Source: an optimization exercise on an open RTL-to-GDS flow (aim: small area). Production flows keep margins and buffers that such runs may drop. Only simulation tests tie the RTL to the original design; equivalence was not proved. Not every run is shown, and edits may drop behaviour that the tests do not exercise. Power is estimated from default activity; no workload was simulated.

**design.v**
```verilog
module Systolic_array (
    input clk, reset,
    input [7:0] in_na, in_nb,           
    output reg [7:0] out_na, out_nb,    
    output reg [16:0] out_c
);
  wire [16:0] nxt;
  wire w1;
  Systolic_nor2 u2 (.a(in_na[0]), .b(in_nb[0]), .y(w1));
  wire w3;
  Systolic_nor2 u4 (.a(in_na[0]), .b(in_nb[1]), .y(w3));
  wire w5;
  Systolic_nor2 u6 (.a(in_na[0]), .b(in_nb[2]), .y(w5));
  wire w7;
  Systolic_nor2 u8 (.a(in_na[0]), .b(in_nb[3]), .y(w7));
  wire w9;
  Systolic_nor2 u10 (.a(in_na[0]), .b(in_nb[4]), .y(w9));
  wire w11;
  Systolic_nor2 u12 (.a(in_na[0]), .b(in_nb[5]), .y(w11));
  wire w13;
  Systolic_nor2 u14 (.a(in_na[0]), .b(in_nb[6]), .y(w13));
  wire w15;
  Systolic_nor2 u16 (.a(in_na[0]), .b(in_nb[7]), .y(w15));
  wire w17;
  Systolic_nor2 u18 (.a(in_na[1]), .b(in_nb[0]), .y(w17));
  wire w19;
  Systolic_nor2 u20 (.a(in_na[1]), .b(in_nb[1]), .y(w19));
  wire w21;
  Systolic_nor2 u22 (.a(in_na[1]), .b(in_nb[2]), .y(w21));
  wire w23;
  Systolic_nor2 u24 (.a(in_na[1]), .b(in_nb[3]), .y(w23));
  wire w25;
  Systolic_nor2 u26 (.a(in_na[1]), .b(in_nb[4]), .y(w25));
  wire w27;
  Systolic_nor2 u28 (.a(in_na[1]), .b(in_nb[5]), .y(w27));
  wire w29;
  Systolic_nor2 u30 (.a(in_na[1]), .b(in_nb[6]), .y(w29));
  wire w31;
  Systolic_nor2 u32 (.a(in_na[1]), .b(in_nb[7]), .y(w31));
  wire w33;
  Systolic_nor2 u34 (.a(in_na[2]), .b(in_nb[0]), .y(w33));
  wire w35;
  Systolic_nor2 u36 (.a(in_na[2]), .b(in_nb[1]), .y(w35));
  wire w37;
  Systolic_nor2 u38 (.a(in_na[2]), .b(in_nb[2]), .y(w37));
  wire w39;
  Systolic_nor2 u40 (.a(in_na[2]), .b(in_nb[3]), .y(w39));
  wire w41;
  Systolic_nor2 u42 (.a(in_na[2]), .b(in_nb[4]), .y(w41));
  wire w43;
  Systolic_nor2 u44 (.a(in_na[2]), .b(in_nb[5]), .y(w43));
  wire w45;
  Systolic_nor2 u46 (.a(in_na[2]), .b(in_nb[6]), .y(w45));
  wire w47;
  Systolic_nor2 u48 (.a(in_na[2]), .b(in_nb[7]), .y(w47));
  wire w49;
  Systolic_nor2 u50 (.a(in_na[3]), .b(in_nb[0]), .y(w49));
  wire w51;
  Systolic_nor2 u52 (.a(in_na[3]), .b(in_nb[1]), .y(w51));
  wire w53;
  Systolic_nor2 u54 (.a(in_na[3]), .b(in_nb[2]), .y(w53));
  wire w55;
  Systolic_nor2 u56 (.a(in_na[3]), .b(in_nb[3]), .y(w55));
  wire w57;
  Systolic_nor2 u58 (.a(in_na[3]), .b(in_nb[4]), .y(w57));
  wire w59;
  Systolic_nor2 u60 (.a(in_na[3]), .b(in_nb[5]), .y(w59));
  wire w61;
  Systolic_nor2 u62 (.a(in_na[3]), .b(in_nb[6]), .y(w61));
  wire w63;
  Systolic_nor2 u64 (.a(in_na[3]), .b(in_nb[7]), .y(w63));
  wire w65;
  Systolic_nor2 u66 (.a(in_na[4]), .b(in_nb[0]), .y(w65));
  wire w67;
  Systolic_nor2 u68 (.a(in_na[4]), .b(in_nb[1]), .y(w67));
  wire w69;
  Systolic_nor2 u70 (.a(in_na[4]), .b(in_nb[2]), .y(w69));
  wire w71;
  Systolic_nor2 u72 (.a(in_na[4]), .b(in_nb[3]), .y(w71));
  wire w73;
  Systolic_nor2 u74 (.a(in_na[4]), .b(in_nb[4]), .y(w73));
  wire w75;
  Systolic_nor2 u76 (.a(in_na[4]), .b(in_nb[5]), .y(w75));
  wire w77;
  Systolic_nor2 u78 (.a(in_na[4]), .b(in_nb[6]), .y(w77));
  wire w79;
  Systolic_nor2 u80 (.a(in_na[4]), .b(in_nb[7]), .y(w79));
  wire w81;
  Systolic_nor2 u82 (.a(in_na[5]), .b(in_nb[0]), .y(w81));
  wire w83;
  Systolic_nor2 u84 (.a(in_na[5]), .b(in_nb[1]), .y(w83));
  wire w85;
  Systolic_nor2 u86 (.a(in_na[5]), .b(in_nb[2]), .y(w85));
  wire w87;
  Systolic_nor2 u88 (.a(in_na[5]), .b(in_nb[3]), .y(w87));
  wire w89;
  Systolic_nor2 u90 (.a(in_na[5]), .b(in_nb[4]), .y(w89));
  wire w91;
  Systolic_nor2 u92 (.a(in_na[5]), .b(in_nb[5]), .y(w91));
  wire w93;
  Systolic_nor2 u94 (.a(in_na[5]), .b(in_nb[6]), .y(w93));
  wire w95;
  Systolic_nor2 u96 (.a(in_na[5]), .b(in_nb[7]), .y(w95));
  wire w97;
  Systolic_nor2 u98 (.a(in_na[6]), .b(in_nb[0]), .y(w97));
  wire w99;
  Systolic_nor2 u100 (.a(in_na[6]), .b(in_nb[1]), .y(w99));
  wire w101;
  Systolic_nor2 u102 (.a(in_na[6]), .b(in_nb[2]), .y(w101));
  wire w103;
  Systolic_nor2 u104 (.a(in_na[6]), .b(in_nb[3]), .y(w103));
  wire w105;
  Systolic_nor2 u106 (.a(in_na[6]), .b(in_nb[4]), .y(w105));
  wire w107;
  Systolic_nor2 u108 (.a(in_na[6]), .b(in_nb[5]), .y(w107));
  wire w109;
  Systolic_nor2 u110 (.a(in_na[6]), .b(in_nb[6]), .y(w109));
  wire w111;
  Systolic_nor2 u112 (.a(in_na[6]), .b(in_nb[7]), .y(w111));
  wire w113;
  Systolic_nor2 u114 (.a(in_na[7]), .b(in_nb[0]), .y(w113));
  wire w115;
  Systolic_nor2 u116 (.a(in_na[7]), .b(in_nb[1]), .y(w115));
  wire w117;
  Systolic_nor2 u118 (.a(in_na[7]), .b(in_nb[2]), .y(w117));
  wire w119;
  Systolic_nor2 u120 (.a(in_na[7]), .b(in_nb[3]), .y(w119));
  wire w121;
  Systolic_nor2 u122 (.a(in_na[7]), .b(in_nb[4]), .y(w121));
  wire w123;
  Systolic_nor2 u124 (.a(in_na[7]), .b(in_nb[5]), .y(w123));
  wire w125;
  Systolic_nor2 u126 (.a(in_na[7]), .b(in_nb[6]), .y(w125));
  wire w127;
  Systolic_nor2 u128 (.a(in_na[7]), .b(in_nb[7]), .y(w127));
  wire w129;
  wire w130;
  Systolic_ha u131 (.a(out_c[0]), .b(w1), .s(w129), .co(w130));
  wire w132;
  wire w133;
  Systolic_ha u134 (.a(out_c[1]), .b(w17), .s(w132), .co(w133));
  wire w135;
  wire w136;
  Systolic_fa u137 (.a(w3), .b(w130), .ci(w132), .s(w135), .co(w136));
  wire w138;
  wire w139;
  Systolic_fa u140 (.a(out_c[2]), .b(w33), .ci(w19), .s(w138), .co(w139));
  wire w141;
  wire w142;
  Systolic_ha u143 (.a(w5), .b(w133), .s(w141), .co(w142));
  wire w144;
  wire w145;
  Systolic_fa u146 (.a(w138), .b(w141), .ci(w136), .s(w144), .co(w145));
  wire w147;
  wire w148;
  Systolic_ha u149 (.a(out_c[3]), .b(w21), .s(w147), .co(w148));
  wire w150;
  wire w151;
  Systolic_fa u152 (.a(w7), .b(w35), .ci(w49), .s(w150), .co(w151));
  wire w153;
  wire w154;
  Systolic_fa u155 (.a(w147), .b(w142), .ci(w139), .s(w153), .co(w154));
  wire w156;
  wire w157;
  Systolic_fa u158 (.a(w150), .b(w153), .ci(w145), .s(w156), .co(w157));
  wire w159;
  wire w160;
  Systolic_fa u161 (.a(out_c[4]), .b(w65), .ci(w9), .s(w159), .co(w160));
  wire w162;
  wire w163;
  Systolic_fa u164 (.a(w37), .b(w23), .ci(w51), .s(w162), .co(w163));
  wire w165;
  wire w166;
  Systolic_fa u167 (.a(w148), .b(w151), .ci(w159), .s(w165), .co(w166));
  wire w168;
  wire w169;
  Systolic_fa u170 (.a(w162), .b(w154), .ci(w165), .s(w168), .co(w169));
  wire w171;
  wire w172;
  Systolic_ha u173 (.a(w168), .b(w157), .s(w171), .co(w172));
  wire w174;
  wire w175;
  Systolic_fa u176 (.a(out_c[5]), .b(w81), .ci(w67), .s(w174), .co(w175));
  wire w177;
  wire w178;
  Systolic_fa u179 (.a(w11), .b(w39), .ci(w25), .s(w177), .co(w178));
  wire w180;
  wire w181;
  Systolic_fa u182 (.a(w53), .b(w160), .ci(w163), .s(w180), .co(w181));
  wire w183;
  wire w184;
  Systolic_fa u185 (.a(w177), .b(w174), .ci(w166), .s(w183), .co(w184));
  wire w186;
  wire w187;
  Systolic_fa u188 (.a(w180), .b(w183), .ci(w169), .s(w186), .co(w187));
  wire w189;
  wire w190;
  Systolic_ha u191 (.a(w172), .b(w186), .s(w189), .co(w190));
  wire w192;
  wire w193;
  Systolic_fa u194 (.a(out_c[6]), .b(w41), .ci(w27), .s(w192), .co(w193));
  wire w195;
  wire w196;
  Systolic_ha u197 (.a(w55), .b(w83), .s(w195), .co(w196));
  wire w198;
  wire w199;
  Systolic_fa u200 (.a(w69), .b(w97), .ci(w13), .s(w198), .co(w199));
  wire w201;
  wire w202;
  Systolic_fa u203 (.a(w195), .b(w178), .ci(w198), .s(w201), .co(w202));
  wire w204;
  wire w205;
  Systolic_fa u206 (.a(w175), .b(w192), .ci(w181), .s(w204), .co(w205));
  wire w207;
  wire w208;
  Systolic_fa u209 (.a(w201), .b(w184), .ci(w204), .s(w207), .co(w208));
  wire w210;
  wire w211;
  Systolic_fa u212 (.a(w207), .b(w187), .ci(w190), .s(w210), .co(w211));
  wire w213;
  wire w214;
  Systolic_fa u215 (.a(out_c[7]), .b(w113), .ci(w71), .s(w213), .co(w214));
  wire w216;
  wire w217;
  Systolic_fa u218 (.a(w43), .b(w85), .ci(w29), .s(w216), .co(w217));
  wire w219;
  wire w220;
  Systolic_fa u221 (.a(w57), .b(w99), .ci(w15), .s(w219), .co(w220));
  wire w222;
  wire w223;
  Systolic_fa u224 (.a(w196), .b(w193), .ci(w199), .s(w222), .co(w223));
  wire w225;
  wire w226;
  Systolic_fa u227 (.a(w216), .b(w213), .ci(w219), .s(w225), .co(w226));
  wire w228;
  wire w229;
  Systolic_fa u230 (.a(w202), .b(w222), .ci(w225), .s(w228), .co(w229));
  wire w231;
  wire w232;
  Systolic_fa u233 (.a(w205), .b(w228), .ci(w208), .s(w231), .co(w232));
  wire w234;
  wire w235;
  Systolic_ha u236 (.a(w231), .b(w211), .s(w234), .co(w235));
  wire w237;
  wire w238;
  Systolic_fa u239 (.a(out_c[8]), .b(w115), .ci(w101), .s(w237), .co(w238));
  wire w240;
  wire w241;
  Systolic_fa u242 (.a(w87), .b(w73), .ci(w45), .s(w240), .co(w241));
  wire w243;
  wire w244;
  Systolic_ha u245 (.a(w31), .b(w59), .s(w243), .co(w244));
  wire w246;
  wire w247;
  Systolic_fa u248 (.a(w243), .b(w214), .ci(w240), .s(w246), .co(w247));
  wire w249;
  wire w250;
  Systolic_fa u251 (.a(w217), .b(w220), .ci(w237), .s(w249), .co(w250));
  wire w252;
  wire w253;
  Systolic_fa u254 (.a(w223), .b(w226), .ci(w246), .s(w252), .co(w253));
  wire w255;
  wire w256;
  Systolic_fa u257 (.a(w249), .b(w229), .ci(w252), .s(w255), .co(w256));
  wire w258;
  wire w259;
  Systolic_fa u260 (.a(w255), .b(w232), .ci(w235), .s(w258), .co(w259));
  wire w261;
  wire w262;
  Systolic_fa u263 (.a(out_c[9]), .b(w89), .ci(w103), .s(w261), .co(w262));
  wire w264;
  wire w265;
  Systolic_fa u266 (.a(w61), .b(w75), .ci(w117), .s(w264), .co(w265));
  wire w267;
  wire w268;
  Systolic_fa u269 (.a(w47), .b(w244), .ci(w238), .s(w267), .co(w268));
  wire w270;
  wire w271;
  Systolic_fa u272 (.a(w241), .b(w264), .ci(w261), .s(w270), .co(w271));
  wire w273;
  wire w274;
  Systolic_fa u275 (.a(w247), .b(w267), .ci(w250), .s(w273), .co(w274));
  wire w276;
  wire w277;
  Systolic_fa u278 (.a(w270), .b(w253), .ci(w273), .s(w276), .co(w277));
  wire w279;
  wire w280;
  Systolic_fa u281 (.a(w256), .b(w276), .ci(w259), .s(w279), .co(w280));
  wire w282;
  wire w283;
  Systolic_fa u284 (.a(out_c[10]), .b(w63), .ci(w91), .s(w282), .co(w283));
  wire w285;
  wire w286;
  Systolic_fa u287 (.a(w77), .b(w105), .ci(w119), .s(w285), .co(w286));
  wire w288;
  wire w289;
  Systolic_fa u290 (.a(w265), .b(w262), .ci(w282), .s(w288), .co(w289));
  wire w291;
  wire w292;
  Systolic_fa u293 (.a(w285), .b(w268), .ci(w271), .s(w291), .co(w292));
  wire w294;
  wire w295;
  Systolic_fa u296 (.a(w288), .b(w274), .ci(w291), .s(w294), .co(w295));
  wire w297;
  wire w298;
  Systolic_fa u299 (.a(w277), .b(w294), .ci(w280), .s(w297), .co(w298));
  wire w300;
  wire w301;
  Systolic_fa u302 (.a(out_c[11]), .b(w79), .ci(w93), .s(w300), .co(w301));
  wire w303;
  wire w304;
  Systolic_fa u305 (.a(w107), .b(w121), .ci(w283), .s(w303), .co(w304));
  wire w306;
  wire w307;
  Systolic_fa u308 (.a(w286), .b(w300), .ci(w303), .s(w306), .co(w307));
  wire w309;
  wire w310;
  Systolic_fa u311 (.a(w289), .b(w292), .ci(w306), .s(w309), .co(w310));
  wire w312;
  wire w313;
  Systolic_fa u314 (.a(w295), .b(w309), .ci(w298), .s(w312), .co(w313));
  wire w315;
  wire w316;
  Systolic_fa u317 (.a(out_c[12]), .b(w123), .ci(w109), .s(w315), .co(w316));
  wire w318;
  wire w319;
  Systolic_fa u320 (.a(w95), .b(w301), .ci(w315), .s(w318), .co(w319));
  wire w321;
  wire w322;
  Systolic_fa u323 (.a(w304), .b(w318), .ci(w307), .s(w321), .co(w322));
  wire w324;
  wire w325;
  Systolic_fa u326 (.a(w321), .b(w310), .ci(w313), .s(w324), .co(w325));
  wire w327;
  wire w328;
  Systolic_fa u329 (.a(out_c[13]), .b(w111), .ci(w125), .s(w327), .co(w328));
  wire w330;
  wire w331;
  Systolic_fa u332 (.a(w316), .b(w327), .ci(w319), .s(w330), .co(w331));
  wire w333;
  wire w334;
  Systolic_fa u335 (.a(w330), .b(w322), .ci(w325), .s(w333), .co(w334));
  wire w336;
  wire w337;
  Systolic_fa u338 (.a(out_c[14]), .b(w127), .ci(w328), .s(w336), .co(w337));
  wire w339;
  wire w340;
  Systolic_fa u341 (.a(w336), .b(w331), .ci(w334), .s(w339), .co(w340));
  wire w342;
  wire w343;
  Systolic_fa u344 (.a(out_c[15]), .b(w337), .ci(w340), .s(w342), .co(w343));
  wire w345;
  Systolic_xor2 u346 (.a(out_c[16]), .b(w343), .y(w345));
  assign nxt[0] = w129;
  assign nxt[1] = w135;
  assign nxt[2] = w144;
  assign nxt[3] = w156;
  assign nxt[4] = w171;
  assign nxt[5] = w189;
  assign nxt[6] = w210;
  assign nxt[7] = w234;
  assign nxt[8] = w258;
  assign nxt[9] = w279;
  assign nxt[10] = w297;
  assign nxt[11] = w312;
  assign nxt[12] = w324;
  assign nxt[13] = w333;
  assign nxt[14] = w339;
  assign nxt[15] = w342;
  assign nxt[16] = w345;
  always @(posedge clk or posedge reset) begin
    if (reset) begin
      out_na <= 8'hff;
      out_nb <= 8'hff;
      out_c <= 17'b0;
    end else begin
      out_c <= nxt;
      out_na <= in_na;
      out_nb <= in_nb;
    end
  end
endmodule
module Systolic_array_in (
    input clk, reset,
    input [7:0] in_na, in_nb,           
    output reg [7:0] out_na, out_nb,    
    output reg [16:0] out_c
);
  wire [16:0] nxt;
  wire w1;
  Systolic_nor2 u2 (.a(in_na[0]), .b(in_nb[0]), .y(w1));
  wire w3;
  Systolic_nor2 u4 (.a(in_na[0]), .b(in_nb[1]), .y(w3));
  wire w5;
  Systolic_nor2 u6 (.a(in_na[0]), .b(in_nb[2]), .y(w5));
  wire w7;
  Systolic_nor2 u8 (.a(in_na[0]), .b(in_nb[3]), .y(w7));
  wire w9;
  Systolic_nor2 u10 (.a(in_na[0]), .b(in_nb[4]), .y(w9));
  wire w11;
  Systolic_nor2 u12 (.a(in_na[0]), .b(in_nb[5]), .y(w11));
  wire w13;
  Systolic_nor2 u14 (.a(in_na[0]), .b(in_nb[6]), .y(w13));
  wire w15;
  Systolic_nor2 u16 (.a(in_na[0]), .b(in_nb[7]), .y(w15));
  wire w17;
  Systolic_nor2 u18 (.a(in_na[1]), .b(in_nb[0]), .y(w17));
  wire w19;
  Systolic_nor2 u20 (.a(in_na[1]), .b(in_nb[1]), .y(w19));
  wire w21;
  Systolic_nor2 u22 (.a(in_na[1]), .b(in_nb[2]), .y(w21));
  wire w23;
  Systolic_nor2 u24 (.a(in_na[1]), .b(in_nb[3]), .y(w23));
  wire w25;
  Systolic_nor2 u26 (.a(in_na[1]), .b(in_nb[4]), .y(w25));
  wire w27;
  Systolic_nor2 u28 (.a(in_na[1]), .b(in_nb[5]), .y(w27));
  wire w29;
  Systolic_nor2 u30 (.a(in_na[1]), .b(in_nb[6]), .y(w29));
  wire w31;
  Systolic_nor2 u32 (.a(in_na[1]), .b(in_nb[7]), .y(w31));
  wire w33;
  Systolic_nor2 u34 (.a(in_na[2]), .b(in_nb[0]), .y(w33));
  wire w35;
  Systolic_nor2 u36 (.a(in_na[2]), .b(in_nb[1]), .y(w35));
  wire w37;
  Systolic_nor2 u38 (.a(in_na[2]), .b(in_nb[2]), .y(w37));
  wire w39;
  Systolic_nor2 u40 (.a(in_na[2]), .b(in_nb[3]), .y(w39));
  wire w41;
  Systolic_nor2 u42 (.a(in_na[2]), .b(in_nb[4]), .y(w41));
  wire w43;
  Systolic_nor2 u44 (.a(in_na[2]), .b(in_nb[5]), .y(w43));
  wire w45;
  Systolic_nor2 u46 (.a(in_na[2]), .b(in_nb[6]), .y(w45));
  wire w47;
  Systolic_nor2 u48 (.a(in_na[2]), .b(in_nb[7]), .y(w47));
  wire w49;
  Systolic_nor2 u50 (.a(in_na[3]), .b(in_nb[0]), .y(w49));
  wire w51;
  Systolic_nor2 u52 (.a(in_na[3]), .b(in_nb[1]), .y(w51));
  wire w53;
  Systolic_nor2 u54 (.a(in_na[3]), .b(in_nb[2]), .y(w53));
  wire w55;
  Systolic_nor2 u56 (.a(in_na[3]), .b(in_nb[3]), .y(w55));
  wire w57;
  Systolic_nor2 u58 (.a(in_na[3]), .b(in_nb[4]), .y(w57));
  wire w59;
  Systolic_nor2 u60 (.a(in_na[3]), .b(in_nb[5]), .y(w59));
  wire w61;
  Systolic_nor2 u62 (.a(in_na[3]), .b(in_nb[6]), .y(w61));
  wire w63;
  Systolic_nor2 u64 (.a(in_na[3]), .b(in_nb[7]), .y(w63));
  wire w65;
  Systolic_nor2 u66 (.a(in_na[4]), .b(in_nb[0]), .y(w65));
  wire w67;
  Systolic_nor2 u68 (.a(in_na[4]), .b(in_nb[1]), .y(w67));
  wire w69;
  Systolic_nor2 u70 (.a(in_na[4]), .b(in_nb[2]), .y(w69));
  wire w71;
  Systolic_nor2 u72 (.a(in_na[4]), .b(in_nb[3]), .y(w71));
  wire w73;
  Systolic_nor2 u74 (.a(in_na[4]), .b(in_nb[4]), .y(w73));
  wire w75;
  Systolic_nor2 u76 (.a(in_na[4]), .b(in_nb[5]), .y(w75));
  wire w77;
  Systolic_nor2 u78 (.a(in_na[4]), .b(in_nb[6]), .y(w77));
  wire w79;
  Systolic_nor2 u80 (.a(in_na[4]), .b(in_nb[7]), .y(w79));
  wire w81;
  Systolic_nor2 u82 (.a(in_na[5]), .b(in_nb[0]), .y(w81));
  wire w83;
  Systolic_nor2 u84 (.a(in_na[5]), .b(in_nb[1]), .y(w83));
  wire w85;
  Systolic_nor2 u86 (.a(in_na[5]), .b(in_nb[2]), .y(w85));
  wire w87;
  Systolic_nor2 u88 (.a(in_na[5]), .b(in_nb[3]), .y(w87));
  wire w89;
  Systolic_nor2 u90 (.a(in_na[5]), .b(in_nb[4]), .y(w89));
  wire w91;
  Systolic_nor2 u92 (.a(in_na[5]), .b(in_nb[5]), .y(w91));
  wire w93;
  Systolic_nor2 u94 (.a(in_na[5]), .b(in_nb[6]), .y(w93));
  wire w95;
  Systolic_nor2 u96 (.a(in_na[5]), .b(in_nb[7]), .y(w95));
  wire w97;
  Systolic_nor2 u98 (.a(in_na[6]), .b(in_nb[0]), .y(w97));
  wire w99;
  Systolic_nor2 u100 (.a(in_na[6]), .b(in_nb[1]), .y(w99));
  wire w101;
  Systolic_nor2 u102 (.a(in_na[6]), .b(in_nb[2]), .y(w101));
  wire w103;
  Systolic_nor2 u104 (.a(in_na[6]), .b(in_nb[3]), .y(w103));
  wire w105;
  Systolic_nor2 u106 (.a(in_na[6]), .b(in_nb[4]), .y(w105));
  wire w107;
  Systolic_nor2 u108 (.a(in_na[6]), .b(in_nb[5]), .y(w107));
  wire w109;
  Systolic_nor2 u110 (.a(in_na[6]), .b(in_nb[6]), .y(w109));
  wire w111;
  Systolic_nor2 u112 (.a(in_na[6]), .b(in_nb[7]), .y(w111));
  wire w113;
  Systolic_nor2 u114 (.a(in_na[7]), .b(in_nb[0]), .y(w113));
  wire w115;
  Systolic_nor2 u116 (.a(in_na[7]), .b(in_nb[1]), .y(w115));
  wire w117;
  Systolic_nor2 u118 (.a(in_na[7]), .b(in_nb[2]), .y(w117));
  wire w119;
  Systolic_nor2 u120 (.a(in_na[7]), .b(in_nb[3]), .y(w119));
  wire w121;
  Systolic_nor2 u122 (.a(in_na[7]), .b(in_nb[4]), .y(w121));
  wire w123;
  Systolic_nor2 u124 (.a(in_na[7]), .b(in_nb[5]), .y(w123));
  wire w125;
  Systolic_nor2 u126 (.a(in_na[7]), .b(in_nb[6]), .y(w125));
  wire w127;
  Systolic_nor2 u128 (.a(in_na[7]), .b(in_nb[7]), .y(w127));
  wire w129;
  wire w130;
  Systolic_ha u131 (.a(out_c[0]), .b(w1), .s(w129), .co(w130));
  wire w132;
  wire w133;
  Systolic_ha u134 (.a(out_c[1]), .b(w17), .s(w132), .co(w133));
  wire w135;
  wire w136;
  Systolic_fa u137 (.a(w3), .b(w130), .ci(w132), .s(w135), .co(w136));
  wire w138;
  wire w139;
  Systolic_fa u140 (.a(out_c[2]), .b(w33), .ci(w19), .s(w138), .co(w139));
  wire w141;
  wire w142;
  Systolic_ha u143 (.a(w5), .b(w133), .s(w141), .co(w142));
  wire w144;
  wire w145;
  Systolic_fa u146 (.a(w138), .b(w141), .ci(w136), .s(w144), .co(w145));
  wire w147;
  wire w148;
  Systolic_ha u149 (.a(out_c[3]), .b(w21), .s(w147), .co(w148));
  wire w150;
  wire w151;
  Systolic_fa u152 (.a(w7), .b(w35), .ci(w49), .s(w150), .co(w151));
  wire w153;
  wire w154;
  Systolic_fa u155 (.a(w147), .b(w142), .ci(w139), .s(w153), .co(w154));
  wire w156;
  wire w157;
  Systolic_fa u158 (.a(w150), .b(w153), .ci(w145), .s(w156), .co(w157));
  wire w159;
  wire w160;
  Systolic_fa u161 (.a(out_c[4]), .b(w65), .ci(w9), .s(w159), .co(w160));
  wire w162;
  wire w163;
  Systolic_fa u164 (.a(w37), .b(w23), .ci(w51), .s(w162), .co(w163));
  wire w165;
  wire w166;
  Systolic_fa u167 (.a(w148), .b(w151), .ci(w159), .s(w165), .co(w166));
  wire w168;
  wire w169;
  Systolic_fa u170 (.a(w162), .b(w154), .ci(w165), .s(w168), .co(w169));
  wire w171;
  wire w172;
  Systolic_ha u173 (.a(w168), .b(w157), .s(w171), .co(w172));
  wire w174;
  wire w175;
  Systolic_fa u176 (.a(out_c[5]), .b(w81), .ci(w67), .s(w174), .co(w175));
  wire w177;
  wire w178;
  Systolic_fa u179 (.a(w11), .b(w39), .ci(w25), .s(w177), .co(w178));
  wire w180;
  wire w181;
  Systolic_fa u182 (.a(w53), .b(w160), .ci(w163), .s(w180), .co(w181));
  wire w183;
  wire w184;
  Systolic_fa u185 (.a(w177), .b(w174), .ci(w166), .s(w183), .co(w184));
  wire w186;
  wire w187;
  Systolic_fa u188 (.a(w180), .b(w183), .ci(w169), .s(w186), .co(w187));
  wire w189;
  wire w190;
  Systolic_ha u191 (.a(w172), .b(w186), .s(w189), .co(w190));
  wire w192;
  wire w193;
  Systolic_fa u194 (.a(out_c[6]), .b(w41), .ci(w27), .s(w192), .co(w193));
  wire w195;
  wire w196;
  Systolic_ha u197 (.a(w55), .b(w83), .s(w195), .co(w196));
  wire w198;
  wire w199;
  Systolic_fa u200 (.a(w69), .b(w97), .ci(w13), .s(w198), .co(w199));
  wire w201;
  wire w202;
  Systolic_fa u203 (.a(w195), .b(w178), .ci(w198), .s(w201), .co(w202));
  wire w204;
  wire w205;
  Systolic_fa u206 (.a(w175), .b(w192), .ci(w181), .s(w204), .co(w205));
  wire w207;
  wire w208;
  Systolic_fa u209 (.a(w201), .b(w184), .ci(w204), .s(w207), .co(w208));
  wire w210;
  wire w211;
  Systolic_fa u212 (.a(w207), .b(w187), .ci(w190), .s(w210), .co(w211));
  wire w213;
  wire w214;
  Systolic_fa u215 (.a(out_c[7]), .b(w113), .ci(w71), .s(w213), .co(w214));
  wire w216;
  wire w217;
  Systolic_fa u218 (.a(w43), .b(w85), .ci(w29), .s(w216), .co(w217));
  wire w219;
  wire w220;
  Systolic_fa u221 (.a(w57), .b(w99), .ci(w15), .s(w219), .co(w220));
  wire w222;
  wire w223;
  Systolic_fa u224 (.a(w196), .b(w193), .ci(w199), .s(w222), .co(w223));
  wire w225;
  wire w226;
  Systolic_fa u227 (.a(w216), .b(w213), .ci(w219), .s(w225), .co(w226));
  wire w228;
  wire w229;
  Systolic_fa u230 (.a(w202), .b(w222), .ci(w225), .s(w228), .co(w229));
  wire w231;
  wire w232;
  Systolic_fa u233 (.a(w205), .b(w228), .ci(w208), .s(w231), .co(w232));
  wire w234;
  wire w235;
  Systolic_ha u236 (.a(w231), .b(w211), .s(w234), .co(w235));
  wire w237;
  wire w238;
  Systolic_fa u239 (.a(out_c[8]), .b(w115), .ci(w101), .s(w237), .co(w238));
  wire w240;
  wire w241;
  Systolic_fa u242 (.a(w87), .b(w73), .ci(w45), .s(w240), .co(w241));
  wire w243;
  wire w244;
  Systolic_ha u245 (.a(w31), .b(w59), .s(w243), .co(w244));
  wire w246;
  wire w247;
  Systolic_fa u248 (.a(w243), .b(w214), .ci(w240), .s(w246), .co(w247));
  wire w249;
  wire w250;
  Systolic_fa u251 (.a(w217), .b(w220), .ci(w237), .s(w249), .co(w250));
  wire w252;
  wire w253;
  Systolic_fa u254 (.a(w223), .b(w226), .ci(w246), .s(w252), .co(w253));
  wire w255;
  wire w256;
  Systolic_fa u257 (.a(w249), .b(w229), .ci(w252), .s(w255), .co(w256));
  wire w258;
  wire w259;
  Systolic_fa u260 (.a(w255), .b(w232), .ci(w235), .s(w258), .co(w259));
  wire w261;
  wire w262;
  Systolic_fa u263 (.a(out_c[9]), .b(w89), .ci(w103), .s(w261), .co(w262));
  wire w264;
  wire w265;
  Systolic_fa u266 (.a(w61), .b(w75), .ci(w117), .s(w264), .co(w265));
  wire w267;
  wire w268;
  Systolic_fa u269 (.a(w47), .b(w244), .ci(w238), .s(w267), .co(w268));
  wire w270;
  wire w271;
  Systolic_fa u272 (.a(w241), .b(w264), .ci(w261), .s(w270), .co(w271));
  wire w273;
  wire w274;
  Systolic_fa u275 (.a(w267), .b(w247), .ci(w250), .s(w273), .co(w274));
  wire w276;
  wire w277;
  Systolic_fa u278 (.a(w270), .b(w253), .ci(w273), .s(w276), .co(w277));
  wire w279;
  wire w280;
  Systolic_fa u281 (.a(w256), .b(w276), .ci(w259), .s(w279), .co(w280));
  wire w282;
  wire w283;
  Systolic_fa u284 (.a(out_c[10]), .b(w63), .ci(w91), .s(w282), .co(w283));
  wire w285;
  wire w286;
  Systolic_fa u287 (.a(w77), .b(w105), .ci(w119), .s(w285), .co(w286));
  wire w288;
  wire w289;
  Systolic_fa u290 (.a(w265), .b(w262), .ci(w282), .s(w288), .co(w289));
  wire w291;
  wire w292;
  Systolic_fa u293 (.a(w285), .b(w268), .ci(w271), .s(w291), .co(w292));
  wire w294;
  wire w295;
  Systolic_fa u296 (.a(w288), .b(w274), .ci(w291), .s(w294), .co(w295));
  wire w297;
  wire w298;
  Systolic_fa u299 (.a(w277), .b(w294), .ci(w280), .s(w297), .co(w298));
  wire w300;
  wire w301;
  Systolic_fa u302 (.a(out_c[11]), .b(w79), .ci(w93), .s(w300), .co(w301));
  wire w303;
  wire w304;
  Systolic_fa u305 (.a(w107), .b(w121), .ci(w283), .s(w303), .co(w304));
  wire w306;
  wire w307;
  Systolic_fa u308 (.a(w286), .b(w300), .ci(w303), .s(w306), .co(w307));
  wire w309;
  wire w310;
  Systolic_fa u311 (.a(w289), .b(w292), .ci(w306), .s(w309), .co(w310));
  wire w312;
  wire w313;
  Systolic_fa u314 (.a(w295), .b(w309), .ci(w298), .s(w312), .co(w313));
  wire w315;
  wire w316;
  Systolic_fa u317 (.a(out_c[12]), .b(w123), .ci(w109), .s(w315), .co(w316));
  wire w318;
  wire w319;
  Systolic_fa u320 (.a(w95), .b(w301), .ci(w315), .s(w318), .co(w319));
  wire w321;
  wire w322;
  Systolic_fa u323 (.a(w304), .b(w318), .ci(w307), .s(w321), .co(w322));
  wire w324;
  wire w325;
  Systolic_fa u326 (.a(w321), .b(w310), .ci(w313), .s(w324), .co(w325));
  wire w327;
  wire w328;
  Systolic_fa u329 (.a(out_c[13]), .b(w111), .ci(w125), .s(w327), .co(w328));
  wire w330;
  wire w331;
  Systolic_fa u332 (.a(w316), .b(w327), .ci(w319), .s(w330), .co(w331));
  wire w333;
  wire w334;
  Systolic_fa u335 (.a(w330), .b(w322), .ci(w325), .s(w333), .co(w334));
  wire w336;
  wire w337;
  Systolic_fa u338 (.a(out_c[14]), .b(w127), .ci(w328), .s(w336), .co(w337));
  wire w339;
  wire w340;
  Systolic_fa u341 (.a(w336), .b(w331), .ci(w334), .s(w339), .co(w340));
  wire w342;
  wire w343;
  Systolic_fa u344 (.a(out_c[15]), .b(w337), .ci(w340), .s(w342), .co(w343));
  wire w345;
  Systolic_xor2 u346 (.a(out_c[16]), .b(w343), .y(w345));
  assign nxt[0] = w129;
  assign nxt[1] = w135;
  assign nxt[2] = w144;
  assign nxt[3] = w156;
  assign nxt[4] = w171;
  assign nxt[5] = w189;
  assign nxt[6] = w210;
  assign nxt[7] = w234;
  assign nxt[8] = w258;
  assign nxt[9] = w279;
  assign nxt[10] = w297;
  assign nxt[11] = w312;
  assign nxt[12] = w324;
  assign nxt[13] = w333;
  assign nxt[14] = w339;
  assign nxt[15] = w342;
  assign nxt[16] = w345;
  always @(posedge clk or posedge reset) begin
    if (reset) begin
      out_na <= 8'hff;
      out_nb <= 8'hff;
      out_c <= 17'b0;
    end else begin
      out_c <= nxt;
      out_na <= in_na;
      out_nb <= in_nb;
    end
  end
endmodule
module Systolic_inv8 (input [7:0] a, output [7:0] y);
  Systolic_inv u0 (.a(a[0]), .y(y[0]));
  Systolic_inv u1 (.a(a[1]), .y(y[1]));
  Systolic_inv u2 (.a(a[2]), .y(y[2]));
  Systolic_inv u3 (.a(a[3]), .y(y[3]));
  Systolic_inv u4 (.a(a[4]), .y(y[4]));
  Systolic_inv u5 (.a(a[5]), .y(y[5]));
  Systolic_inv u6 (.a(a[6]), .y(y[6]));
  Systolic_inv u7 (.a(a[7]), .y(y[7]));
endmodule
module Systolic_fa (input a, b, ci, output s, co);
  assign s = a ^ b ^ ci;
  assign co = (a & b) | (a & ci) | (b & ci);
endmodule
module Systolic_ha (input a, b, output s, co);
  assign s = a ^ b;
  assign co = a & b;
endmodule
module Systolic_inv (input a, output y);
  assign y = ~a;
endmodule
module Systolic_nor2 (input a, b, output y);
  assign y = ~(a | b);
endmodule
module Systolic_xor2 (input a, b, output y);
  assign y = a ^ b;
endmodule
module Matrix_Multiplication (
  input clk, reset,
  input [7:0] a1, a2, a3, a4, b1, b2, b3, b4,
  output [16:0] c1, c2, c3, c4, c5, c6, c7, c8, c9, c10, c11, c12, c13, c14, c15, c16
);
  wire [7:0] na1, na2, na3, na4, nb1, nb2, nb3, nb4;
  Systolic_inv8 Ia1 (.a(a1), .y(na1));
  Systolic_inv8 Ia2 (.a(a2), .y(na2));
  Systolic_inv8 Ia3 (.a(a3), .y(na3));
  Systolic_inv8 Ia4 (.a(a4), .y(na4));
  Systolic_inv8 Ib1 (.a(b1), .y(nb1));
  Systolic_inv8 Ib2 (.a(b2), .y(nb2));
  Systolic_inv8 Ib3 (.a(b3), .y(nb3));
  Systolic_inv8 Ib4 (.a(b4), .y(nb4));
  wire [7:0] va00, vb00;
  wire [7:0] va01, vb01;
  wire [7:0] va02, vb02;
  wire [7:0] va03, vb03;
  wire [7:0] va10, vb10;
  wire [7:0] va11, vb11;
  wire [7:0] va12, vb12;
  wire [7:0] va13, vb13;
  wire [7:0] va20, vb20;
  wire [7:0] va21, vb21;
  wire [7:0] va22, vb22;
  wire [7:0] va23, vb23;
  wire [7:0] va30, vb30;
  wire [7:0] va31, vb31;
  wire [7:0] va32, vb32;
  wire [7:0] va33, vb33;
  Systolic_array B1 (.clk(clk), .reset(reset), .in_na(na1), .in_nb(nb1), .out_na(va00), .out_nb(vb00), .out_c(c1));
  Systolic_array B2 (.clk(clk), .reset(reset), .in_na(na2), .in_nb(vb00), .out_na(va01), .out_nb(vb01), .out_c(c2));
  Systolic_array B3 (.clk(clk), .reset(reset), .in_na(na3), .in_nb(vb01), .out_na(va02), .out_nb(vb02), .out_c(c3));
  Systolic_array B4 (.clk(clk), .reset(reset), .in_na(na4), .in_nb(vb02), .out_na(va03), .out_nb(), .out_c(c4));
  Systolic_array B5 (.clk(clk), .reset(reset), .in_na(va00), .in_nb(nb2), .out_na(va10), .out_nb(vb10), .out_c(c5));
  Systolic_array_in B6 (.clk(clk), .reset(reset), .in_na(va01), .in_nb(vb10), .out_na(va11), .out_nb(vb11), .out_c(c6));
  Systolic_array_in B7 (.clk(clk), .reset(reset), .in_na(va02), .in_nb(vb11), .out_na(va12), .out_nb(vb12), .out_c(c7));
  Systolic_array_in B8 (.clk(clk), .reset(reset), .in_na(va03), .in_nb(vb12), .out_na(va13), .out_nb(), .out_c(c8));
  Systolic_array B9 (.clk(clk), .reset(reset), .in_na(va10), .in_nb(nb3), .out_na(va20), .out_nb(vb20), .out_c(c9));
  Systolic_array_in B10 (.clk(clk), .reset(reset), .in_na(va11), .in_nb(vb20), .out_na(va21), .out_nb(vb21), .out_c(c10));
  Systolic_array_in B11 (.clk(clk), .reset(reset), .in_na(va12), .in_nb(vb21), .out_na(va22), .out_nb(vb22), .out_c(c11));
  Systolic_array_in B12 (.clk(clk), .reset(reset), .in_na(va13), .in_nb(vb22), .out_na(va23), .out_nb(), .out_c(c12));
  Systolic_array B13 (.clk(clk), .reset(reset), .in_na(va20), .in_nb(nb4), .out_na(), .out_nb(vb30), .out_c(c13));
  Systolic_array_in B14 (.clk(clk), .reset(reset), .in_na(va21), .in_nb(vb30), .out_na(), .out_nb(vb31), .out_c(c14));
  Systolic_array_in B15 (.clk(clk), .reset(reset), .in_na(va22), .in_nb(vb31), .out_na(), .out_nb(vb32), .out_c(c15));
  Systolic_array_in B16 (.clk(clk), .reset(reset), .in_na(va23), .in_nb(vb32), .out_na(), .out_nb(), .out_c(c16));
endmodule
```
**flow/run.sh**
```bash
#!/bin/bash
# Own flow: the standard layout, with the PE's leaf modules mapped one-to-one
# onto standard cells before synthesis (flow/map.py), buf_1 port buffers,
# synthesis buffers removed at floorplan, and the extra ORFS settings listed
# one per line in flow/make_args.  Each tool's output goes to a log here.
set -euo pipefail
python3 flow/map.py design.v > design_mapped.v 2> map.log
EXTRA=()
if [[ -f flow/make_args ]]; then
  while IFS= read -r line; do
    [[ -n "$line" && "$line" != \#* ]] && EXTRA+=("$line")
  done < flow/make_args
fi
bash standard.sh VERILOG_FILES=$PWD/design_mapped.v \
  "BUFFER_PORTS_ARGS=-buffer_cell sky130_fd_sc_hd__buf_1" \
  REMOVE_ABC_BUFFERS=1 "${EXTRA[@]}" \
  finish > standard.log 2>&1
```
**flow/make_args**
```
CTS_ARGS=-sink_clustering_enable -repair_clock_nets -dont_use_dummy_load -buf_list sky130_fd_sc_hd__clkbuf_16 -sink_clustering_size 24 -sink_clustering_max_diameter 100
```
**flow/map.py**
```python
#!/usr/bin/env python3
"""Map the leaf modules of the PE netlist (Systolic_fa, Systolic_nand2, ...)
one-to-one onto sky130hd cells.  Reads design.v, writes the mapped design to
stdout.  Each leaf module keeps its name and ports; only its body becomes a
single standard-cell instance with the same function."""
import re, sys

CELLS = {
    'fa':    ("input a, b, ci, output s, co", "sky130_fd_sc_hd__fa_1 c (.A(a), .B(b), .CIN(ci), .SUM(s), .COUT(co));"),
    'ha':    ("input a, b, output s, co", "sky130_fd_sc_hd__ha_1 c (.A(a), .B(b), .SUM(s), .COUT(co));"),
    'nand2': ("input a, b, output y", "sky130_fd_sc_hd__nand2_1 c (.A(a), .B(b), .Y(y));"),
    'and2':  ("input a, b, output y", "sky130_fd_sc_hd__and2_1 c (.A(a), .B(b), .X(y));"),
    'nor2':  ("input a, b, output y", "sky130_fd_sc_hd__nor2_1 c (.A(a), .B(b), .Y(y));"),
    'or2':   ("input a, b, output y", "sky130_fd_sc_hd__or2_1 c (.A(a), .B(b), .X(y));"),
    'xor2':  ("input a, b, output y", "sky130_fd_sc_hd__xor2_1 c (.A(a), .B(b), .X(y));"),
    'xnor2': ("input a, b, output y", "sky130_fd_sc_hd__xnor2_1 c (.A(a), .B(b), .Y(y));"),
    'inv':   ("input a, output y", "sky130_fd_sc_hd__inv_2 c (.A(a), .Y(y));"),
    'nor2b': ("input a, bn, output y", "sky130_fd_sc_hd__nor2b_1 c (.A(a), .B_N(bn), .Y(y));"),
    'or2b':  ("input a, bn, output y", "sky130_fd_sc_hd__or2b_1 c (.A(a), .B_N(bn), .X(y));"),
}

src = open(sys.argv[1]).read()
n = 0
for m, (ports, body) in CELLS.items():
    pat = re.compile(r'\bmodule\s+Systolic_' + m + r'\b.*?\bendmodule\b', re.S)
    src, k = pat.subn(f"module Systolic_{m} ({ports});\n  {body}\nendmodule", src)
    n += k
sys.stdout.write(src)
print(f"map.py: mapped {n} leaf modules", file=sys.stderr)
```
**standard.sh**
```bash
#!/bin/bash
# synth_recipe.tcl (not shown) runs the flow's synth.tcl, then flattens the netlist and writes it again
# the make line also repeats each setting of config.mk as NAME=value (left out here)
make -C /OpenROAD-flow-scripts/flow DESIGN_CONFIG=/design/flow/config.mk WORK_HOME=/design/flow/orfs CLKGATE_MAP_FILE= SYNTH_SCRIPT=/design/flow/synth_recipe.tcl "${@:-finish}"
```
**config.mk**
```make
export PLATFORM = sky130hd
export DESIGN_NAME = Matrix_Multiplication
export DESIGN_NICKNAME = Matrix_Multiplication
export VERILOG_FILES = /design/flow/design.v
export SDC_FILE = /design/flow/constraint.sdc
export NUM_CORES = 4
export LEC_CHECK = 0
export CAP_MARGIN = 20
export CORE_MARGIN = 2
export CORE_UTILIZATION = 65
export GPL_TIMING_DRIVEN = 0
export SLEW_MARGIN = 20
```
**constraint.sdc**
```tcl
create_clock -name core_clock -period 8.0 [get_ports {clk}]
set_input_delay 1.6000 -clock core_clock [delete_from_list [all_inputs] [get_ports {clk}]]
set_output_delay 1.6000 -clock core_clock [all_outputs]
set_load 0.01 [all_outputs]
```
==> run_1/layer_met3.png <==
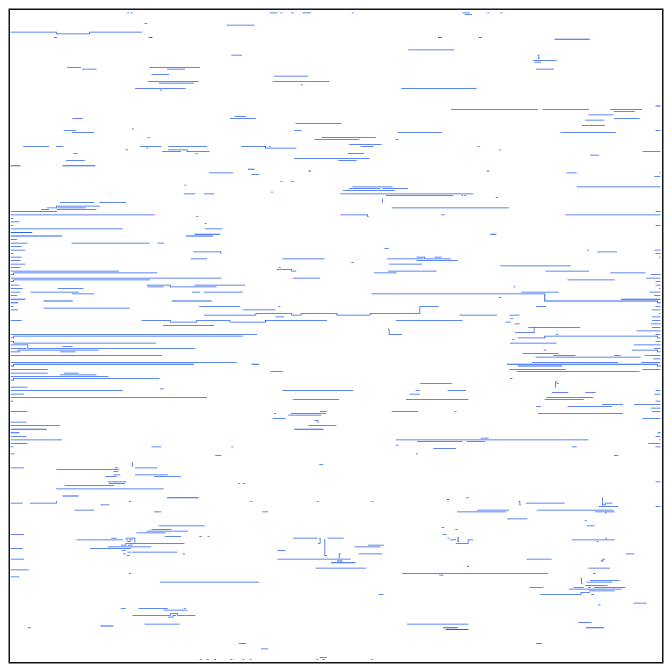
main direction: horizontal
nets with wire on the layer: 338
wire length on this layer: 5200 microns
share of all routed wire: 6.0%
longest straight run: 95.0 microns

==> run_1/io_fan.png <==
Bar = 100 microns.
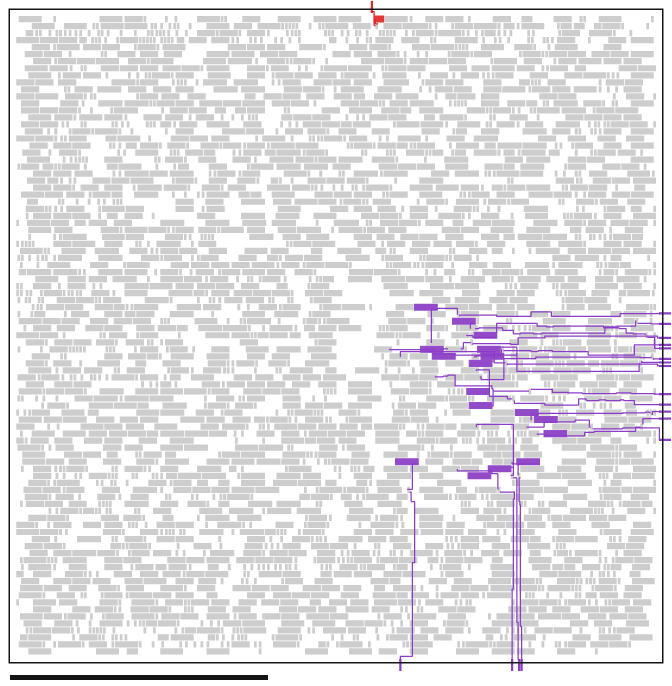
| port | colour | direction | edge | end cells | buffers | wire |
|---|---|---|---|---|---|---|
| `reset` | red | input | top | 1 | 1 | 9.60 microns |
| `c11` | purple | output | 13 right, 4 bottom | 17 | 17 | 1500 microns |

==> impl_results.md, run 1 <==
- Port Buf Inserts: 337
- CTS sink cnt: 464
- FF+latch count: between 400 and 500
- Detailed Routing Iterations Pass 1: 5
- Dpl cells: about 3900
- Nets: between 4000 and 5000
- Slew Viols, Final: 0
- Die area: between 60000 and 70000 sq um
- Slowest stage cell on the critical path: fa_1
- Multi-input gate area: about 26000 sq um
- Largest net degree at the start of global routing: about 110
- Signal buf overhead: ~3.3%
- XOR/XNOR share of the synthesized area: less than 1%
- Clock buffer cells: 30
- Postcts setup bufs: 0
- Synth Area in Adders: 54.81%
- Synth Warn #: 2
- Antenna viol nets, final: 0
- Biggest consumer: combinational cells
- Met2 wire len: between 40000 and 50000 microns
- WL met1: around 33000 microns
- MaxCap Viol Count: 0
- Switching pwr: approximately 7.6 mW
- Ant diodes: 0
- Worst path cell trace: buf_1 > inv_2 > nor2_1 > fa_1 > fa_1 > fa_1 > fa_1 > ha_1 > fa_1 > ha_1 > fa_1 > fa_1 > fa_1 > fa_1 > fa_1 > fa_1 > fa_1 > fa_1 > xor2_1
- Commonest non-fill, non-tap cell in the layout: nor2_1
- Biggest area consumer among synthesized cells: fa_1
- Most common cell in the netlist: nor2_1
- TritonCTS clock tree: yes
- Register-to-register setup slack: ~1000 ps
- Hold Slack: between 400 and 500 ps
- Fraction of area in registers: 28.78%
- Critical R2R Capture: B15.out_c[16]$_DFF_PP0_
- GPL Wtd Cong: around 0.89
- Comb. pwr: 11.2 mW
- R2r startpoint: B14.out_nb[3]$_DFF_PP1_
- Worst path most repeated cell: fa_1
- Clock Power Share: roughly 8.6%
- Slowest stage delay, CP: approximately 530 ps
- Min Tclk post-route: approximately 7500 ps
- FP Rows: 91
- Total number of vias: around 22000
- Launch point of the worst path: a4[0]
- Placed Area: approximately 40000 sq um
- Register area: between 10000 and 15000 sq um
- Area Growth Syn to Fin: 2.693%
- Hold path start: B1.out_nb[7]$_DFF_PP1_
- End of the critical path: B4.out_c[16]$_DFF_PP0_
- First-pass GRT wire length: between 100000 and 150000 microns
- Clk slew on worst S/H paths: 90 ps
- CP Depth: 19
- Share of post-route cells with drive strength above 1: about a tenth
- CP Class: primary input to register
- Cts hold-fix bufs: 0
- Area contributors post-synth: fa_1 (50%), dfrtp_1 (17%), dfstp_2 (13%), nor2_1 (9.6%), buf_4 (5.1%)
- Startpoint Class: primary input
- Initial core utilization: around 65%
- P_seq: ~4.4 mW
- Clock Skews: 58.99 ps
- Mux cell area share after synthesis: 0%
- CTS H-tree depth: 1
- Dpl hpwl: ~69000 microns
- DR vias/cell: 5.727
- Reg power frac: 25.9%
- CTS max path bufs: 3
- Post-route cell area: roughly 40000 sq um
- Int Pwr: between 9 and 10 mW
- Fmax: 0.1335 GHz
- Final setup fails: 0
- Wire length on met3: between 5000 and 6000 microns
- Overall die width: between 200 and 300 microns
- WP buf/inv: 2
- Fin crit share: a little over nine tenths
- Die height: around 250 microns
- Post-synthesis compound-gate area fraction: 0%
- Routed wire length per instance: 22.26 microns
- Largest family of logic cells by synthesized area: adder cells
- Layout Cells excl Fill: 3882
- Syn Area/Cell: 13.40 sq um
- RSZ-0062 raised after global routing: false
- Mapped cell area: between 40000 and 50000 sq um
- CTS Buf Count: 30
- CP delay by family, top: adder cells
- GR Util met2: 49.03%
- Non-clk bufs: between 300 and 400
- N_taps: 790
- Outcome: complete, no violations
- Fraction of area in multi-input gates: 63.05%
- Post-CTS sizing: 0
- Initial antenna violation count: 0
- Top class by area: multi-input gates
- Clock root buffer: clkbuf_16
- Ys async rst share: 100.0%
- Worst Hold Path EP: B2.out_nb[7]$_DFF_PP1_
- Setup TNS: 0 ps
- Synth Register Bits: roughly 460
- Multi-input gates: 2192
- Worst slew pin tran: roughly 540 ps
- Clock tree cell share of total cell area: 1.823%
- Core area: around 61000 sq um
==> run_1/io_placement.png <==
Pins as bars across the die edge, other pins in grey.
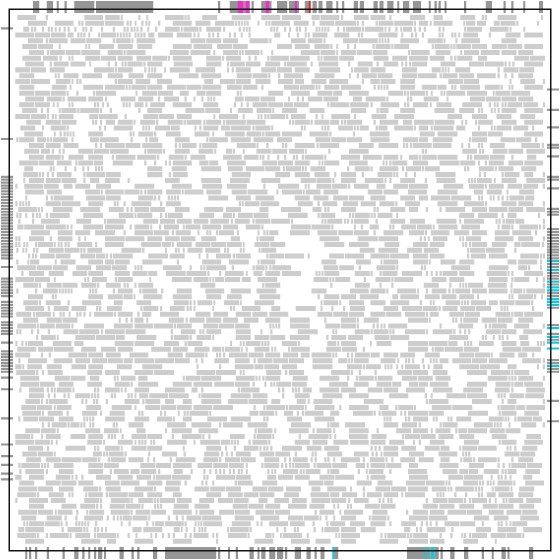
| port | colour | pins | direction | edge |
|---|---|---|---|---|
| `c11` | cyan | 17 | output | 13 right, 4 bottom |
| `b3` | magenta | 8 | input | top |
| `reset` | red | 1 | input | top |

==> run_1/congestion.png <==
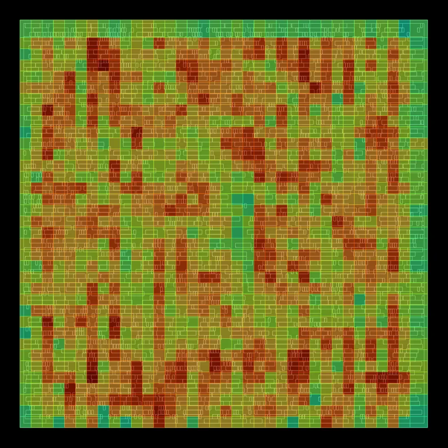
fin util: 67.10%
met3 Use GR: 4.645%
GR Layer Usage met1: 40.24%
GRT Max-Usage Layer: met2
Total GRT Usage: 29.38%

==> run_1/detail.png <==
Window x 177 to 202, y 51 to 76 microns. Cells in grey, sequential cells in the stronger grey; small squares are vias.
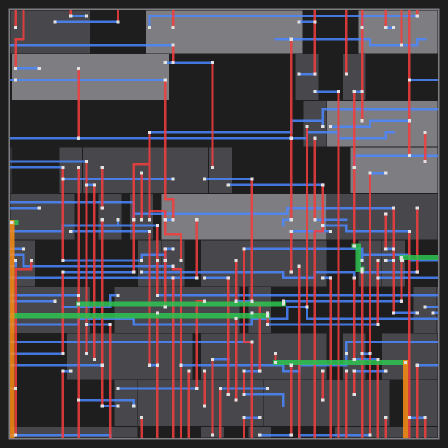

==> run 2: changes to the inputs <==
==> flow/make_args (replaced) <==
CTS_ARGS=-sink_clustering_enable -repair_clock_nets -dont_use_dummy_load -buf_list sky130_fd_sc_hd__clkbuf_8 -sink_clustering_size 15 -sink_clustering_max_diameter 80
--- a/config.mk
+++ b/config.mk
@@ -8,5 +8,5 @@
 export CAP_MARGIN = 20
 export CORE_MARGIN = 2
-export CORE_UTILIZATION = 65
+export CORE_UTILIZATION = 80
 export GPL_TIMING_DRIVEN = 0
 export SLEW_MARGIN = 20
==> run_2/detail.png <==
Window x 158 to 183, y 44 to 69 microns. Cells in grey, sequential cells in the stronger grey; small squares are vias.
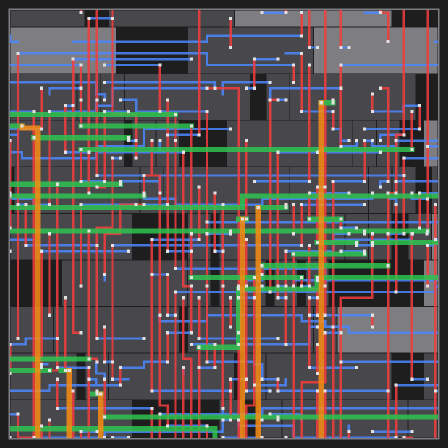
| layer | colour |
|---|---|
| metal 4 | orange |
| metal 3 | green |
| metal 2 | red |
| metal 1 | blue |
most frequent: nor2_1 (25), fa_1 (18), dfstp_2 (3)
cells with their middle in the window: 47
netlist names of flops here include: `B11.out_nb` (2), `B8.out_na` (1)
sequential cells in the window: 3

==> run_2/layer_met3.png <==
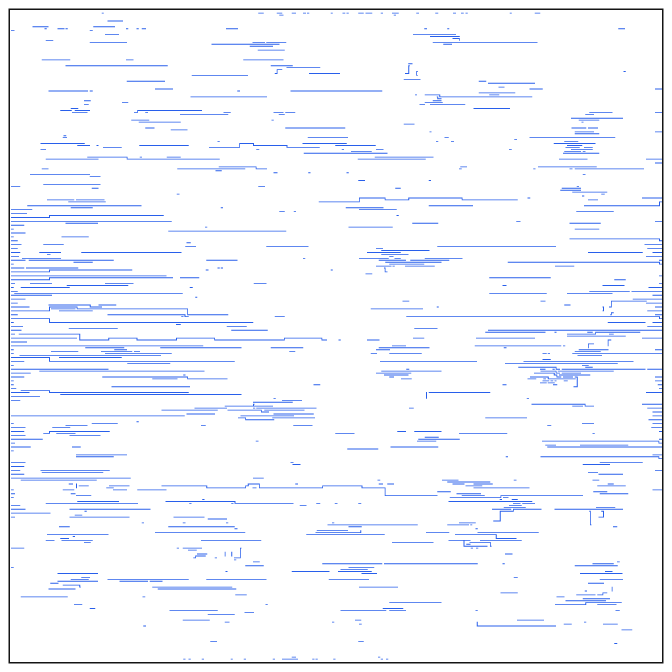
main direction: horizontal
share of all routed wire: 8.3%
wire length on this layer: 7050 microns
longest straight run: 88.3 microns
nets with wire on the layer: 505

==> impl_results.md, run 2 <==
- Non-clk bufs: about 340
- Comb. pwr: 11.3 mW
- Clock Skews: 69.80 ps
- Post-CTS sizing: 0
- Crit Path Max Fanout: 9
- WP buf/inv: 2
- Startpoint Class: primary input
- Comb power frac: approximately 67%
- Clk slew on worst S/H paths: 100 ps
- Synth Area in Adders: between 50% and 60%
- Clock tree cell share of total cell area: 1.314%
- MaxCap Viol Count: 0
- Int Pwr: around 9.3 mW
- Setup TNS: 0 ps
- Placed Area: ~40000 sq um
- Syn Area/Cell: 13.40 sq um
- Slowest stage delay, CP: between 500 and 600 ps
- Met2 wire len: around 43000 microns
- Switching pwr: approximately 7.7 mW
- Most common cell in the netlist: nor2_1
- Area contributors post-synth: fa_1 (50%), dfrtp_1 (17%), dfstp_2 (13%), nor2_1 (9.6%), buf_4 (5.1%)
- Worst slew pin tran: just over 500 ps
- Netlist cell types: 9
- Worst path arrival time: 7930 ps
- Hold path start: B1.out_nb[7]$_DFF_PP1_
- Postcts setup bufs: 0
- Detailed Routing Iterations Pass 1: 6
- Post-synth top cells: nor2_1 (1024), fa_1 (1008), buf_4 (272), dfrtp_1 (272), dfstp_2 (192)
- Yosys top cell area share: 50.32%
- Reg power frac: 26.2%
- Worst R2R Path Depth: 17
- Die height: approximately 230 microns
- Highest routing layer actually used: met4
- Inverters: 65
- DR vias/cell: roughly 6
- Fmax: between 0.1 and 0.15 GHz
- # DRC: 0
- N_taps: ~670
- Launch point of the worst path: a3[0]
- Share of post-route cells with drive strength above 1: 9.703%
- CP Class: primary input to register
- First-pass GRT wire length: between 100000 and 150000 microns
- Synth Warn #: 2
- Cts hold-fix bufs: 0
- P_seq: approximately 4.5 mW
- Biggest consumer: combinational cells
- FF+latch count: roughly 460
- Final wirelength: ~86000 microns
- Ys flop type: dfrtp_1
- GPL Wtd Cong: ~0.9
- Power Density: 416.2 nW/um^2
- Simple-Gate Fraction of Synth Area: 9.585%
- Outcome: complete, no violations
- CTS H-tree depth: 2
- Nets: about 4300
- Layout Cells excl Fill: 3775
- Critical R2R Capture: B15.out_c[16]$_DFF_PP0_
- Hold Slack: 409.8 ps
- CTS max path bufs: 3
- Most frequent cells in the layout: nor2_1 (1024), fa_1 (1008), buf_1 (337)
- Ys async rst share: 100.0%
- Post-synthesis compound-gate area fraction: 0%
- Dpl hpwl: 68840 microns
- Fin crit share: between 90% and 100%
- Clock buffer cells: 39
- Slowest stage cell on the critical path: fa_1
- CTS Buf Count: 39
- Cell depth of the worst hold path: 0
- CP Depth: 19
- R2r startpoint: B14.out_nb[3]$_DFF_PP1_
- Sw frac: 45.36%
- Wire length on met3: approximately 7100 microns
- Total number of vias: roughly 23000
- Biggest area consumer among synthesized cells: fa_1
- DRT iter0 DRCs: approximately 1700
- XOR/XNOR share of the synthesized area: less than 1%
- Port Buf Inserts: around 340
- RSZ-0062 raised after global routing: false
- TritonCTS clock tree: yes
- Final setup fails: 0
- Mux cell area share after synthesis: 0%
- Mapped Cells: about 3000
- Seq/Total Area, Yosys: between 20% and 30%
- Top class by area: multi-input gates
- Hold Fails Final Rpt: 0
- Register area: about 12000 sq um
- Overall die width: 227.9 microns
- Initial core utilization: 80.43%
- Worst Hold Path EP: B2.out_nb[7]$_DFF_PP1_
- Max IR drop VDD: a little under 0.0004 V
- Largest family of logic cells by synthesized area: adder cells
- Slew Viols, Final: 0
- Rel. slew slack: approximately two thirds
- Ant diodes: 1
- Vias in the first global route: between 20000 and 30000
- Worst path cell trace: buf_1 > inv_2 > nor2_1 > fa_1 > fa_1 > fa_1 > fa_1 > ha_1 > fa_1 > ha_1 > fa_1 > fa_1 > fa_1 > fa_1 > fa_1 > fa_1 > fa_1 > fa_1 > xor2_1
- Pwr Total: 17.00 mW
- Total congestion overflow: 0
- Total GRT Usage: around 36%
- Clk pwr: approximately 1.2 mW
- Static leakage: around 18 nW
- Mapped cell area: around 40000 sq um
- Commonest non-fill, non-tap cell in the layout: nor2_1
- Post-route cell area: 40850 sq um
- Critical Path RT: ~8500 ps
- Register-to-register setup slack: 1060 ps
- Dpl cells: about 3700
- Fraction of area in registers: roughly 29%
- Met3 Use GR: between 7 and 8%
- CTS sink cnt: ~460
- Pre-CTS setup slack: -74.32 ps
- FP Rows: approximately 80
- Core area: between 40000 and 50000 sq um
- Number of enable flip-flop cells after synthesis: 0
- Largest net degree at the start of global routing: 95
- Final worst slack: approximately 550 ps
- WL met1: slightly above 30000 microns
- Filler cells: about 2800
- Signal buf overhead: 3.434%
- IO Pins: 338
- Die area: 51930 sq um
- Fraction of area in multi-input gates: a little under two thirds
- Clock Latency Late Sink: 660 ps
- Multi-input gates: roughly 2200
- Clock root buffer: clkbuf_8
- Clock Power Share: under 10%
- End of the critical path: B3.out_c[16]$_DFF_PP0_
- Hold Crit Class: register to register
- Min Tclk post-route: approximately 7400 ps
- Area Growth Syn to Fin: 1.866%
- Antenna viol nets, final: 0
- Critical path endpoint category: register
- Multi-input gate area: 25960 sq um
- Synth Register Bits: ~460
- CP delay by family, top: adder cells
- GRT Max-Usage Layer: met2
- Worst path most repeated cell: fa_1
- Initial antenna violation count: 0
==> run_2/congestion.png <==
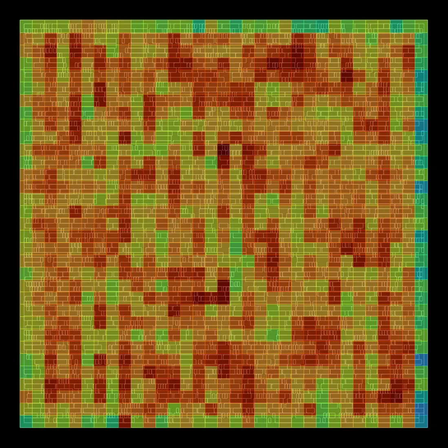
routed wire length per instance: 22.66 microns
GR Util met2: 57.72%
GR Layer Usage met1: 50.55%
fin util: 81.93%

==> run_2/io_placement.png <==
Pins as bars across the die edge, other pins in grey.
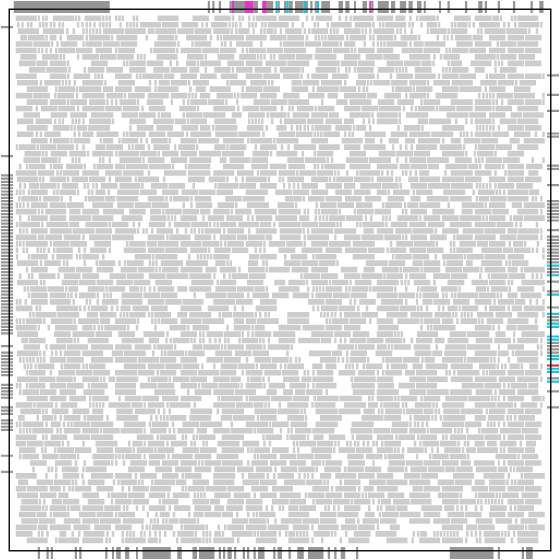
| port | colour | pins | direction | edge |
|---|---|---|---|---|
| `reset` | red | 1 | input | right |
| `c11` | cyan | 17 | output | 13 right, 4 top |
| `b3` | magenta | 8 | input | top |
all pins by edge: 119 top, 91 bottom, 75 left, 53 right

==> run_2/clock_tree.png <==
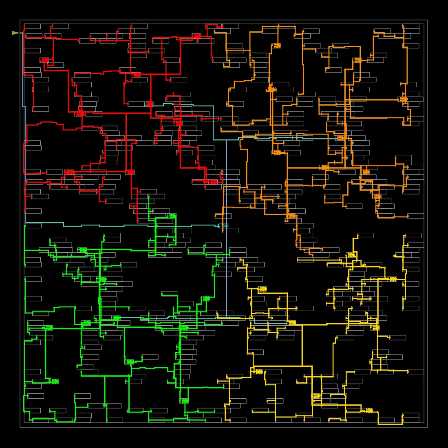

==> run 3: changes to the inputs <==
--- a/config.mk
+++ b/config.mk
@@ -8,5 +8,5 @@
 export CAP_MARGIN = 20
 export CORE_MARGIN = 2
-export CORE_UTILIZATION = 80
+export CORE_UTILIZATION = 65
 export GPL_TIMING_DRIVEN = 0
 export SLEW_MARGIN = 20
==> run_3/clock_tree.png <==
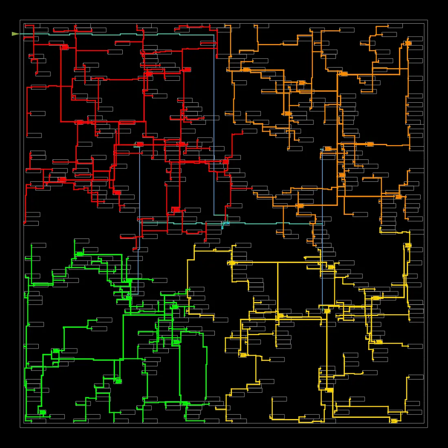
FF+latch count: 464
CTS Buf Count: 40
CTS sink cnt: 464
clock root buffer: clkbuf_8
CTS H-tree depth: 2

==> run_3/detail.png <==
Window x 177 to 202, y 51 to 76 microns. Cells in grey, sequential cells in the stronger grey; small squares are vias.
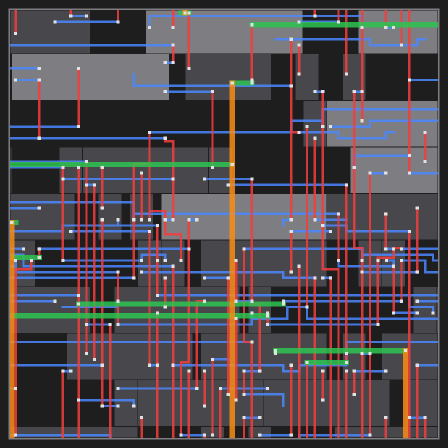
| layer | colour |
|---|---|
| metal 3 | green |
| metal 4 | orange |
| metal 1 | blue |
| metal 2 | red |
cells with their middle in the window: 33
most frequent: nor2_1 (13), fa_1 (11)
netlist names of flops here include: `B11.out_c` (2), `B12.out_na` (2)
sequential cells in the window: 5

==> run_3/layer_met3.png <==
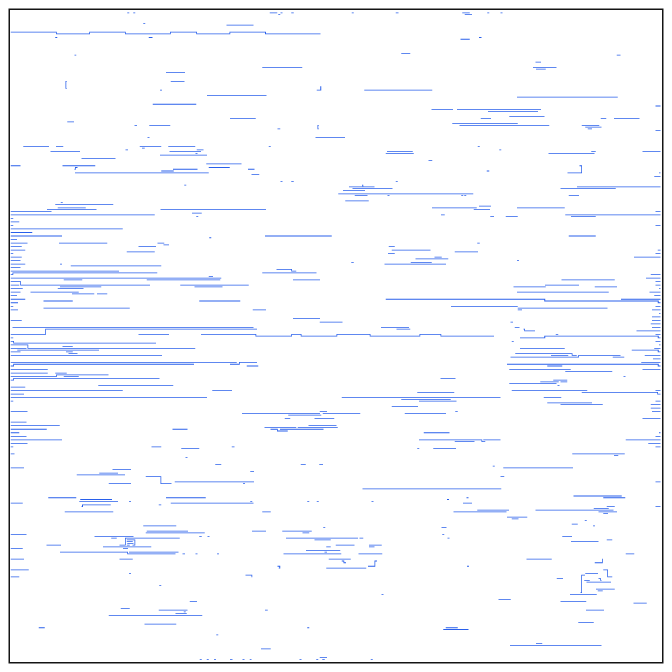
longest straight run: 92.9 microns
nets with wire on the layer: 348

==> run_3/congestion.png <==
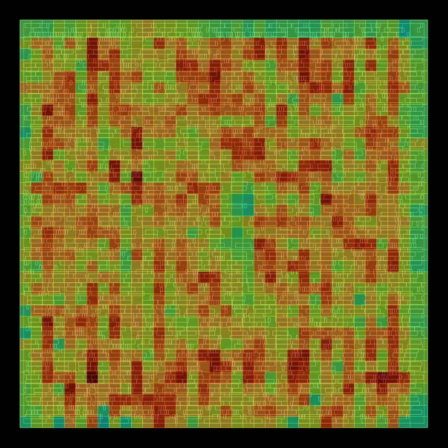
GR Layer Usage met1: 40.07%
fin util: 66.78%

==> impl_results.md, run 3 <==
- Outcome: complete, no violations
- Ant diodes: 1
- CP delay by family, top: adder cells
- RSZ-0062 raised after global routing: false
- Biggest area consumer among synthesized cells: fa_1
- Overall die width: roughly 250 microns
- Pre-CTS setup slack: -154.6 ps
- Layout Cells excl Fill: between 3000 and 4000
- Ys async rst share: 100.0%
- Slew Viols, Final: 0
- CP Class: primary input to register
- Synth Register Bits: between 400 and 500
- Post-synth top cells: nor2_1 (1024), fa_1 (1008), buf_4 (272), dfrtp_1 (272), dfstp_2 (192)
- Rel. slew slack: 63.87%
- Largest family of logic cells by synthesized area: adder cells
- Comb. pwr: between 10 and 15 mW
- MaxCap Viol Count: 0
- End of the critical path: B4.out_c[16]$_DFF_PP0_
- Total congestion overflow: 0
- Worst path cell trace: buf_1 > inv_2 > nor2_1 > fa_1 > fa_1 > fa_1 > fa_1 > ha_1 > fa_1 > ha_1 > fa_1 > fa_1 > fa_1 > fa_1 > fa_1 > fa_1 > fa_1 > fa_1 > xor2_1
- Biggest consumer: combinational cells
- Simple-Gate Fraction of Synth Area: under 10%
- Final wirelength: between 80000 and 90000 microns
- Worst R2R Path Depth: 17
- Reg power frac: around a quarter
- Post-synthesis compound-gate area fraction: 0%
- Clock buffer cells: 40
- Placed Area: 40430 sq um
- Synth Warn #: 2
- Yosys top cell area share: about half
- CTS max path bufs: 3
- Hold Crit Class: register to register
- Clock Skews: 47.77 ps
- GR Util met2: 48.88%
- Final setup fails: 0
- Hold path start: B4.out_na[6]$_DFF_PP1_
- Largest net degree at the start of global routing: ~110
- Vias in the first global route: ~27000
- Clk pwr: 1.26 mW
- Syn Area/Cell: ~13 sq um
- Setup TNS: 0 ps
- Clock tree cell share of total cell area: between 1 and 1.5%
- Non-clk bufs: between 300 and 400
- Ys flop type: dfrtp_1
- GPL Wtd Cong: about 0.89
- Mapped Cells: roughly 3000
- TritonCTS clock tree: yes
- CP Depth: 19
- Core area: 61370 sq um
- Wire length on met3: around 5300 microns
- Slowest stage cell on the critical path: fa_1
- Fraction of area in multi-input gates: ~63%
- Initial antenna violation count: 1
- DR vias/cell: between 5 and 6
- Inverters: 65
- R2r startpoint: B14.out_nb[3]$_DFF_PP1_
- Met2 wire len: roughly 45000 microns
- Total GRT Usage: 29.58%
- Port Buf Inserts: about 340
- Top class by area: multi-input gates
- P_seq: roughly 4.4 mW
- Critical R2R Capture: B15.out_c[16]$_DFF_PP0_
- Register-to-register setup slack: 1040 ps
==> run_3/io_placement.png <==
Pins as bars across the die edge, other pins in grey.
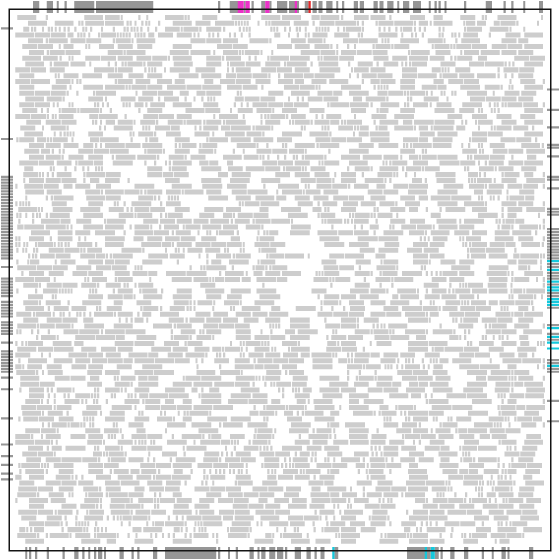

==> run 4: changes to the inputs <==
==> flow/make_args (replaced) <==
CTS_ARGS=-sink_clustering_enable -repair_clock_nets -dont_use_dummy_load -buf_list sky130_fd_sc_hd__clkbuf_8 -sink_clustering_size 18 -sink_clustering_max_diameter 70
==> run_4/io_placement.png <==
Pins as bars across the die edge, other pins in grey.
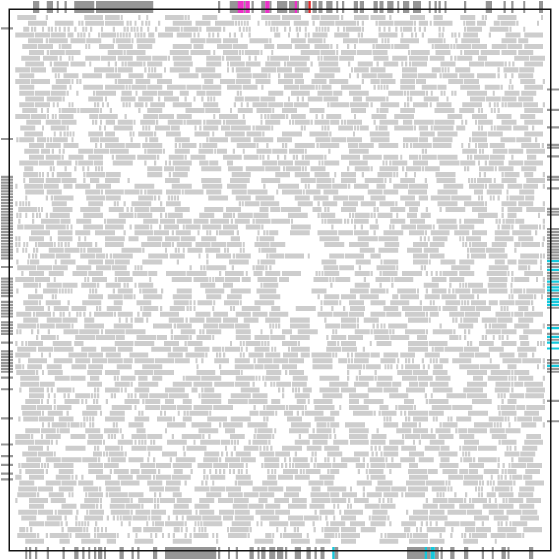
die height: 252.4 microns
overall die width: 252.4 microns

==> run_4/layer_met3.png <==
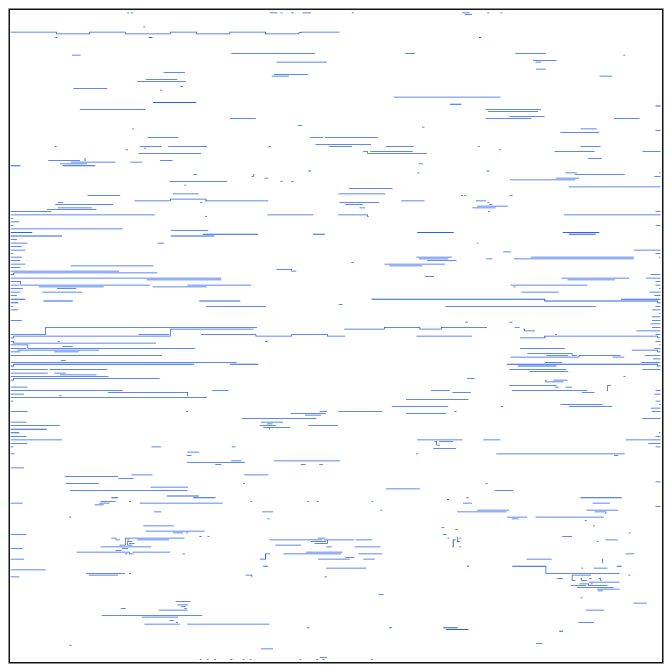
longest straight run: 87.2 microns
nets with wire on the layer: 353
main direction: horizontal
share of all routed wire: 6.3%
wire length on this layer: 5430 microns
met3 Use GR: 5.077%
final wirelength: 86440 microns
total number of vias: 22340

==> run_4/io_fan.png <==
Bar = 100 microns.
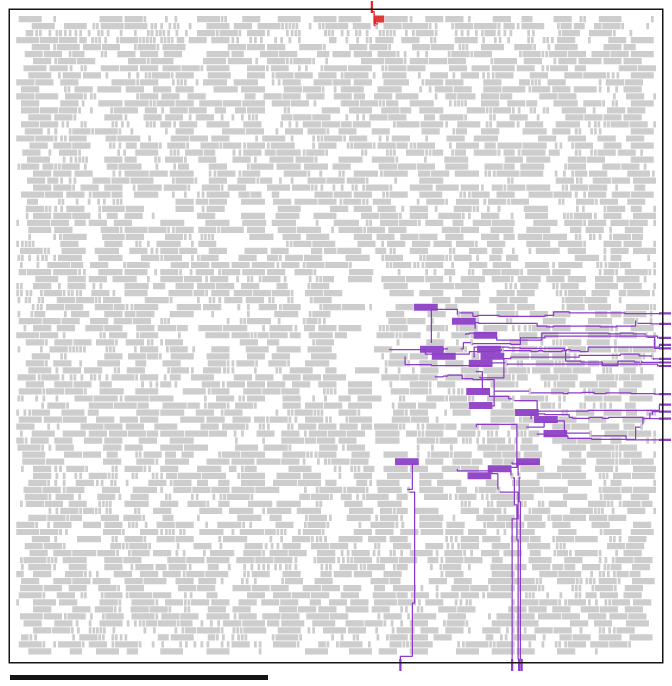
Port Buf Inserts: 337
IO Pins: 338

==> run_4/detail.png <==
Window x 177 to 202, y 51 to 76 microns. Cells in grey, sequential cells in the stronger grey; small squares are vias.
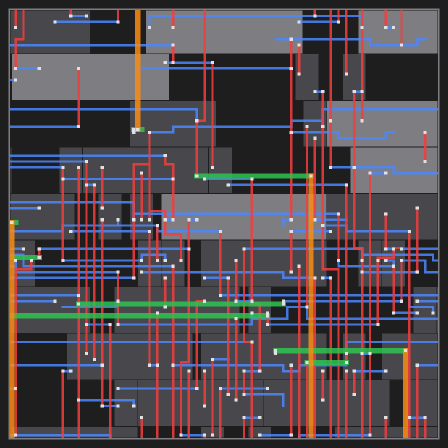
| layer | colour |
|---|---|
| metal 2 | red |
| metal 4 | orange |
| metal 1 | blue |
| metal 3 | green |
sequential cells in the window: 5
most frequent: nor2_1 (13), fa_1 (11)
cells with their middle in the window: 33
netlist names of flops here include: `B11.out_c` (2), `B12.out_na` (2)

==> impl_results.md, run 4 <==
- GR Util met2: between 40% and 50%
- WL met1: approximately 33000 microns
- XOR/XNOR share of the synthesized area: 0.3494%
- WP buf/inv: 2
- Clock Power Share: approximately 7.5%
- CP delay by family, top: adder cells
- Worst path arrival time: 8000 ps
- Largest net degree at the start of global routing: around 110
- Biggest consumer: combinational cells
- Clk pwr: 1.27 mW
- Pre-CTS setup slack: -154.6 ps
- Register area: between 10000 and 15000 sq um
- Synth Warn #: 2
- Reg power frac: a little over a quarter
- Mux cell area share after synthesis: 0%
- Worst slew pin tran: approximately 540 ps
- Wire length on met3: roughly 5400 microns
- Comb power frac: approximately 66%
- Hold path start: B3.out_na[0]$_DFF_PP1_
- CP Class: primary input to register
- Fin util: approximately two thirds
- Post-synthesis compound-gate area fraction: 0%
- Hold Crit Class: register to register
- Pwr Total: roughly 17 mW
- Filler cells: 4549
- Critical R2R Capture: B11.out_c[16]$_DFF_PP0_
- P_seq: 4.44 mW
- GR Layer Usage met1: between 40% and 50%
- Clock tree cell share of total cell area: 1.376%
- Vias in the first global route: approximately 27000
- Routed wire length per instance: 22.20 microns
- Fraction of area in registers: between 20% and 30%
- Clock Skews: 59.76 ps
- Antenna viol nets, final: 0
- Area Growth Syn to Fin: 2.234%
- Die area: about 64000 sq um
- CTS Buf Count: 41
- CTS max path bufs: 3
- MaxCap Viol Count: 0
- Fmax: ~0.13 GHz
- Launch point of the worst path: a4[0]
- Rel. slew slack: 63.81%
- Fin crit share: 93.76%
- Biggest area consumer among synthesized cells: fa_1
- Critical path endpoint category: register
- Postcts setup bufs: 0
- FP Rows: 91
- Final setup fails: 0
- Synth Area in Adders: 54.81%
- Multi-input gate area: 25960 sq um
- Detailed Routing Iterations Pass 1: 5
- Static leakage: between 15 and 20 nW
- Register-to-register setup slack: between 1000 and 1500 ps
- Power Density: ~410 nW/um^2
- Signal buf overhead: 3.354%
- Dpl cells: 3852
- Switching pwr: 7.630 mW
- Critical Path RT: 8500 ps
- End of the critical path: B4.out_c[16]$_DFF_PP0_
- Worst path most repeated cell: fa_1
- Int Pwr: approximately 9 mW
- Yosys top cell area share: about half
- Clock buffer cells: 41
- GRT Max-Usage Layer: met2
- Most frequent cells in the layout: nor2_1 (1024), fa_1 (1008), buf_1 (337)
- CP Depth: 19
- Slew Viols, Final: 0
- Core area: approximately 61000 sq um
- Ys flop type: dfrtp_1
- Setup TNS: 0 ps
- Highest routing layer actually used: met4
- N_taps: between 700 and 800
- Simple-Gate Fraction of Synth Area: a little under a tenth
- Cell depth of the worst hold path: 0
- Post-synth top cells: nor2_1 (1024), fa_1 (1008), buf_4 (272), dfrtp_1 (272), dfstp_2 (192)
- Worst path cell trace: buf_1 > inv_2 > nor2_1 > fa_1 > fa_1 > fa_1 > fa_1 > ha_1 > fa_1 > ha_1 > fa_1 > fa_1 > fa_1 > fa_1 > fa_1 > fa_1 > fa_1 > fa_1 > xor2_1
- DRT iter0 DRCs: approximately 1100
- Commonest non-fill, non-tap cell in the layout: nor2_1
- R2r startpoint: B7.out_na[4]$_DFF_PP1_
- Total GRT Usage: just under 30%
- Mapped Cells: between 2000 and 3000
- CTS sink cnt: roughly 460
- Share of post-route cells with drive strength above 1: a little under 10%
- Worst R2R Path Depth: 17
- Post-route cell area: 41000 sq um
- Area contributors post-synth: fa_1 (50%), dfrtp_1 (17%), dfstp_2 (13%), nor2_1 (9.6%), buf_4 (5.1%)
- First-pass GRT wire length: between 100000 and 150000 microns
- Post-CTS sizing: 0
- Initial antenna violation count: 1
- Placed Area: between 40000 and 50000 sq um
- Inverters: 65
- Seq/Total Area, Yosys: 29.55%
- Comb. pwr: 11.2 mW
- Largest family of logic cells by synthesized area: adder cells
- RSZ-0062 raised after global routing: false
- Synth Register Bits: approximately 460
- DR vias/cell: 5.737
- Cts hold-fix bufs: 0
- Startpoint Class: primary input
- Layout Cells excl Fill: between 3000 and 4000
- Multi-input gates: ~2200
- Most common cell in the netlist: nor2_1
- Outcome: complete, no violations
- Top class by area: multi-input gates
- Min Tclk post-route: 7501 ps
- Met2 wire len: 44650 microns
- Initial core utilization: about 65%
- Total congestion overflow: 0
- Fraction of area in multi-input gates: between 60% and 70%
- FF+latch count: between 400 and 500
- Number of enable flip-flop cells after synthesis: 0
- Clock root buffer: clkbuf_8
- Non-clk bufs: around 340
- Worst Hold Path EP: B7.out_na[0]$_DFF_PP1_
- Slowest stage delay, CP: roughly 530 ps
- Nets: 4323
- Netlist cell types: 9
- # DRC: 0
- Final worst slack: approximately 500 ps
- Clock Latency Late Sink: roughly 660 ps
==> run_4/clock_tree.png <==
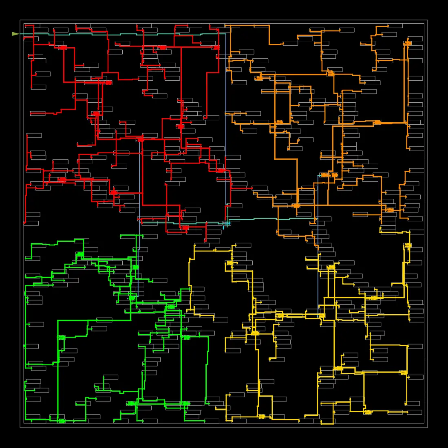

==> run 5: changes to the inputs <==
==> flow/make_args (replaced) <==
CTS_ARGS=-sink_clustering_enable -repair_clock_nets -dont_use_dummy_load -buf_list sky130_fd_sc_hd__clkbuf_8 -sink_clustering_size 17 -sink_clustering_max_diameter 60
==> run_5/clock_tree.png <==
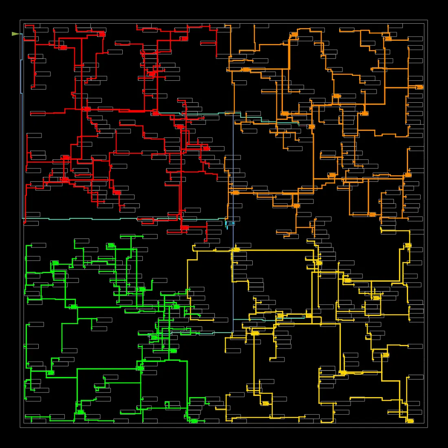
CTS Buf Count: 49

==> run_5/congestion.png <==
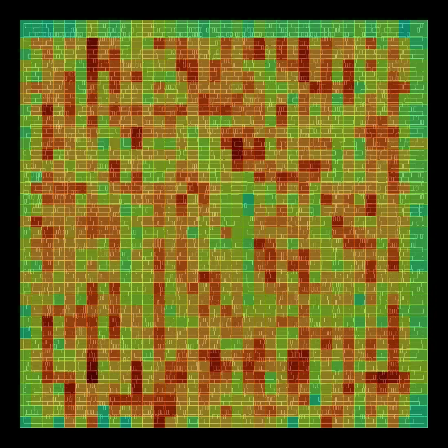
GR Layer Usage met1: 39.92%
GR Util met2: 48.96%
Total GRT Usage: 29.62%

==> run_5/io_fan.png <==
Bar = 100 microns.
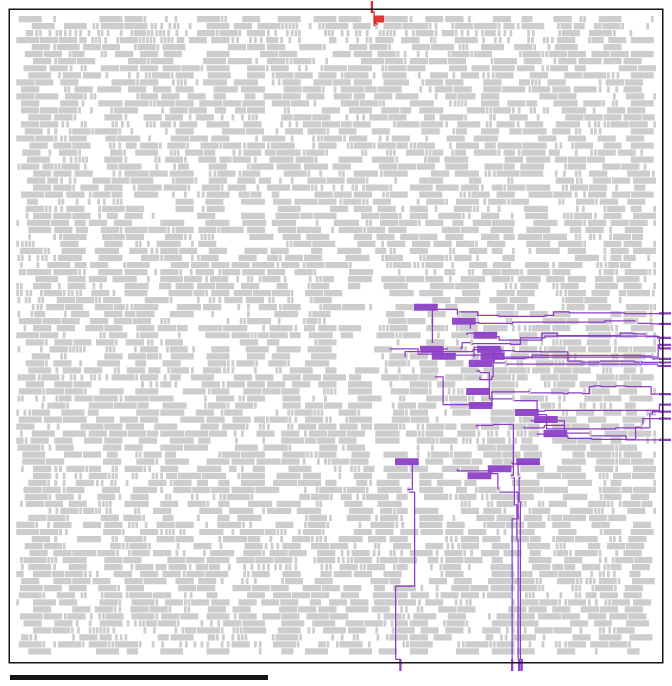
| port | colour | direction | edge | end cells | buffers | wire |
|---|---|---|---|---|---|---|
| `c11` | purple | output | 13 right, 4 bottom | 17 | 17 | 1510 microns |
| `reset` | red | input | top | 1 | 1 | 9.60 microns |

==> run_5/io_placement.png <==
Pins as bars across the die edge, other pins in grey.
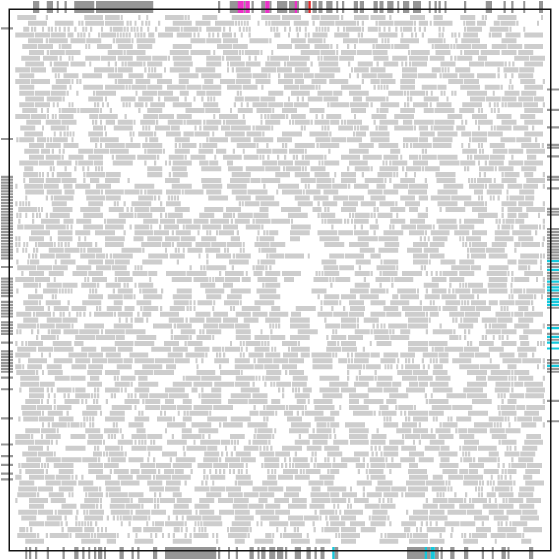

==> impl_results.md, run 5 <==
- Outcome: complete, no violations
- Hold Crit Class: register to register
- Share of post-route cells with drive strength above 1: 9.965%
- GPL Wtd Cong: ~0.9
- Ys async rst share: 100.0%
- DR vias/cell: approximately 5.7
- GRT Max-Usage Layer: met2
- Commonest non-fill, non-tap cell in the layout: nor2_1
- Fmax: around 0.13 GHz
- Ant diodes: 2
- Inverters: 65
- Ys flop type: dfrtp_1
- DRT iter0 DRCs: between 1000 and 1500
- Post-route cell area: just over 40000 sq um
- Non-clk bufs: ~340
- Static leakage: around 18 nW
- First-pass GRT wire length: 144700 microns
- Reg power frac: between 20% and 30%
- Signal buf overhead: 3.345%
- RSZ-0062 raised after global routing: false
- Post-CTS sizing: 0
- N_taps: approximately 800
- Crit Path Max Fanout: 9
- Hold Slack: 407.8 ps
- Post-synthesis compound-gate area fraction: 0%
- Filler cells: about 4500
- Startpoint Class: primary input
- Dpl cells: 3852
- Area contributors post-synth: fa_1 (50%), dfrtp_1 (17%), dfstp_2 (13%), nor2_1 (9.6%), buf_4 (5.1%)
- Synth Area in Adders: between 50% and 60%
- CP delay by family, top: adder cells
- Cts hold-fix bufs: 0
- Multi-input gate area: roughly 26000 sq um
- Launch point of the worst path: a4[0]
- Critical R2R Capture: B6.out_c[16]$_DFF_PP0_
- Worst Hold Path EP: B7.out_na[0]$_DFF_PP1_
- Worst R2R Path Depth: 17
- Int Pwr: between 9 and 10 mW
- Layout Cells excl Fill: roughly 3900
- Pwr Total: ~17 mW
- Worst slew pin tran: roughly 550 ps
- CP Class: primary input to register
- Clock tree cell share of total cell area: around 1.6%
- Sw frac: 45.05%
- # DRC: 0
- Rel. slew slack: a little under two thirds
- Most common cell in the netlist: nor2_1
- Overall die width: roughly 250 microns
- Mapped cell area: 40100 sq um
- Vias in the first global route: between 20000 and 30000
- Initial core utilization: roughly 65%
- Core area: about 60000 sq um
- CTS max path bufs: 3
- P_seq: 4.44 mW
- Slew Viols, Final: 0
- Syn Area/Cell: approximately 13 sq um
- Comb. pwr: 11.2 mW
- Clk pwr: 1.38 mW
- Switching pwr: approximately 7.7 mW
- Yosys top cell area share: about half
- Register area: 11850 sq um
- Met3 Use GR: under 10%
- Setup TNS: 0 ps
- Mapped Cells: 2993
- Top class by area: multi-input gates
- XOR/XNOR share of the synthesized area: 0.3494%
- Power Density: 413.8 nW/um^2
- Placed Area: approximately 40000 sq um
- Register-to-register setup slack: roughly 1100 ps
- Simple-Gate Fraction of Synth Area: under 10%
- Clock Power Share: under 10%
- Biggest area consumer among synthesized cells: fa_1
- End of the critical path: B4.out_c[16]$_DFF_PP0_
- CTS H-tree depth: 2
- R2r startpoint: B2.out_na[4]$_DFF_PP1_
- Cell depth of the worst hold path: 0
- WL met1: 32790 microns
- Hold Fails Final Rpt: 0
- Clk slew on worst S/H paths: roughly 90 ps
- Largest net degree at the start of global routing: 109
- Netlist cell types: 9
- Nets: ~4300
- WP buf/inv: 2
- Hold path start: B3.out_na[0]$_DFF_PP1_
- Critical Path RT: 8530 ps
- Fin util: around 67%
- Detailed Routing Iterations Pass 1: 5
- Critical path endpoint category: register
- Worst path arrival time: 7990 ps
- Fraction of area in multi-input gates: 63.16%
- TritonCTS clock tree: yes
- Synth Warn #: 2
- Slowest stage delay, CP: roughly 530 ps
- Clock root buffer: clkbuf_8
- Worst path most repeated cell: fa_1
- Worst path cell trace: buf_1 > inv_2 > nor2_1 > fa_1 > fa_1 > fa_1 > fa_1 > ha_1 > fa_1 > ha_1 > fa_1 > fa_1 > fa_1 > fa_1 > fa_1 > fa_1 > fa_1 > fa_1 > xor2_1
- Slowest stage cell on the critical path: fa_1
- CP Depth: 19
- Post-synth top cells: nor2_1 (1024), fa_1 (1008), buf_4 (272), dfrtp_1 (272), dfstp_2 (192)
- Routed wire length per instance: ~22 microns
- Biggest consumer: combinational cells
==> run_5/layer_met3.png <==
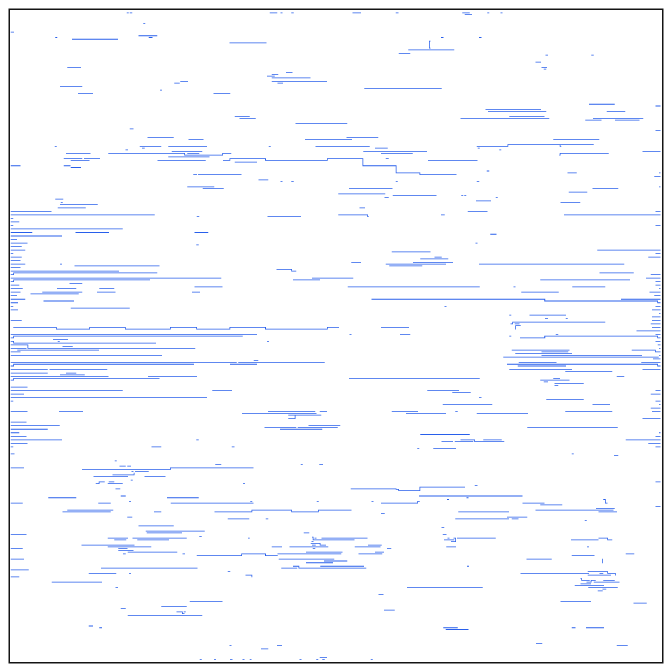

==> run 6: changes to the inputs <==
==> flow/make_args (replaced) <==
CTS_ARGS=-sink_clustering_enable -dont_use_dummy_load -buf_list sky130_fd_sc_hd__clkbuf_8 -sink_clustering_size 16 -sink_clustering_max_diameter 90
==> run_6/layer_met3.png <==
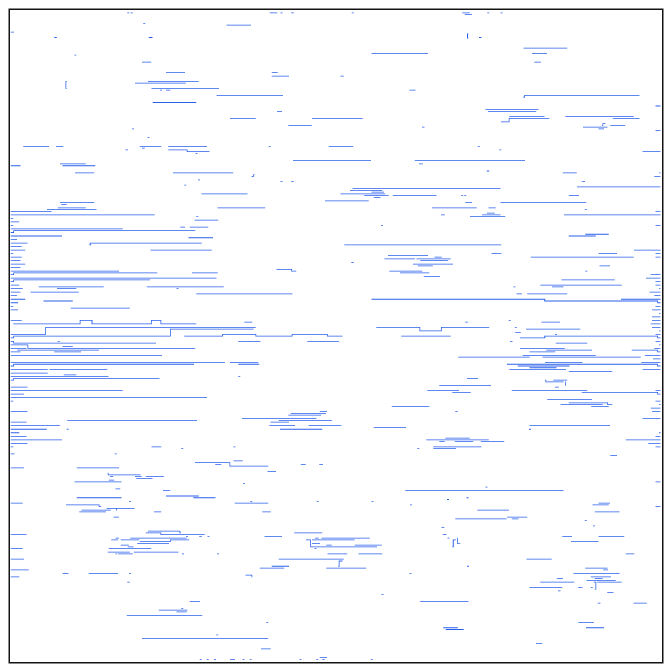
longest straight run: 82.6 microns
share of all routed wire: 6.3%
main direction: horizontal
nets with wire on the layer: 345

==> run_6/clock_tree.png <==
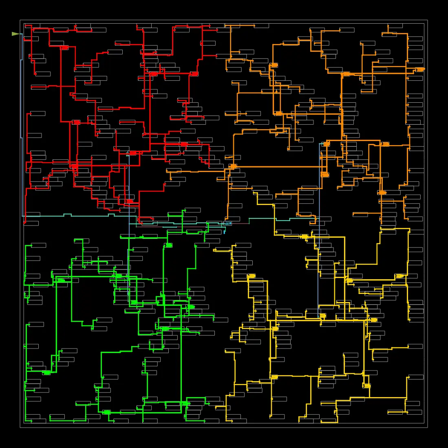
CTS Buf Count: 36

==> run_6/detail.png <==
Window x 177 to 202, y 51 to 76 microns. Cells in grey, sequential cells in the stronger grey; small squares are vias.
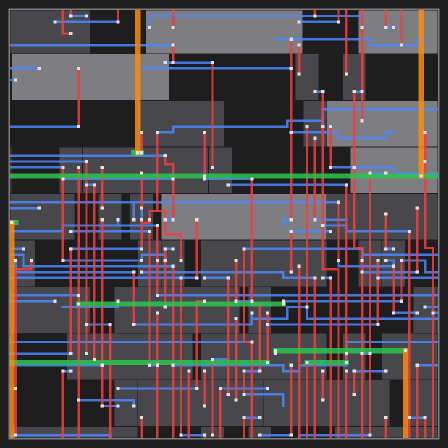
| layer | colour |
|---|---|
| metal 4 | orange |
| metal 2 | red |
| metal 1 | blue |
| metal 3 | green |
most frequent: nor2_1 (13), fa_1 (11)
netlist names of flops here include: `B11.out_c` (2), `B12.out_na` (2)
cells with their middle in the window: 33
sequential cells in the window: 5

==> run_6/io_fan.png <==
Bar = 100 microns.
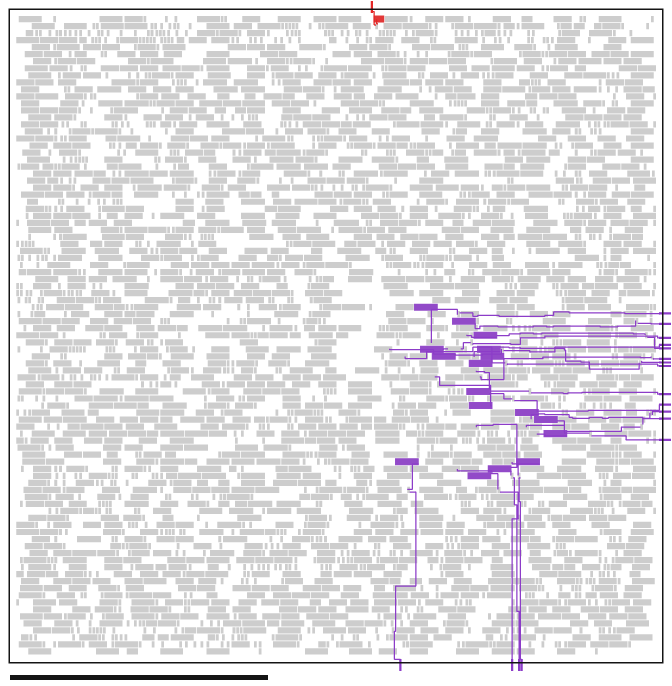
| port | colour | direction | edge | end cells | buffers | wire |
|---|---|---|---|---|---|---|
| `reset` | red | input | top | 1 | 1 | 9.20 microns |
| `c11` | purple | output | 13 right, 4 bottom | 17 | 17 | 1480 microns |

==> impl_results.md, run 6 <==
- FP Rows: a little over 90
- FF+latch count: around 460
- R2r startpoint: B14.out_nb[3]$_DFF_PP1_
- Multi-input gates: ~2200
- Power Density: roughly 410 nW/um^2
- End of the critical path: B4.out_c[16]$_DFF_PP0_
- IO Pins: roughly 340
- DR vias/cell: roughly 5.7
- Number of enable flip-flop cells after synthesis: 0
- Nets: 4318
- Fmax: about 0.13 GHz
- Pwr Total: between 15 and 20 mW
- Most frequent cells in the layout: nor2_1 (1024), fa_1 (1008), buf_1 (337)
- Antenna viol nets, final: 0
- Launch point of the worst path: a4[0]
- Area Growth Syn to Fin: 2.062%
- P_seq: between 4 and 5 mW
- Placed Area: 40430 sq um
- Fin util: approximately two thirds
- Wire length on met3: 5406 microns
- Seq/Total Area, Yosys: just under 30%
- CTS H-tree depth: 2
- Mux cell area share after synthesis: 0%
- Non-clk bufs: about 340
- Simple-Gate Fraction of Synth Area: under 10%
- Signal buf overhead: around 3.4%
- Total GRT Usage: around 30%
- Pre-CTS setup slack: -154.6 ps
- Multi-input gate area: around 26000 sq um
- Final wirelength: 86260 microns
- Register-to-register setup slack: between 1000 and 1500 ps
- Ys flop type: dfrtp_1
- Core area: just over 60000 sq um
- Mapped cell area: about 40000 sq um
- Crit Path Max Fanout: 9
- Reg power frac: about a quarter
- Initial core utilization: roughly two thirds
- Register area: between 10000 and 15000 sq um
- Clock root buffer: clkbuf_8
- Static leakage: between 15 and 20 nW
- Int Pwr: slightly above 9 mW
- Rel. slew slack: between 60 and 70%
- Clock Power Share: under 10%
- Initial antenna violation count: 1
- Post-route cell area: between 40000 and 50000 sq um
- Post-synth top cells: nor2_1 (1024), fa_1 (1008), buf_4 (272), dfrtp_1 (272), dfstp_2 (192)
- GPL Wtd Cong: slightly below 0.9
- CP Depth: 19
- Post-synthesis compound-gate area fraction: 0%
- Vias in the first global route: roughly 27000
- Clk slew on worst S/H paths: 100 ps
- Area contributors post-synth: fa_1 (50%), dfrtp_1 (17%), dfstp_2 (13%), nor2_1 (9.6%), buf_4 (5.1%)
- Worst Hold Path EP: B2.out_nb[4]$_DFF_PP1_
- Clock Latency Late Sink: 630 ps
- Clock tree cell share of total cell area: approximately 1.2%
- Outcome: complete, no violations
- Critical R2R Capture: B15.out_c[16]$_DFF_PP0_
- Largest family of logic cells by synthesized area: adder cells
- Worst R2R Path Depth: 17
- Total number of vias: around 22000
- Syn Area/Cell: between 10 and 15 sq um
- GR Util met2: between 40% and 50%
- Slew Viols, Final: 0
- Dpl hpwl: between 60000 and 70000 microns
- Met2 wire len: between 40000 and 50000 microns
- Switching pwr: around 7.6 mW
- Sw frac: a little under half
- Post-CTS sizing: 0
- Worst slew pin tran: approximately 540 ps
- Slowest stage cell on the critical path: fa_1
- Comb power frac: approximately two thirds
- Ys async rst share: 100.0%
- Worst path arrival time: 8020 ps
- Max IR drop VDD: slightly below 0.0004 V
- Synth Register Bits: 464
- Commonest non-fill, non-tap cell in the layout: nor2_1
- Netlist cell types: 9
- Startpoint Class: primary input
- Ant diodes: 1
- Biggest area consumer among synthesized cells: fa_1
- Detailed Routing Iterations Pass 1: 5
- Mapped Cells: around 3000
- Hold Slack: ~410 ps
- GR Layer Usage met1: between 30% and 40%
- Dpl cells: around 3900
- Share of post-route cells with drive strength above 1: about a tenth
- Die height: around 250 microns
- Highest routing layer actually used: met4
- Clock Skews: 35.41 ps
- CP delay by family, top: adder cells
- Inverters: 65
- XOR/XNOR share of the synthesized area: less than 1%
- MaxCap Viol Count: 0
- Layout Cells excl Fill: around 3900
- Final worst slack: between 500 and 600 ps
- Postcts setup bufs: 0
- Most common cell in the netlist: nor2_1
- Met3 Use GR: ~5%
- Total congestion overflow: 0
- DRT iter0 DRCs: 1227
- Clk pwr: 1.21 mW
- Critical Path RT: around 8500 ps
- Slowest stage delay, CP: 530 ps
- Clock buffer cells: 36
- Fin crit share: 93.75%
- Port Buf Inserts: roughly 340
- Final setup fails: 0
- Min Tclk post-route: around 7500 ps
- Filler cells: between 4000 and 5000
- Synth Warn #: 2
- Fraction of area in registers: 28.96%
- TritonCTS clock tree: yes
- Hold path start: B1.out_nb[4]$_DFF_PP1_
- RSZ-0062 raised after global routing: false
- CP Class: primary input to register
- First-pass GRT wire length: 144200 microns
- Synth Area in Adders: 54.81%
==> run_6/congestion.png <==
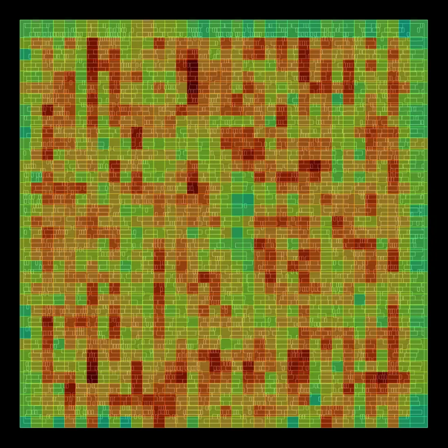

==> run 7: changes to the inputs <==
==> flow/make_args (replaced) <==
CTS_ARGS=-sink_clustering_enable -repair_clock_nets -dont_use_dummy_load -buf_list sky130_fd_sc_hd__clkbuf_8 -sink_clustering_size 15 -sink_clustering_max_diameter 120
--- a/config.mk
+++ b/config.mk
@@ -10,3 +10,4 @@
 export CORE_UTILIZATION = 65
 export GPL_TIMING_DRIVEN = 0
+export PLACE_DENSITY = 0.85
 export SLEW_MARGIN = 20
==> run_7/congestion.png <==
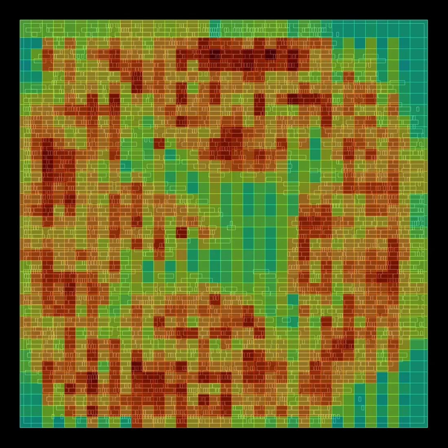
GR Layer Usage met1: 40.40%
Total GRT Usage: 30.21%
fin util: 66.74%
GR Util met2: 49.22%

==> run_7/detail.png <==
Window x 177 to 202, y 51 to 76 microns. Cells in grey, sequential cells in the stronger grey; small squares are vias.
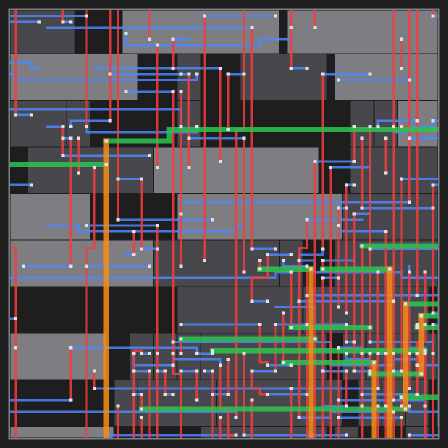
| layer | colour |
|---|---|
| metal 2 | red |
| metal 1 | blue |
| metal 3 | green |
| metal 4 | orange |
cells with their middle in the window: 37
netlist names of flops here include: `B11.out_c` (3), `B11.out_nb` (3)
most frequent: nor2_1 (16), fa_1 (10), dfstp_2 (5)
sequential cells in the window: 8

==> run_7/layer_met3.png <==
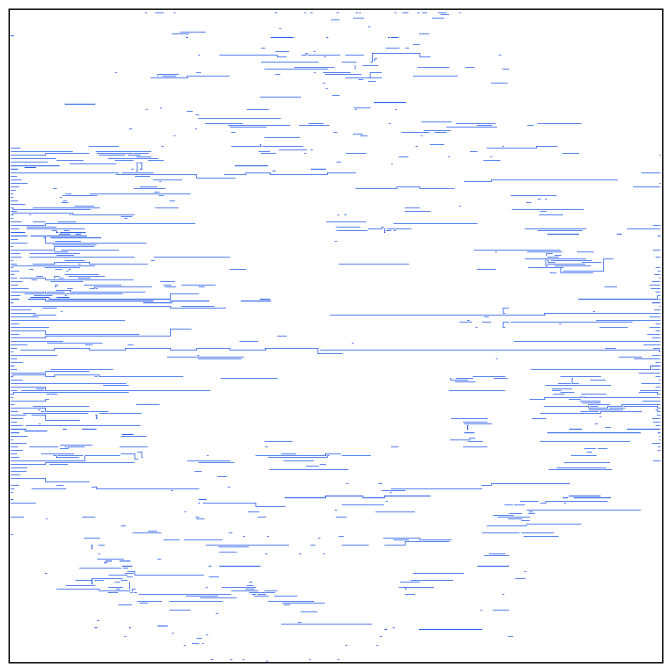
longest straight run: 131 microns
nets with wire on the layer: 488
main direction: horizontal
total number of vias: 22976
met3 Use GR: 6.262%

==> run_7/io_fan.png <==
Bar = 100 microns.
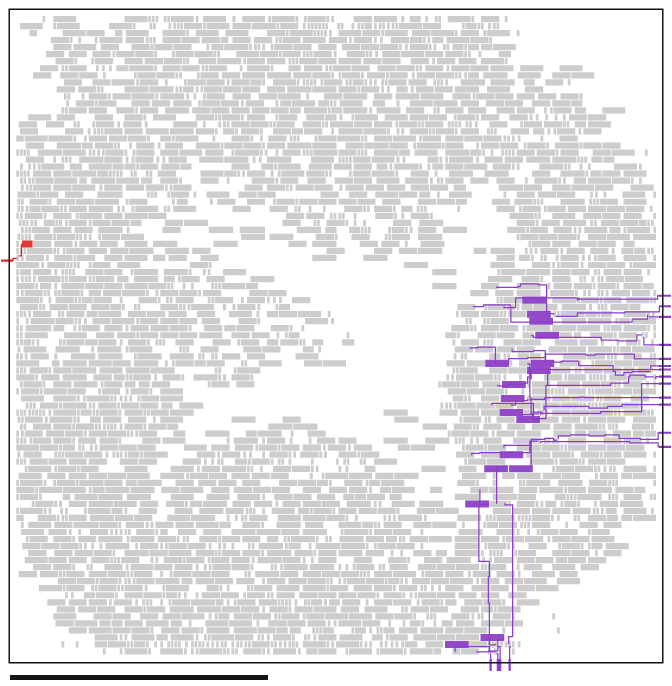

==> impl_results.md, run 7 <==
- Outcome: complete, no violations
- CTS max path bufs: 3
- GRT Max-Usage Layer: met2
- FP Rows: between 90 and 100
- Multi-input gates: about 2200
- Antenna viol nets, final: 0
- Worst Hold Path EP: B11.out_na[3]$_DFF_PP1_
- Final wirelength: 88570 microns
- Mux cell area share after synthesis: 0%
- Clock Latency Late Sink: ~650 ps
- Biggest area consumer among synthesized cells: fa_1
- Ant diodes: 1
- Initial antenna violation count: 1
- Clk slew on worst S/H paths: 110 ps
- DR vias/cell: ~5.9
- Crit Path Max Fanout: 9
- Die height: between 200 and 300 microns
- Slowest stage cell on the critical path: fa_1
- Comb. pwr: between 10 and 15 mW
- Most common cell in the netlist: nor2_1
- Overall die width: 252.4 microns
- Met2 wire len: between 40000 and 50000 microns
- Clk pwr: ~1.2 mW
- Worst slew pin tran: 555.2 ps
- Slew Viols, Final: 0
- TritonCTS clock tree: yes
- Worst path most repeated cell: fa_1
- Ys async rst share: 100.0%
- Worst R2R Path Depth: 17
- Ys flop type: dfrtp_1
- CP Class: primary input to register
- Hold Crit Class: register to register
- Launch point of the worst path: a3[0]
- Setup TNS: 0 ps
- Dpl hpwl: 69610 microns
- CP delay by family, top: adder cells
- Wire length on met3: between 7000 and 8000 microns
- Routed wire length per instance: ~23 microns
- Mapped Cells: 2993
- DRT iter0 DRCs: ~1800
- Most frequent cells in the layout: nor2_1 (1024), fa_1 (1008), buf_1 (337)
- First-pass GRT wire length: around 150000 microns
- Number of enable flip-flop cells after synthesis: 0
- CTS Buf Count: 36
- Int Pwr: around 9.2 mW
- FF+latch count: ~460
- Static leakage: ~18 nW
- CTS H-tree depth: 2
- Hold Slack: ~420 ps
- Synth Warn #: 2
- Nets: 4319
- Detailed Routing Iterations Pass 1: 8
- Share of post-route cells with drive strength above 1: under 10%
- Netlist cell types: 9
- Signal buf overhead: ~3.4%
- Critical R2R Capture: B11.out_c[16]$_DFF_PP0_
- Initial core utilization: 65.34%
- Area Growth Syn to Fin: 2.131%
- Synth Register Bits: 464
- Power Density: 413.6 nW/um^2
- GPL Wtd Cong: just over 0.9
- Commonest non-fill, non-tap cell in the layout: nor2_1
- Seq/Total Area, Yosys: just under 30%
- Register area: about 12000 sq um
- XOR/XNOR share of the synthesized area: less than 1%
- IO Pins: around 340
- Mapped cell area: around 40000 sq um
- Yosys top cell area share: between 50% and 60%
- Final worst slack: around 580 ps
- Clock Power Share: roughly 7%
- Vias in the first global route: between 20000 and 30000
- Post-route cell area: 40960 sq um
- Postcts setup bufs: 0
- Comb power frac: 66.3%
- Reg power frac: 26.5%
- Clock root buffer: clkbuf_8
- CTS sink cnt: 464
- Fraction of area in multi-input gates: between 60% and 70%
- Critical path endpoint category: register
- Fin crit share: approximately 90%
- Port Buf Inserts: between 300 and 400
- # DRC: 0
- Syn Area/Cell: 13.40 sq um
- Cell depth of the worst hold path: 0
- CP Depth: 19
- Startpoint Class: primary input
- Cts hold-fix bufs: 0
- End of the critical path: B3.out_c[16]$_DFF_PP0_
- Rel. slew slack: 62.99%
- Register-to-register setup slack: ~1000 ps
- Biggest consumer: combinational cells
- Switching pwr: a little under 8 mW
- Total congestion overflow: 0
- Non-clk bufs: approximately 340
- Dpl cells: between 3000 and 4000
- Post-synth top cells: nor2_1 (1024), fa_1 (1008), buf_4 (272), dfrtp_1 (272), dfstp_2 (192)
- RSZ-0062 raised after global routing: false
- Layout Cells excl Fill: around 3900
- Highest routing layer actually used: met4
- Clock buffer cells: 36
- Slowest stage delay, CP: roughly 520 ps
- Max IR drop VDD: between 0.0003 and 0.0004 V
- Sw frac: 45.60%
- Final setup fails: 0
- Critical Path RT: roughly 8500 ps
- Largest family of logic cells by synthesized area: adder cells
- Clock Skews: between 60 and 70 ps
- Inverters: between 60 and 70
- Core area: 61370 sq um
- Die area: between 60000 and 70000 sq um
- MaxCap Viol Count: 0
- N_taps: around 800
- Worst path arrival time: between 7000 and 8000 ps
- Area contributors post-synth: fa_1 (50%), dfrtp_1 (17%), dfstp_2 (13%), nor2_1 (9.6%), buf_4 (5.1%)
- Clock tree cell share of total cell area: about 1.2%
- R2r startpoint: B10.out_nb[3]$_DFF_PP1_
- WL met1: between 30000 and 40000 microns
- Fmax: 0.1348 GHz
- Post-synthesis compound-gate area fraction: 0%
- WP buf/inv: 2
- Fraction of area in registers: between 20% and 30%
- Simple-Gate Fraction of Synth Area: around a tenth
- Hold Fails Final Rpt: 0
- P_seq: roughly 4.5 mW
- Filler cells: 4105
- Top class by area: multi-input gates
- Pwr Total: around 17 mW
- Multi-input gate area: approximately 26000 sq um
- Post-CTS sizing: 0
- Hold path start: B7.out_na[3]$_DFF_PP1_
- Largest net degree at the start of global routing: around 110
- Worst path cell trace: buf_1 > inv_2 > nor2_1 > fa_1 > fa_1 > fa_1 > fa_1 > ha_1 > fa_1 > ha_1 > fa_1 > fa_1 > fa_1 > fa_1 > fa_1 > fa_1 > fa_1 > fa_1 > xor2_1
- Placed Area: slightly above 40000 sq um
- Min Tclk post-route: 7418 ps
- Synth Area in Adders: between 50% and 60%
- Pre-CTS setup slack: -103.6 ps
==> run_7/clock_tree.png <==
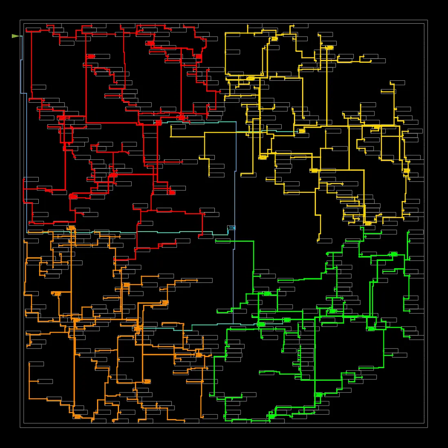

==> run 8: changes to the inputs <==
--- a/config.mk
+++ b/config.mk
@@ -10,4 +10,3 @@
 export CORE_UTILIZATION = 65
 export GPL_TIMING_DRIVEN = 0
-export PLACE_DENSITY = 0.85
 export SLEW_MARGIN = 20
==> run_8/clock_tree.png <==
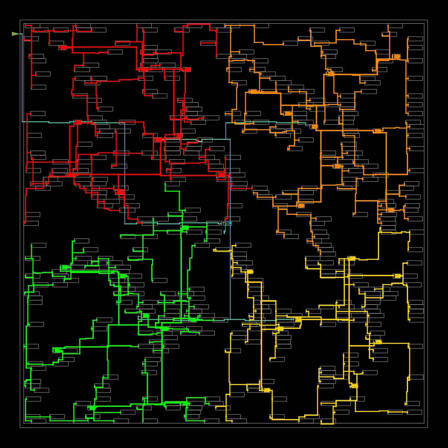

==> run_8/congestion.png <==
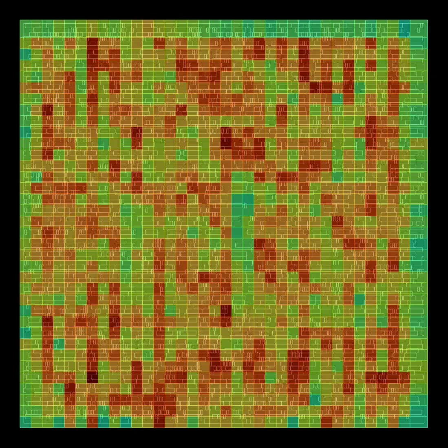
fin util: 66.69%
met3 Use GR: 5.407%

==> impl_results.md, run 8 <==
- CP Depth: 19
- Worst Hold Path EP: B11.out_na[1]$_DFF_PP1_
- Ys async rst share: 100.0%
- N_taps: approximately 800
- Top class by area: multi-input gates
- DRT iter0 DRCs: around 1100
- Total number of vias: roughly 22000
- Vias in the first global route: between 20000 and 30000
- Final wirelength: 86490 microns
- Fin crit share: between 90% and 100%
- Outcome: complete, no violations
- Routed wire length per instance: ~22 microns
- Setup TNS: 0 ps
- Ys flop type: dfrtp_1
- Dpl cells: about 3900
- First-pass GRT wire length: between 100000 and 150000 microns
- Clock root buffer: clkbuf_8
- R2r startpoint: B14.out_nb[3]$_DFF_PP1_
- Most frequent cells in the layout: nor2_1 (1024), fa_1 (1008), buf_1 (337)
- Cell depth of the worst hold path: 0
- Comb power frac: around 67%
- Critical Path RT: 8540 ps
- Clk slew on worst S/H paths: 110 ps
- Highest routing layer actually used: met4
- Clock buffer cells: 36
- Inverters: 65
- Post-route cell area: just over 40000 sq um
- CTS H-tree depth: 2
- Post-synthesis compound-gate area fraction: 0%
- FP Rows: 91
- # DRC: 0
- Clock Power Share: under 10%
- Multi-input gate area: ~26000 sq um
- Sw frac: ~45%
- Synth Warn #: 2
- Biggest area consumer among synthesized cells: fa_1
- GRT Max-Usage Layer: met2
- Pre-CTS setup slack: -154.6 ps
- Worst slew pin tran: between 500 and 600 ps
- Number of enable flip-flop cells after synthesis: 0
- Cts hold-fix bufs: 0
- Register area: between 10000 and 15000 sq um
- GPL Wtd Cong: a little under 0.9
- Clock Latency Late Sink: ~650 ps
- Critical R2R Capture: B15.out_c[16]$_DFF_PP0_
- Rel. slew slack: between 60% and 70%
- Detailed Routing Iterations Pass 1: 6
- Fraction of area in multi-input gates: 63.44%
- XOR/XNOR share of the synthesized area: less than 1%
- CP delay by family, top: adder cells
- Initial core utilization: about two thirds
- Placed Area: 40430 sq um
- Dpl hpwl: 69000 microns
- Filler cells: 4560
- Largest family of logic cells by synthesized area: adder cells
- Final worst slack: 532.6 ps
- End of the critical path: B4.out_c[16]$_DFF_PP0_
- Crit Path Max Fanout: 9
- IO Pins: ~340
- WP buf/inv: 2
- Critical path endpoint category: register
- Wire length on met3: around 5600 microns
- Launch point of the worst path: a4[0]
- Port Buf Inserts: roughly 340
- Overall die width: approximately 250 microns
- Commonest non-fill, non-tap cell in the layout: nor2_1
- Total congestion overflow: 0
- GR Layer Usage met1: about two fifths
- CP Class: primary input to register
- Worst path most repeated cell: fa_1
- Die area: 63700 sq um
- Min Tclk post-route: 7467 ps
- DR vias/cell: 5.717
- Non-clk bufs: ~340
- Pwr Total: between 15 and 20 mW
- Ant diodes: 1
- Static leakage: about 18 nW
- RSZ-0062 raised after global routing: false
- CTS max path bufs: 3
- Syn Area/Cell: about 13 sq um
- Max IR drop VDD: about 0.00040 V
- Switching pwr: 7.619 mW
- Mapped cell area: 40100 sq um
- Synth Register Bits: between 400 and 500
- FF+latch count: approximately 460
- Antenna viol nets, final: 0
- Total GRT Usage: between 20 and 30%
- Biggest consumer: combinational cells
==> run_8/io_placement.png <==
Pins as bars across the die edge, other pins in grey.
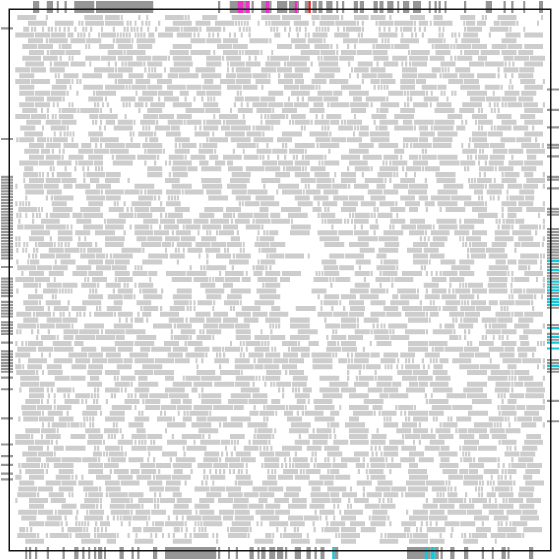
| port | colour | pins | direction | edge |
|---|---|---|---|---|
| `reset` | red | 1 | input | top |
| `b3` | magenta | 8 | input | top |
| `c11` | cyan | 17 | output | 13 right, 4 bottom |
all pins by edge: 118 top, 99 bottom, 67 left, 54 right

==> run_8/io_fan.png <==
Bar = 100 microns.
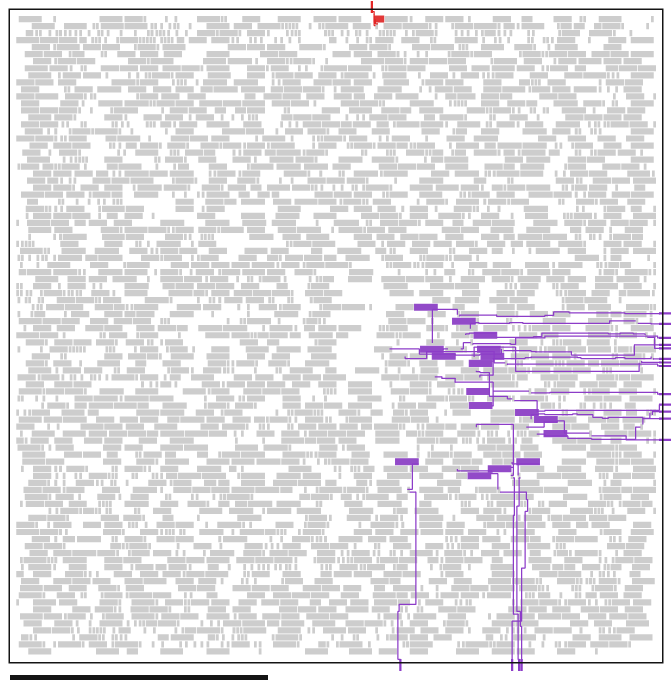

==> run_8/layer_met3.png <==
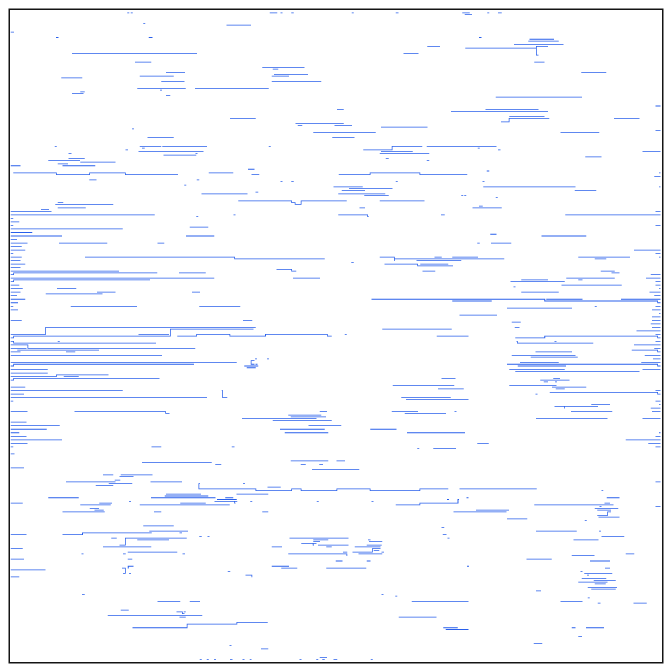

==> run 9: changes to the inputs <==
--- a/config.mk
+++ b/config.mk
@@ -8,5 +8,7 @@
 export CAP_MARGIN = 20
 export CORE_MARGIN = 2
-export CORE_UTILIZATION = 65
+export CORE_UTILIZATION = 55
+export GPL_ROUTABILITY_DRIVEN = 0
 export GPL_TIMING_DRIVEN = 0
+export PLACE_DENSITY = 0.75
 export SLEW_MARGIN = 20
==> run_9/layer_met3.png <==
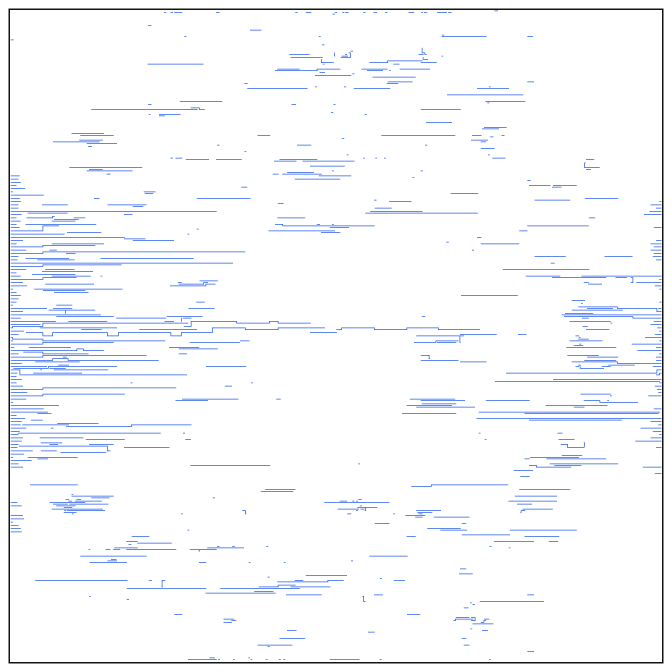
nets with wire on the layer: 453
longest straight run: 93.2 microns
wire length on this layer: 6860 microns
share of all routed wire: 7.8%
main direction: horizontal

==> run_9/detail.png <==
Window x 193 to 218, y 56 to 81 microns. Cells in grey, sequential cells in the stronger grey; small squares are vias.
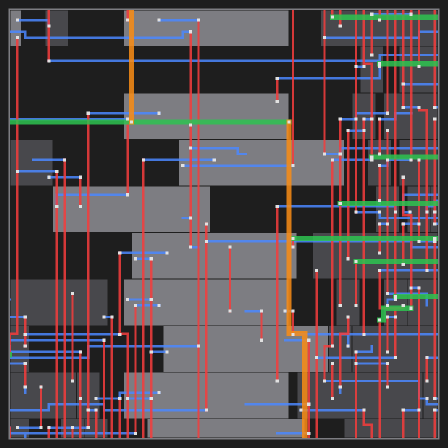
| layer | colour |
|---|---|
| metal 4 | orange |
| metal 1 | blue |
| metal 3 | green |
| metal 2 | red |
sequential cells in the window: 8
netlist names of flops here include: `B8.out_na` (7), `B8.out_c` (1)
cells with their middle in the window: 26
most frequent: nor2_1 (11), dfstp_2 (7), fa_1 (6)

==> run_9/io_placement.png <==
Pins as bars across the die edge, other pins in grey.
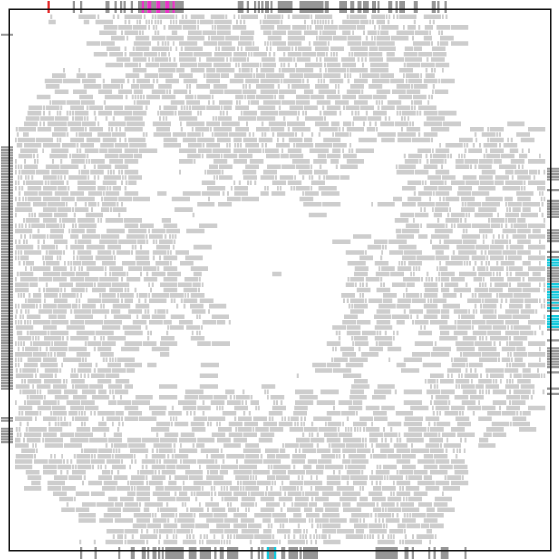
overall die width: 274.0 microns
die height: 274.0 microns

==> run_9/congestion.png <==
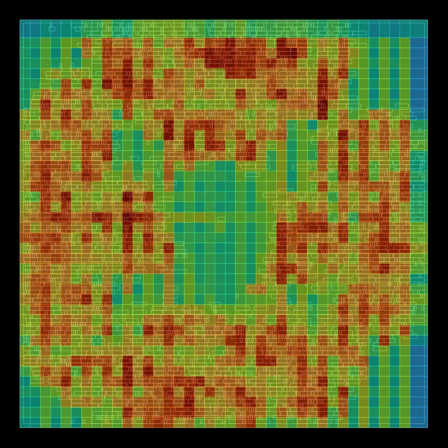
met3 Use GR: 5.281%
GR Layer Usage met1: 33.42%
fin util: 56.70%
GR Util met2: 41.63%

==> impl_results.md, run 9 <==
- Multi-input gate area: about 26000 sq um
- First-pass GRT wire length: ~150000 microns
- Post-synth top cells: nor2_1 (1024), fa_1 (1008), buf_4 (272), dfrtp_1 (272), dfstp_2 (192)
- Slew Viols, Final: 0
- Non-clk bufs: approximately 340
- Slowest stage delay, CP: 520 ps
- Signal buf overhead: 3.341%
- Most common cell in the netlist: nor2_1
- Mapped Cells: ~3000
- Power Density: just over 400 nW/um^2
- Critical path endpoint category: register
- DR vias/cell: around 5.6
- Comb. pwr: 11.3 mW
- Vias in the first global route: roughly 27000
- Largest family of logic cells by synthesized area: adder cells
- CP delay by family, top: adder cells
- Synth Register Bits: 464
- Yosys top cell area share: roughly 50%
- Final wirelength: 88160 microns
- Hold path start: B2.out_nb[5]$_DFF_PP1_
- Mapped cell area: about 40000 sq um
- Initial antenna violation count: 1
- Switching pwr: 7.713 mW
- Clock Skews: roughly 56 ps
- Worst Hold Path EP: B3.out_nb[5]$_DFF_PP1_
- Worst R2R Path Depth: 17
- Worst slew pin tran: ~620 ps
- Pre-CTS setup slack: -94.47 ps
- Outcome: complete, no violations
- Comb power frac: between 60% and 70%
- Cell depth of the worst hold path: 0
- Share of post-route cells with drive strength above 1: under 10%
- Worst path arrival time: slightly below 8000 ps
- Antenna viol nets, final: 0
- Total congestion overflow: 0
- Layout Cells excl Fill: 4060
- Clock buffer cells: 37
- Initial core utilization: between 50% and 60%
- Synth Area in Adders: between 50% and 60%
- Clock Latency Late Sink: about 640 ps
- Fraction of area in registers: between 20 and 30%
- Hold Crit Class: register to register
- Biggest area consumer among synthesized cells: fa_1
- Int Pwr: around 9.2 mW
- Clock tree cell share of total cell area: under 10%
- Startpoint Class: primary input
- RSZ-0062 raised after global routing: false
- Area contributors post-synth: fa_1 (50%), dfrtp_1 (17%), dfstp_2 (13%), nor2_1 (9.6%), buf_4 (5.1%)
- Syn Area/Cell: 13.40 sq um
- Ys flop type: dfrtp_1
- P_seq: about 4.5 mW
- Post-CTS sizing: 0
- Biggest consumer: combinational cells
- CTS sink cnt: 464
- Seq/Total Area, Yosys: about 30%
- CP Class: primary input to register
- Top class by area: multi-input gates
- Worst path cell trace: buf_1 > inv_2 > nor2_1 > fa_1 > fa_1 > fa_1 > fa_1 > ha_1 > fa_1 > ha_1 > fa_1 > fa_1 > fa_1 > fa_1 > fa_1 > fa_1 > fa_1 > fa_1 > xor2_1
- Slowest stage cell on the critical path: fa_1
- Synth Warn #: 2
- GRT Max-Usage Layer: met2
- XOR/XNOR share of the synthesized area: 0.3494%
- Hold Fails Final Rpt: 0
- Netlist cell types: 9
- Reg power frac: between 20% and 30%
- Clk slew on worst S/H paths: approximately 110 ps
- Cts hold-fix bufs: 0
- MaxCap Viol Count: 0
- Routed wire length per instance: 21.71 microns
- DRT iter0 DRCs: 1451
- FP Rows: roughly 100
- Post-route cell area: between 40000 and 50000 sq um
- Fraction of area in multi-input gates: 63.09%
- Total GRT Usage: approximately 25%
- WL met1: about 33000 microns
- Commonest non-fill, non-tap cell in the layout: nor2_1
- Setup TNS: 0 ps
- Wire length on met3: 6856 microns
- Dpl hpwl: approximately 70000 microns
- Die area: between 70000 and 80000 sq um
- Fmax: 0.1348 GHz
- Final setup fails: 0
- Ys async rst share: 100.0%
- Rel. slew slack: between 50% and 60%
- Placed Area: approximately 40000 sq um
- TritonCTS clock tree: yes
- Ant diodes: 2
- Area Growth Syn to Fin: 2.630%
- Number of enable flip-flop cells after synthesis: 0
- Postcts setup bufs: 0
- Clock Power Share: 7.3%
- Critical R2R Capture: B11.out_c[16]$_DFF_PP0_
- Hold Slack: about 380 ps
- R2r startpoint: B7.out_na[4]$_DFF_PP1_
- Mux cell area share after synthesis: 0%
- CP Depth: 19
- Final worst slack: between 500 and 600 ps
- Fin crit share: ~90%
- FF+latch count: between 400 and 500
- Critical Path RT: ~8500 ps
- Simple-Gate Fraction of Synth Area: a little under a tenth

==> what the ideal ports hide <==
In the flow no input, the clock included, has a driving cell. The finished layouts below were timed again as built, in two steps. Step 1: set_driving_cell puts a clkbuf_16 on clk and a buf_2 on each other input, an assumption about the parent block. Step 2 adds t to the input delays and takes it off the output delays; t is the mean of the earliest and latest rising clock arrival at the registers after step 1. Input paths then give back, and output paths get back, about the clock's delay inside the block. Three values: ideal, step 1, step 2; two values: the first two.
run	t, ns	setup WS [ns]	worst setup path at the end	worst data-port slew with drivers (ns)	cell pins on the clock port's net
run 1	0.659	0.508 / 0.549 / -0.110	input to register	0.05	1
run 2	0.686	0.552 / 0.585 / -0.101	input to register	0.04	1
run 3	0.686	0.526 / 0.570 / -0.116	input to register	0.05	1
run 4	0.703	0.499 / 0.542 / -0.160	input to register	0.05	1
run 5	0.720	0.533 / 0.569 / -0.151	input to register	0.05	1
run 6	0.676	0.500 / 0.536 / -0.140	input to register	0.05	1
run 7	0.686	0.582 / 0.598 / -0.088	input to register	0.06	1
run 8	0.677	0.533 / 0.569 / -0.108	input to register	0.05	1
run 9	0.676	0.582 / 0.623 / -0.054	input to register	0.04	1
Met with ideal ports but missed after step 2: setup timing in every run listed. For run 5, which loses most, drivers alone change the setup slack by +0.036 ns; drivers and shift together by -0.684 ns.
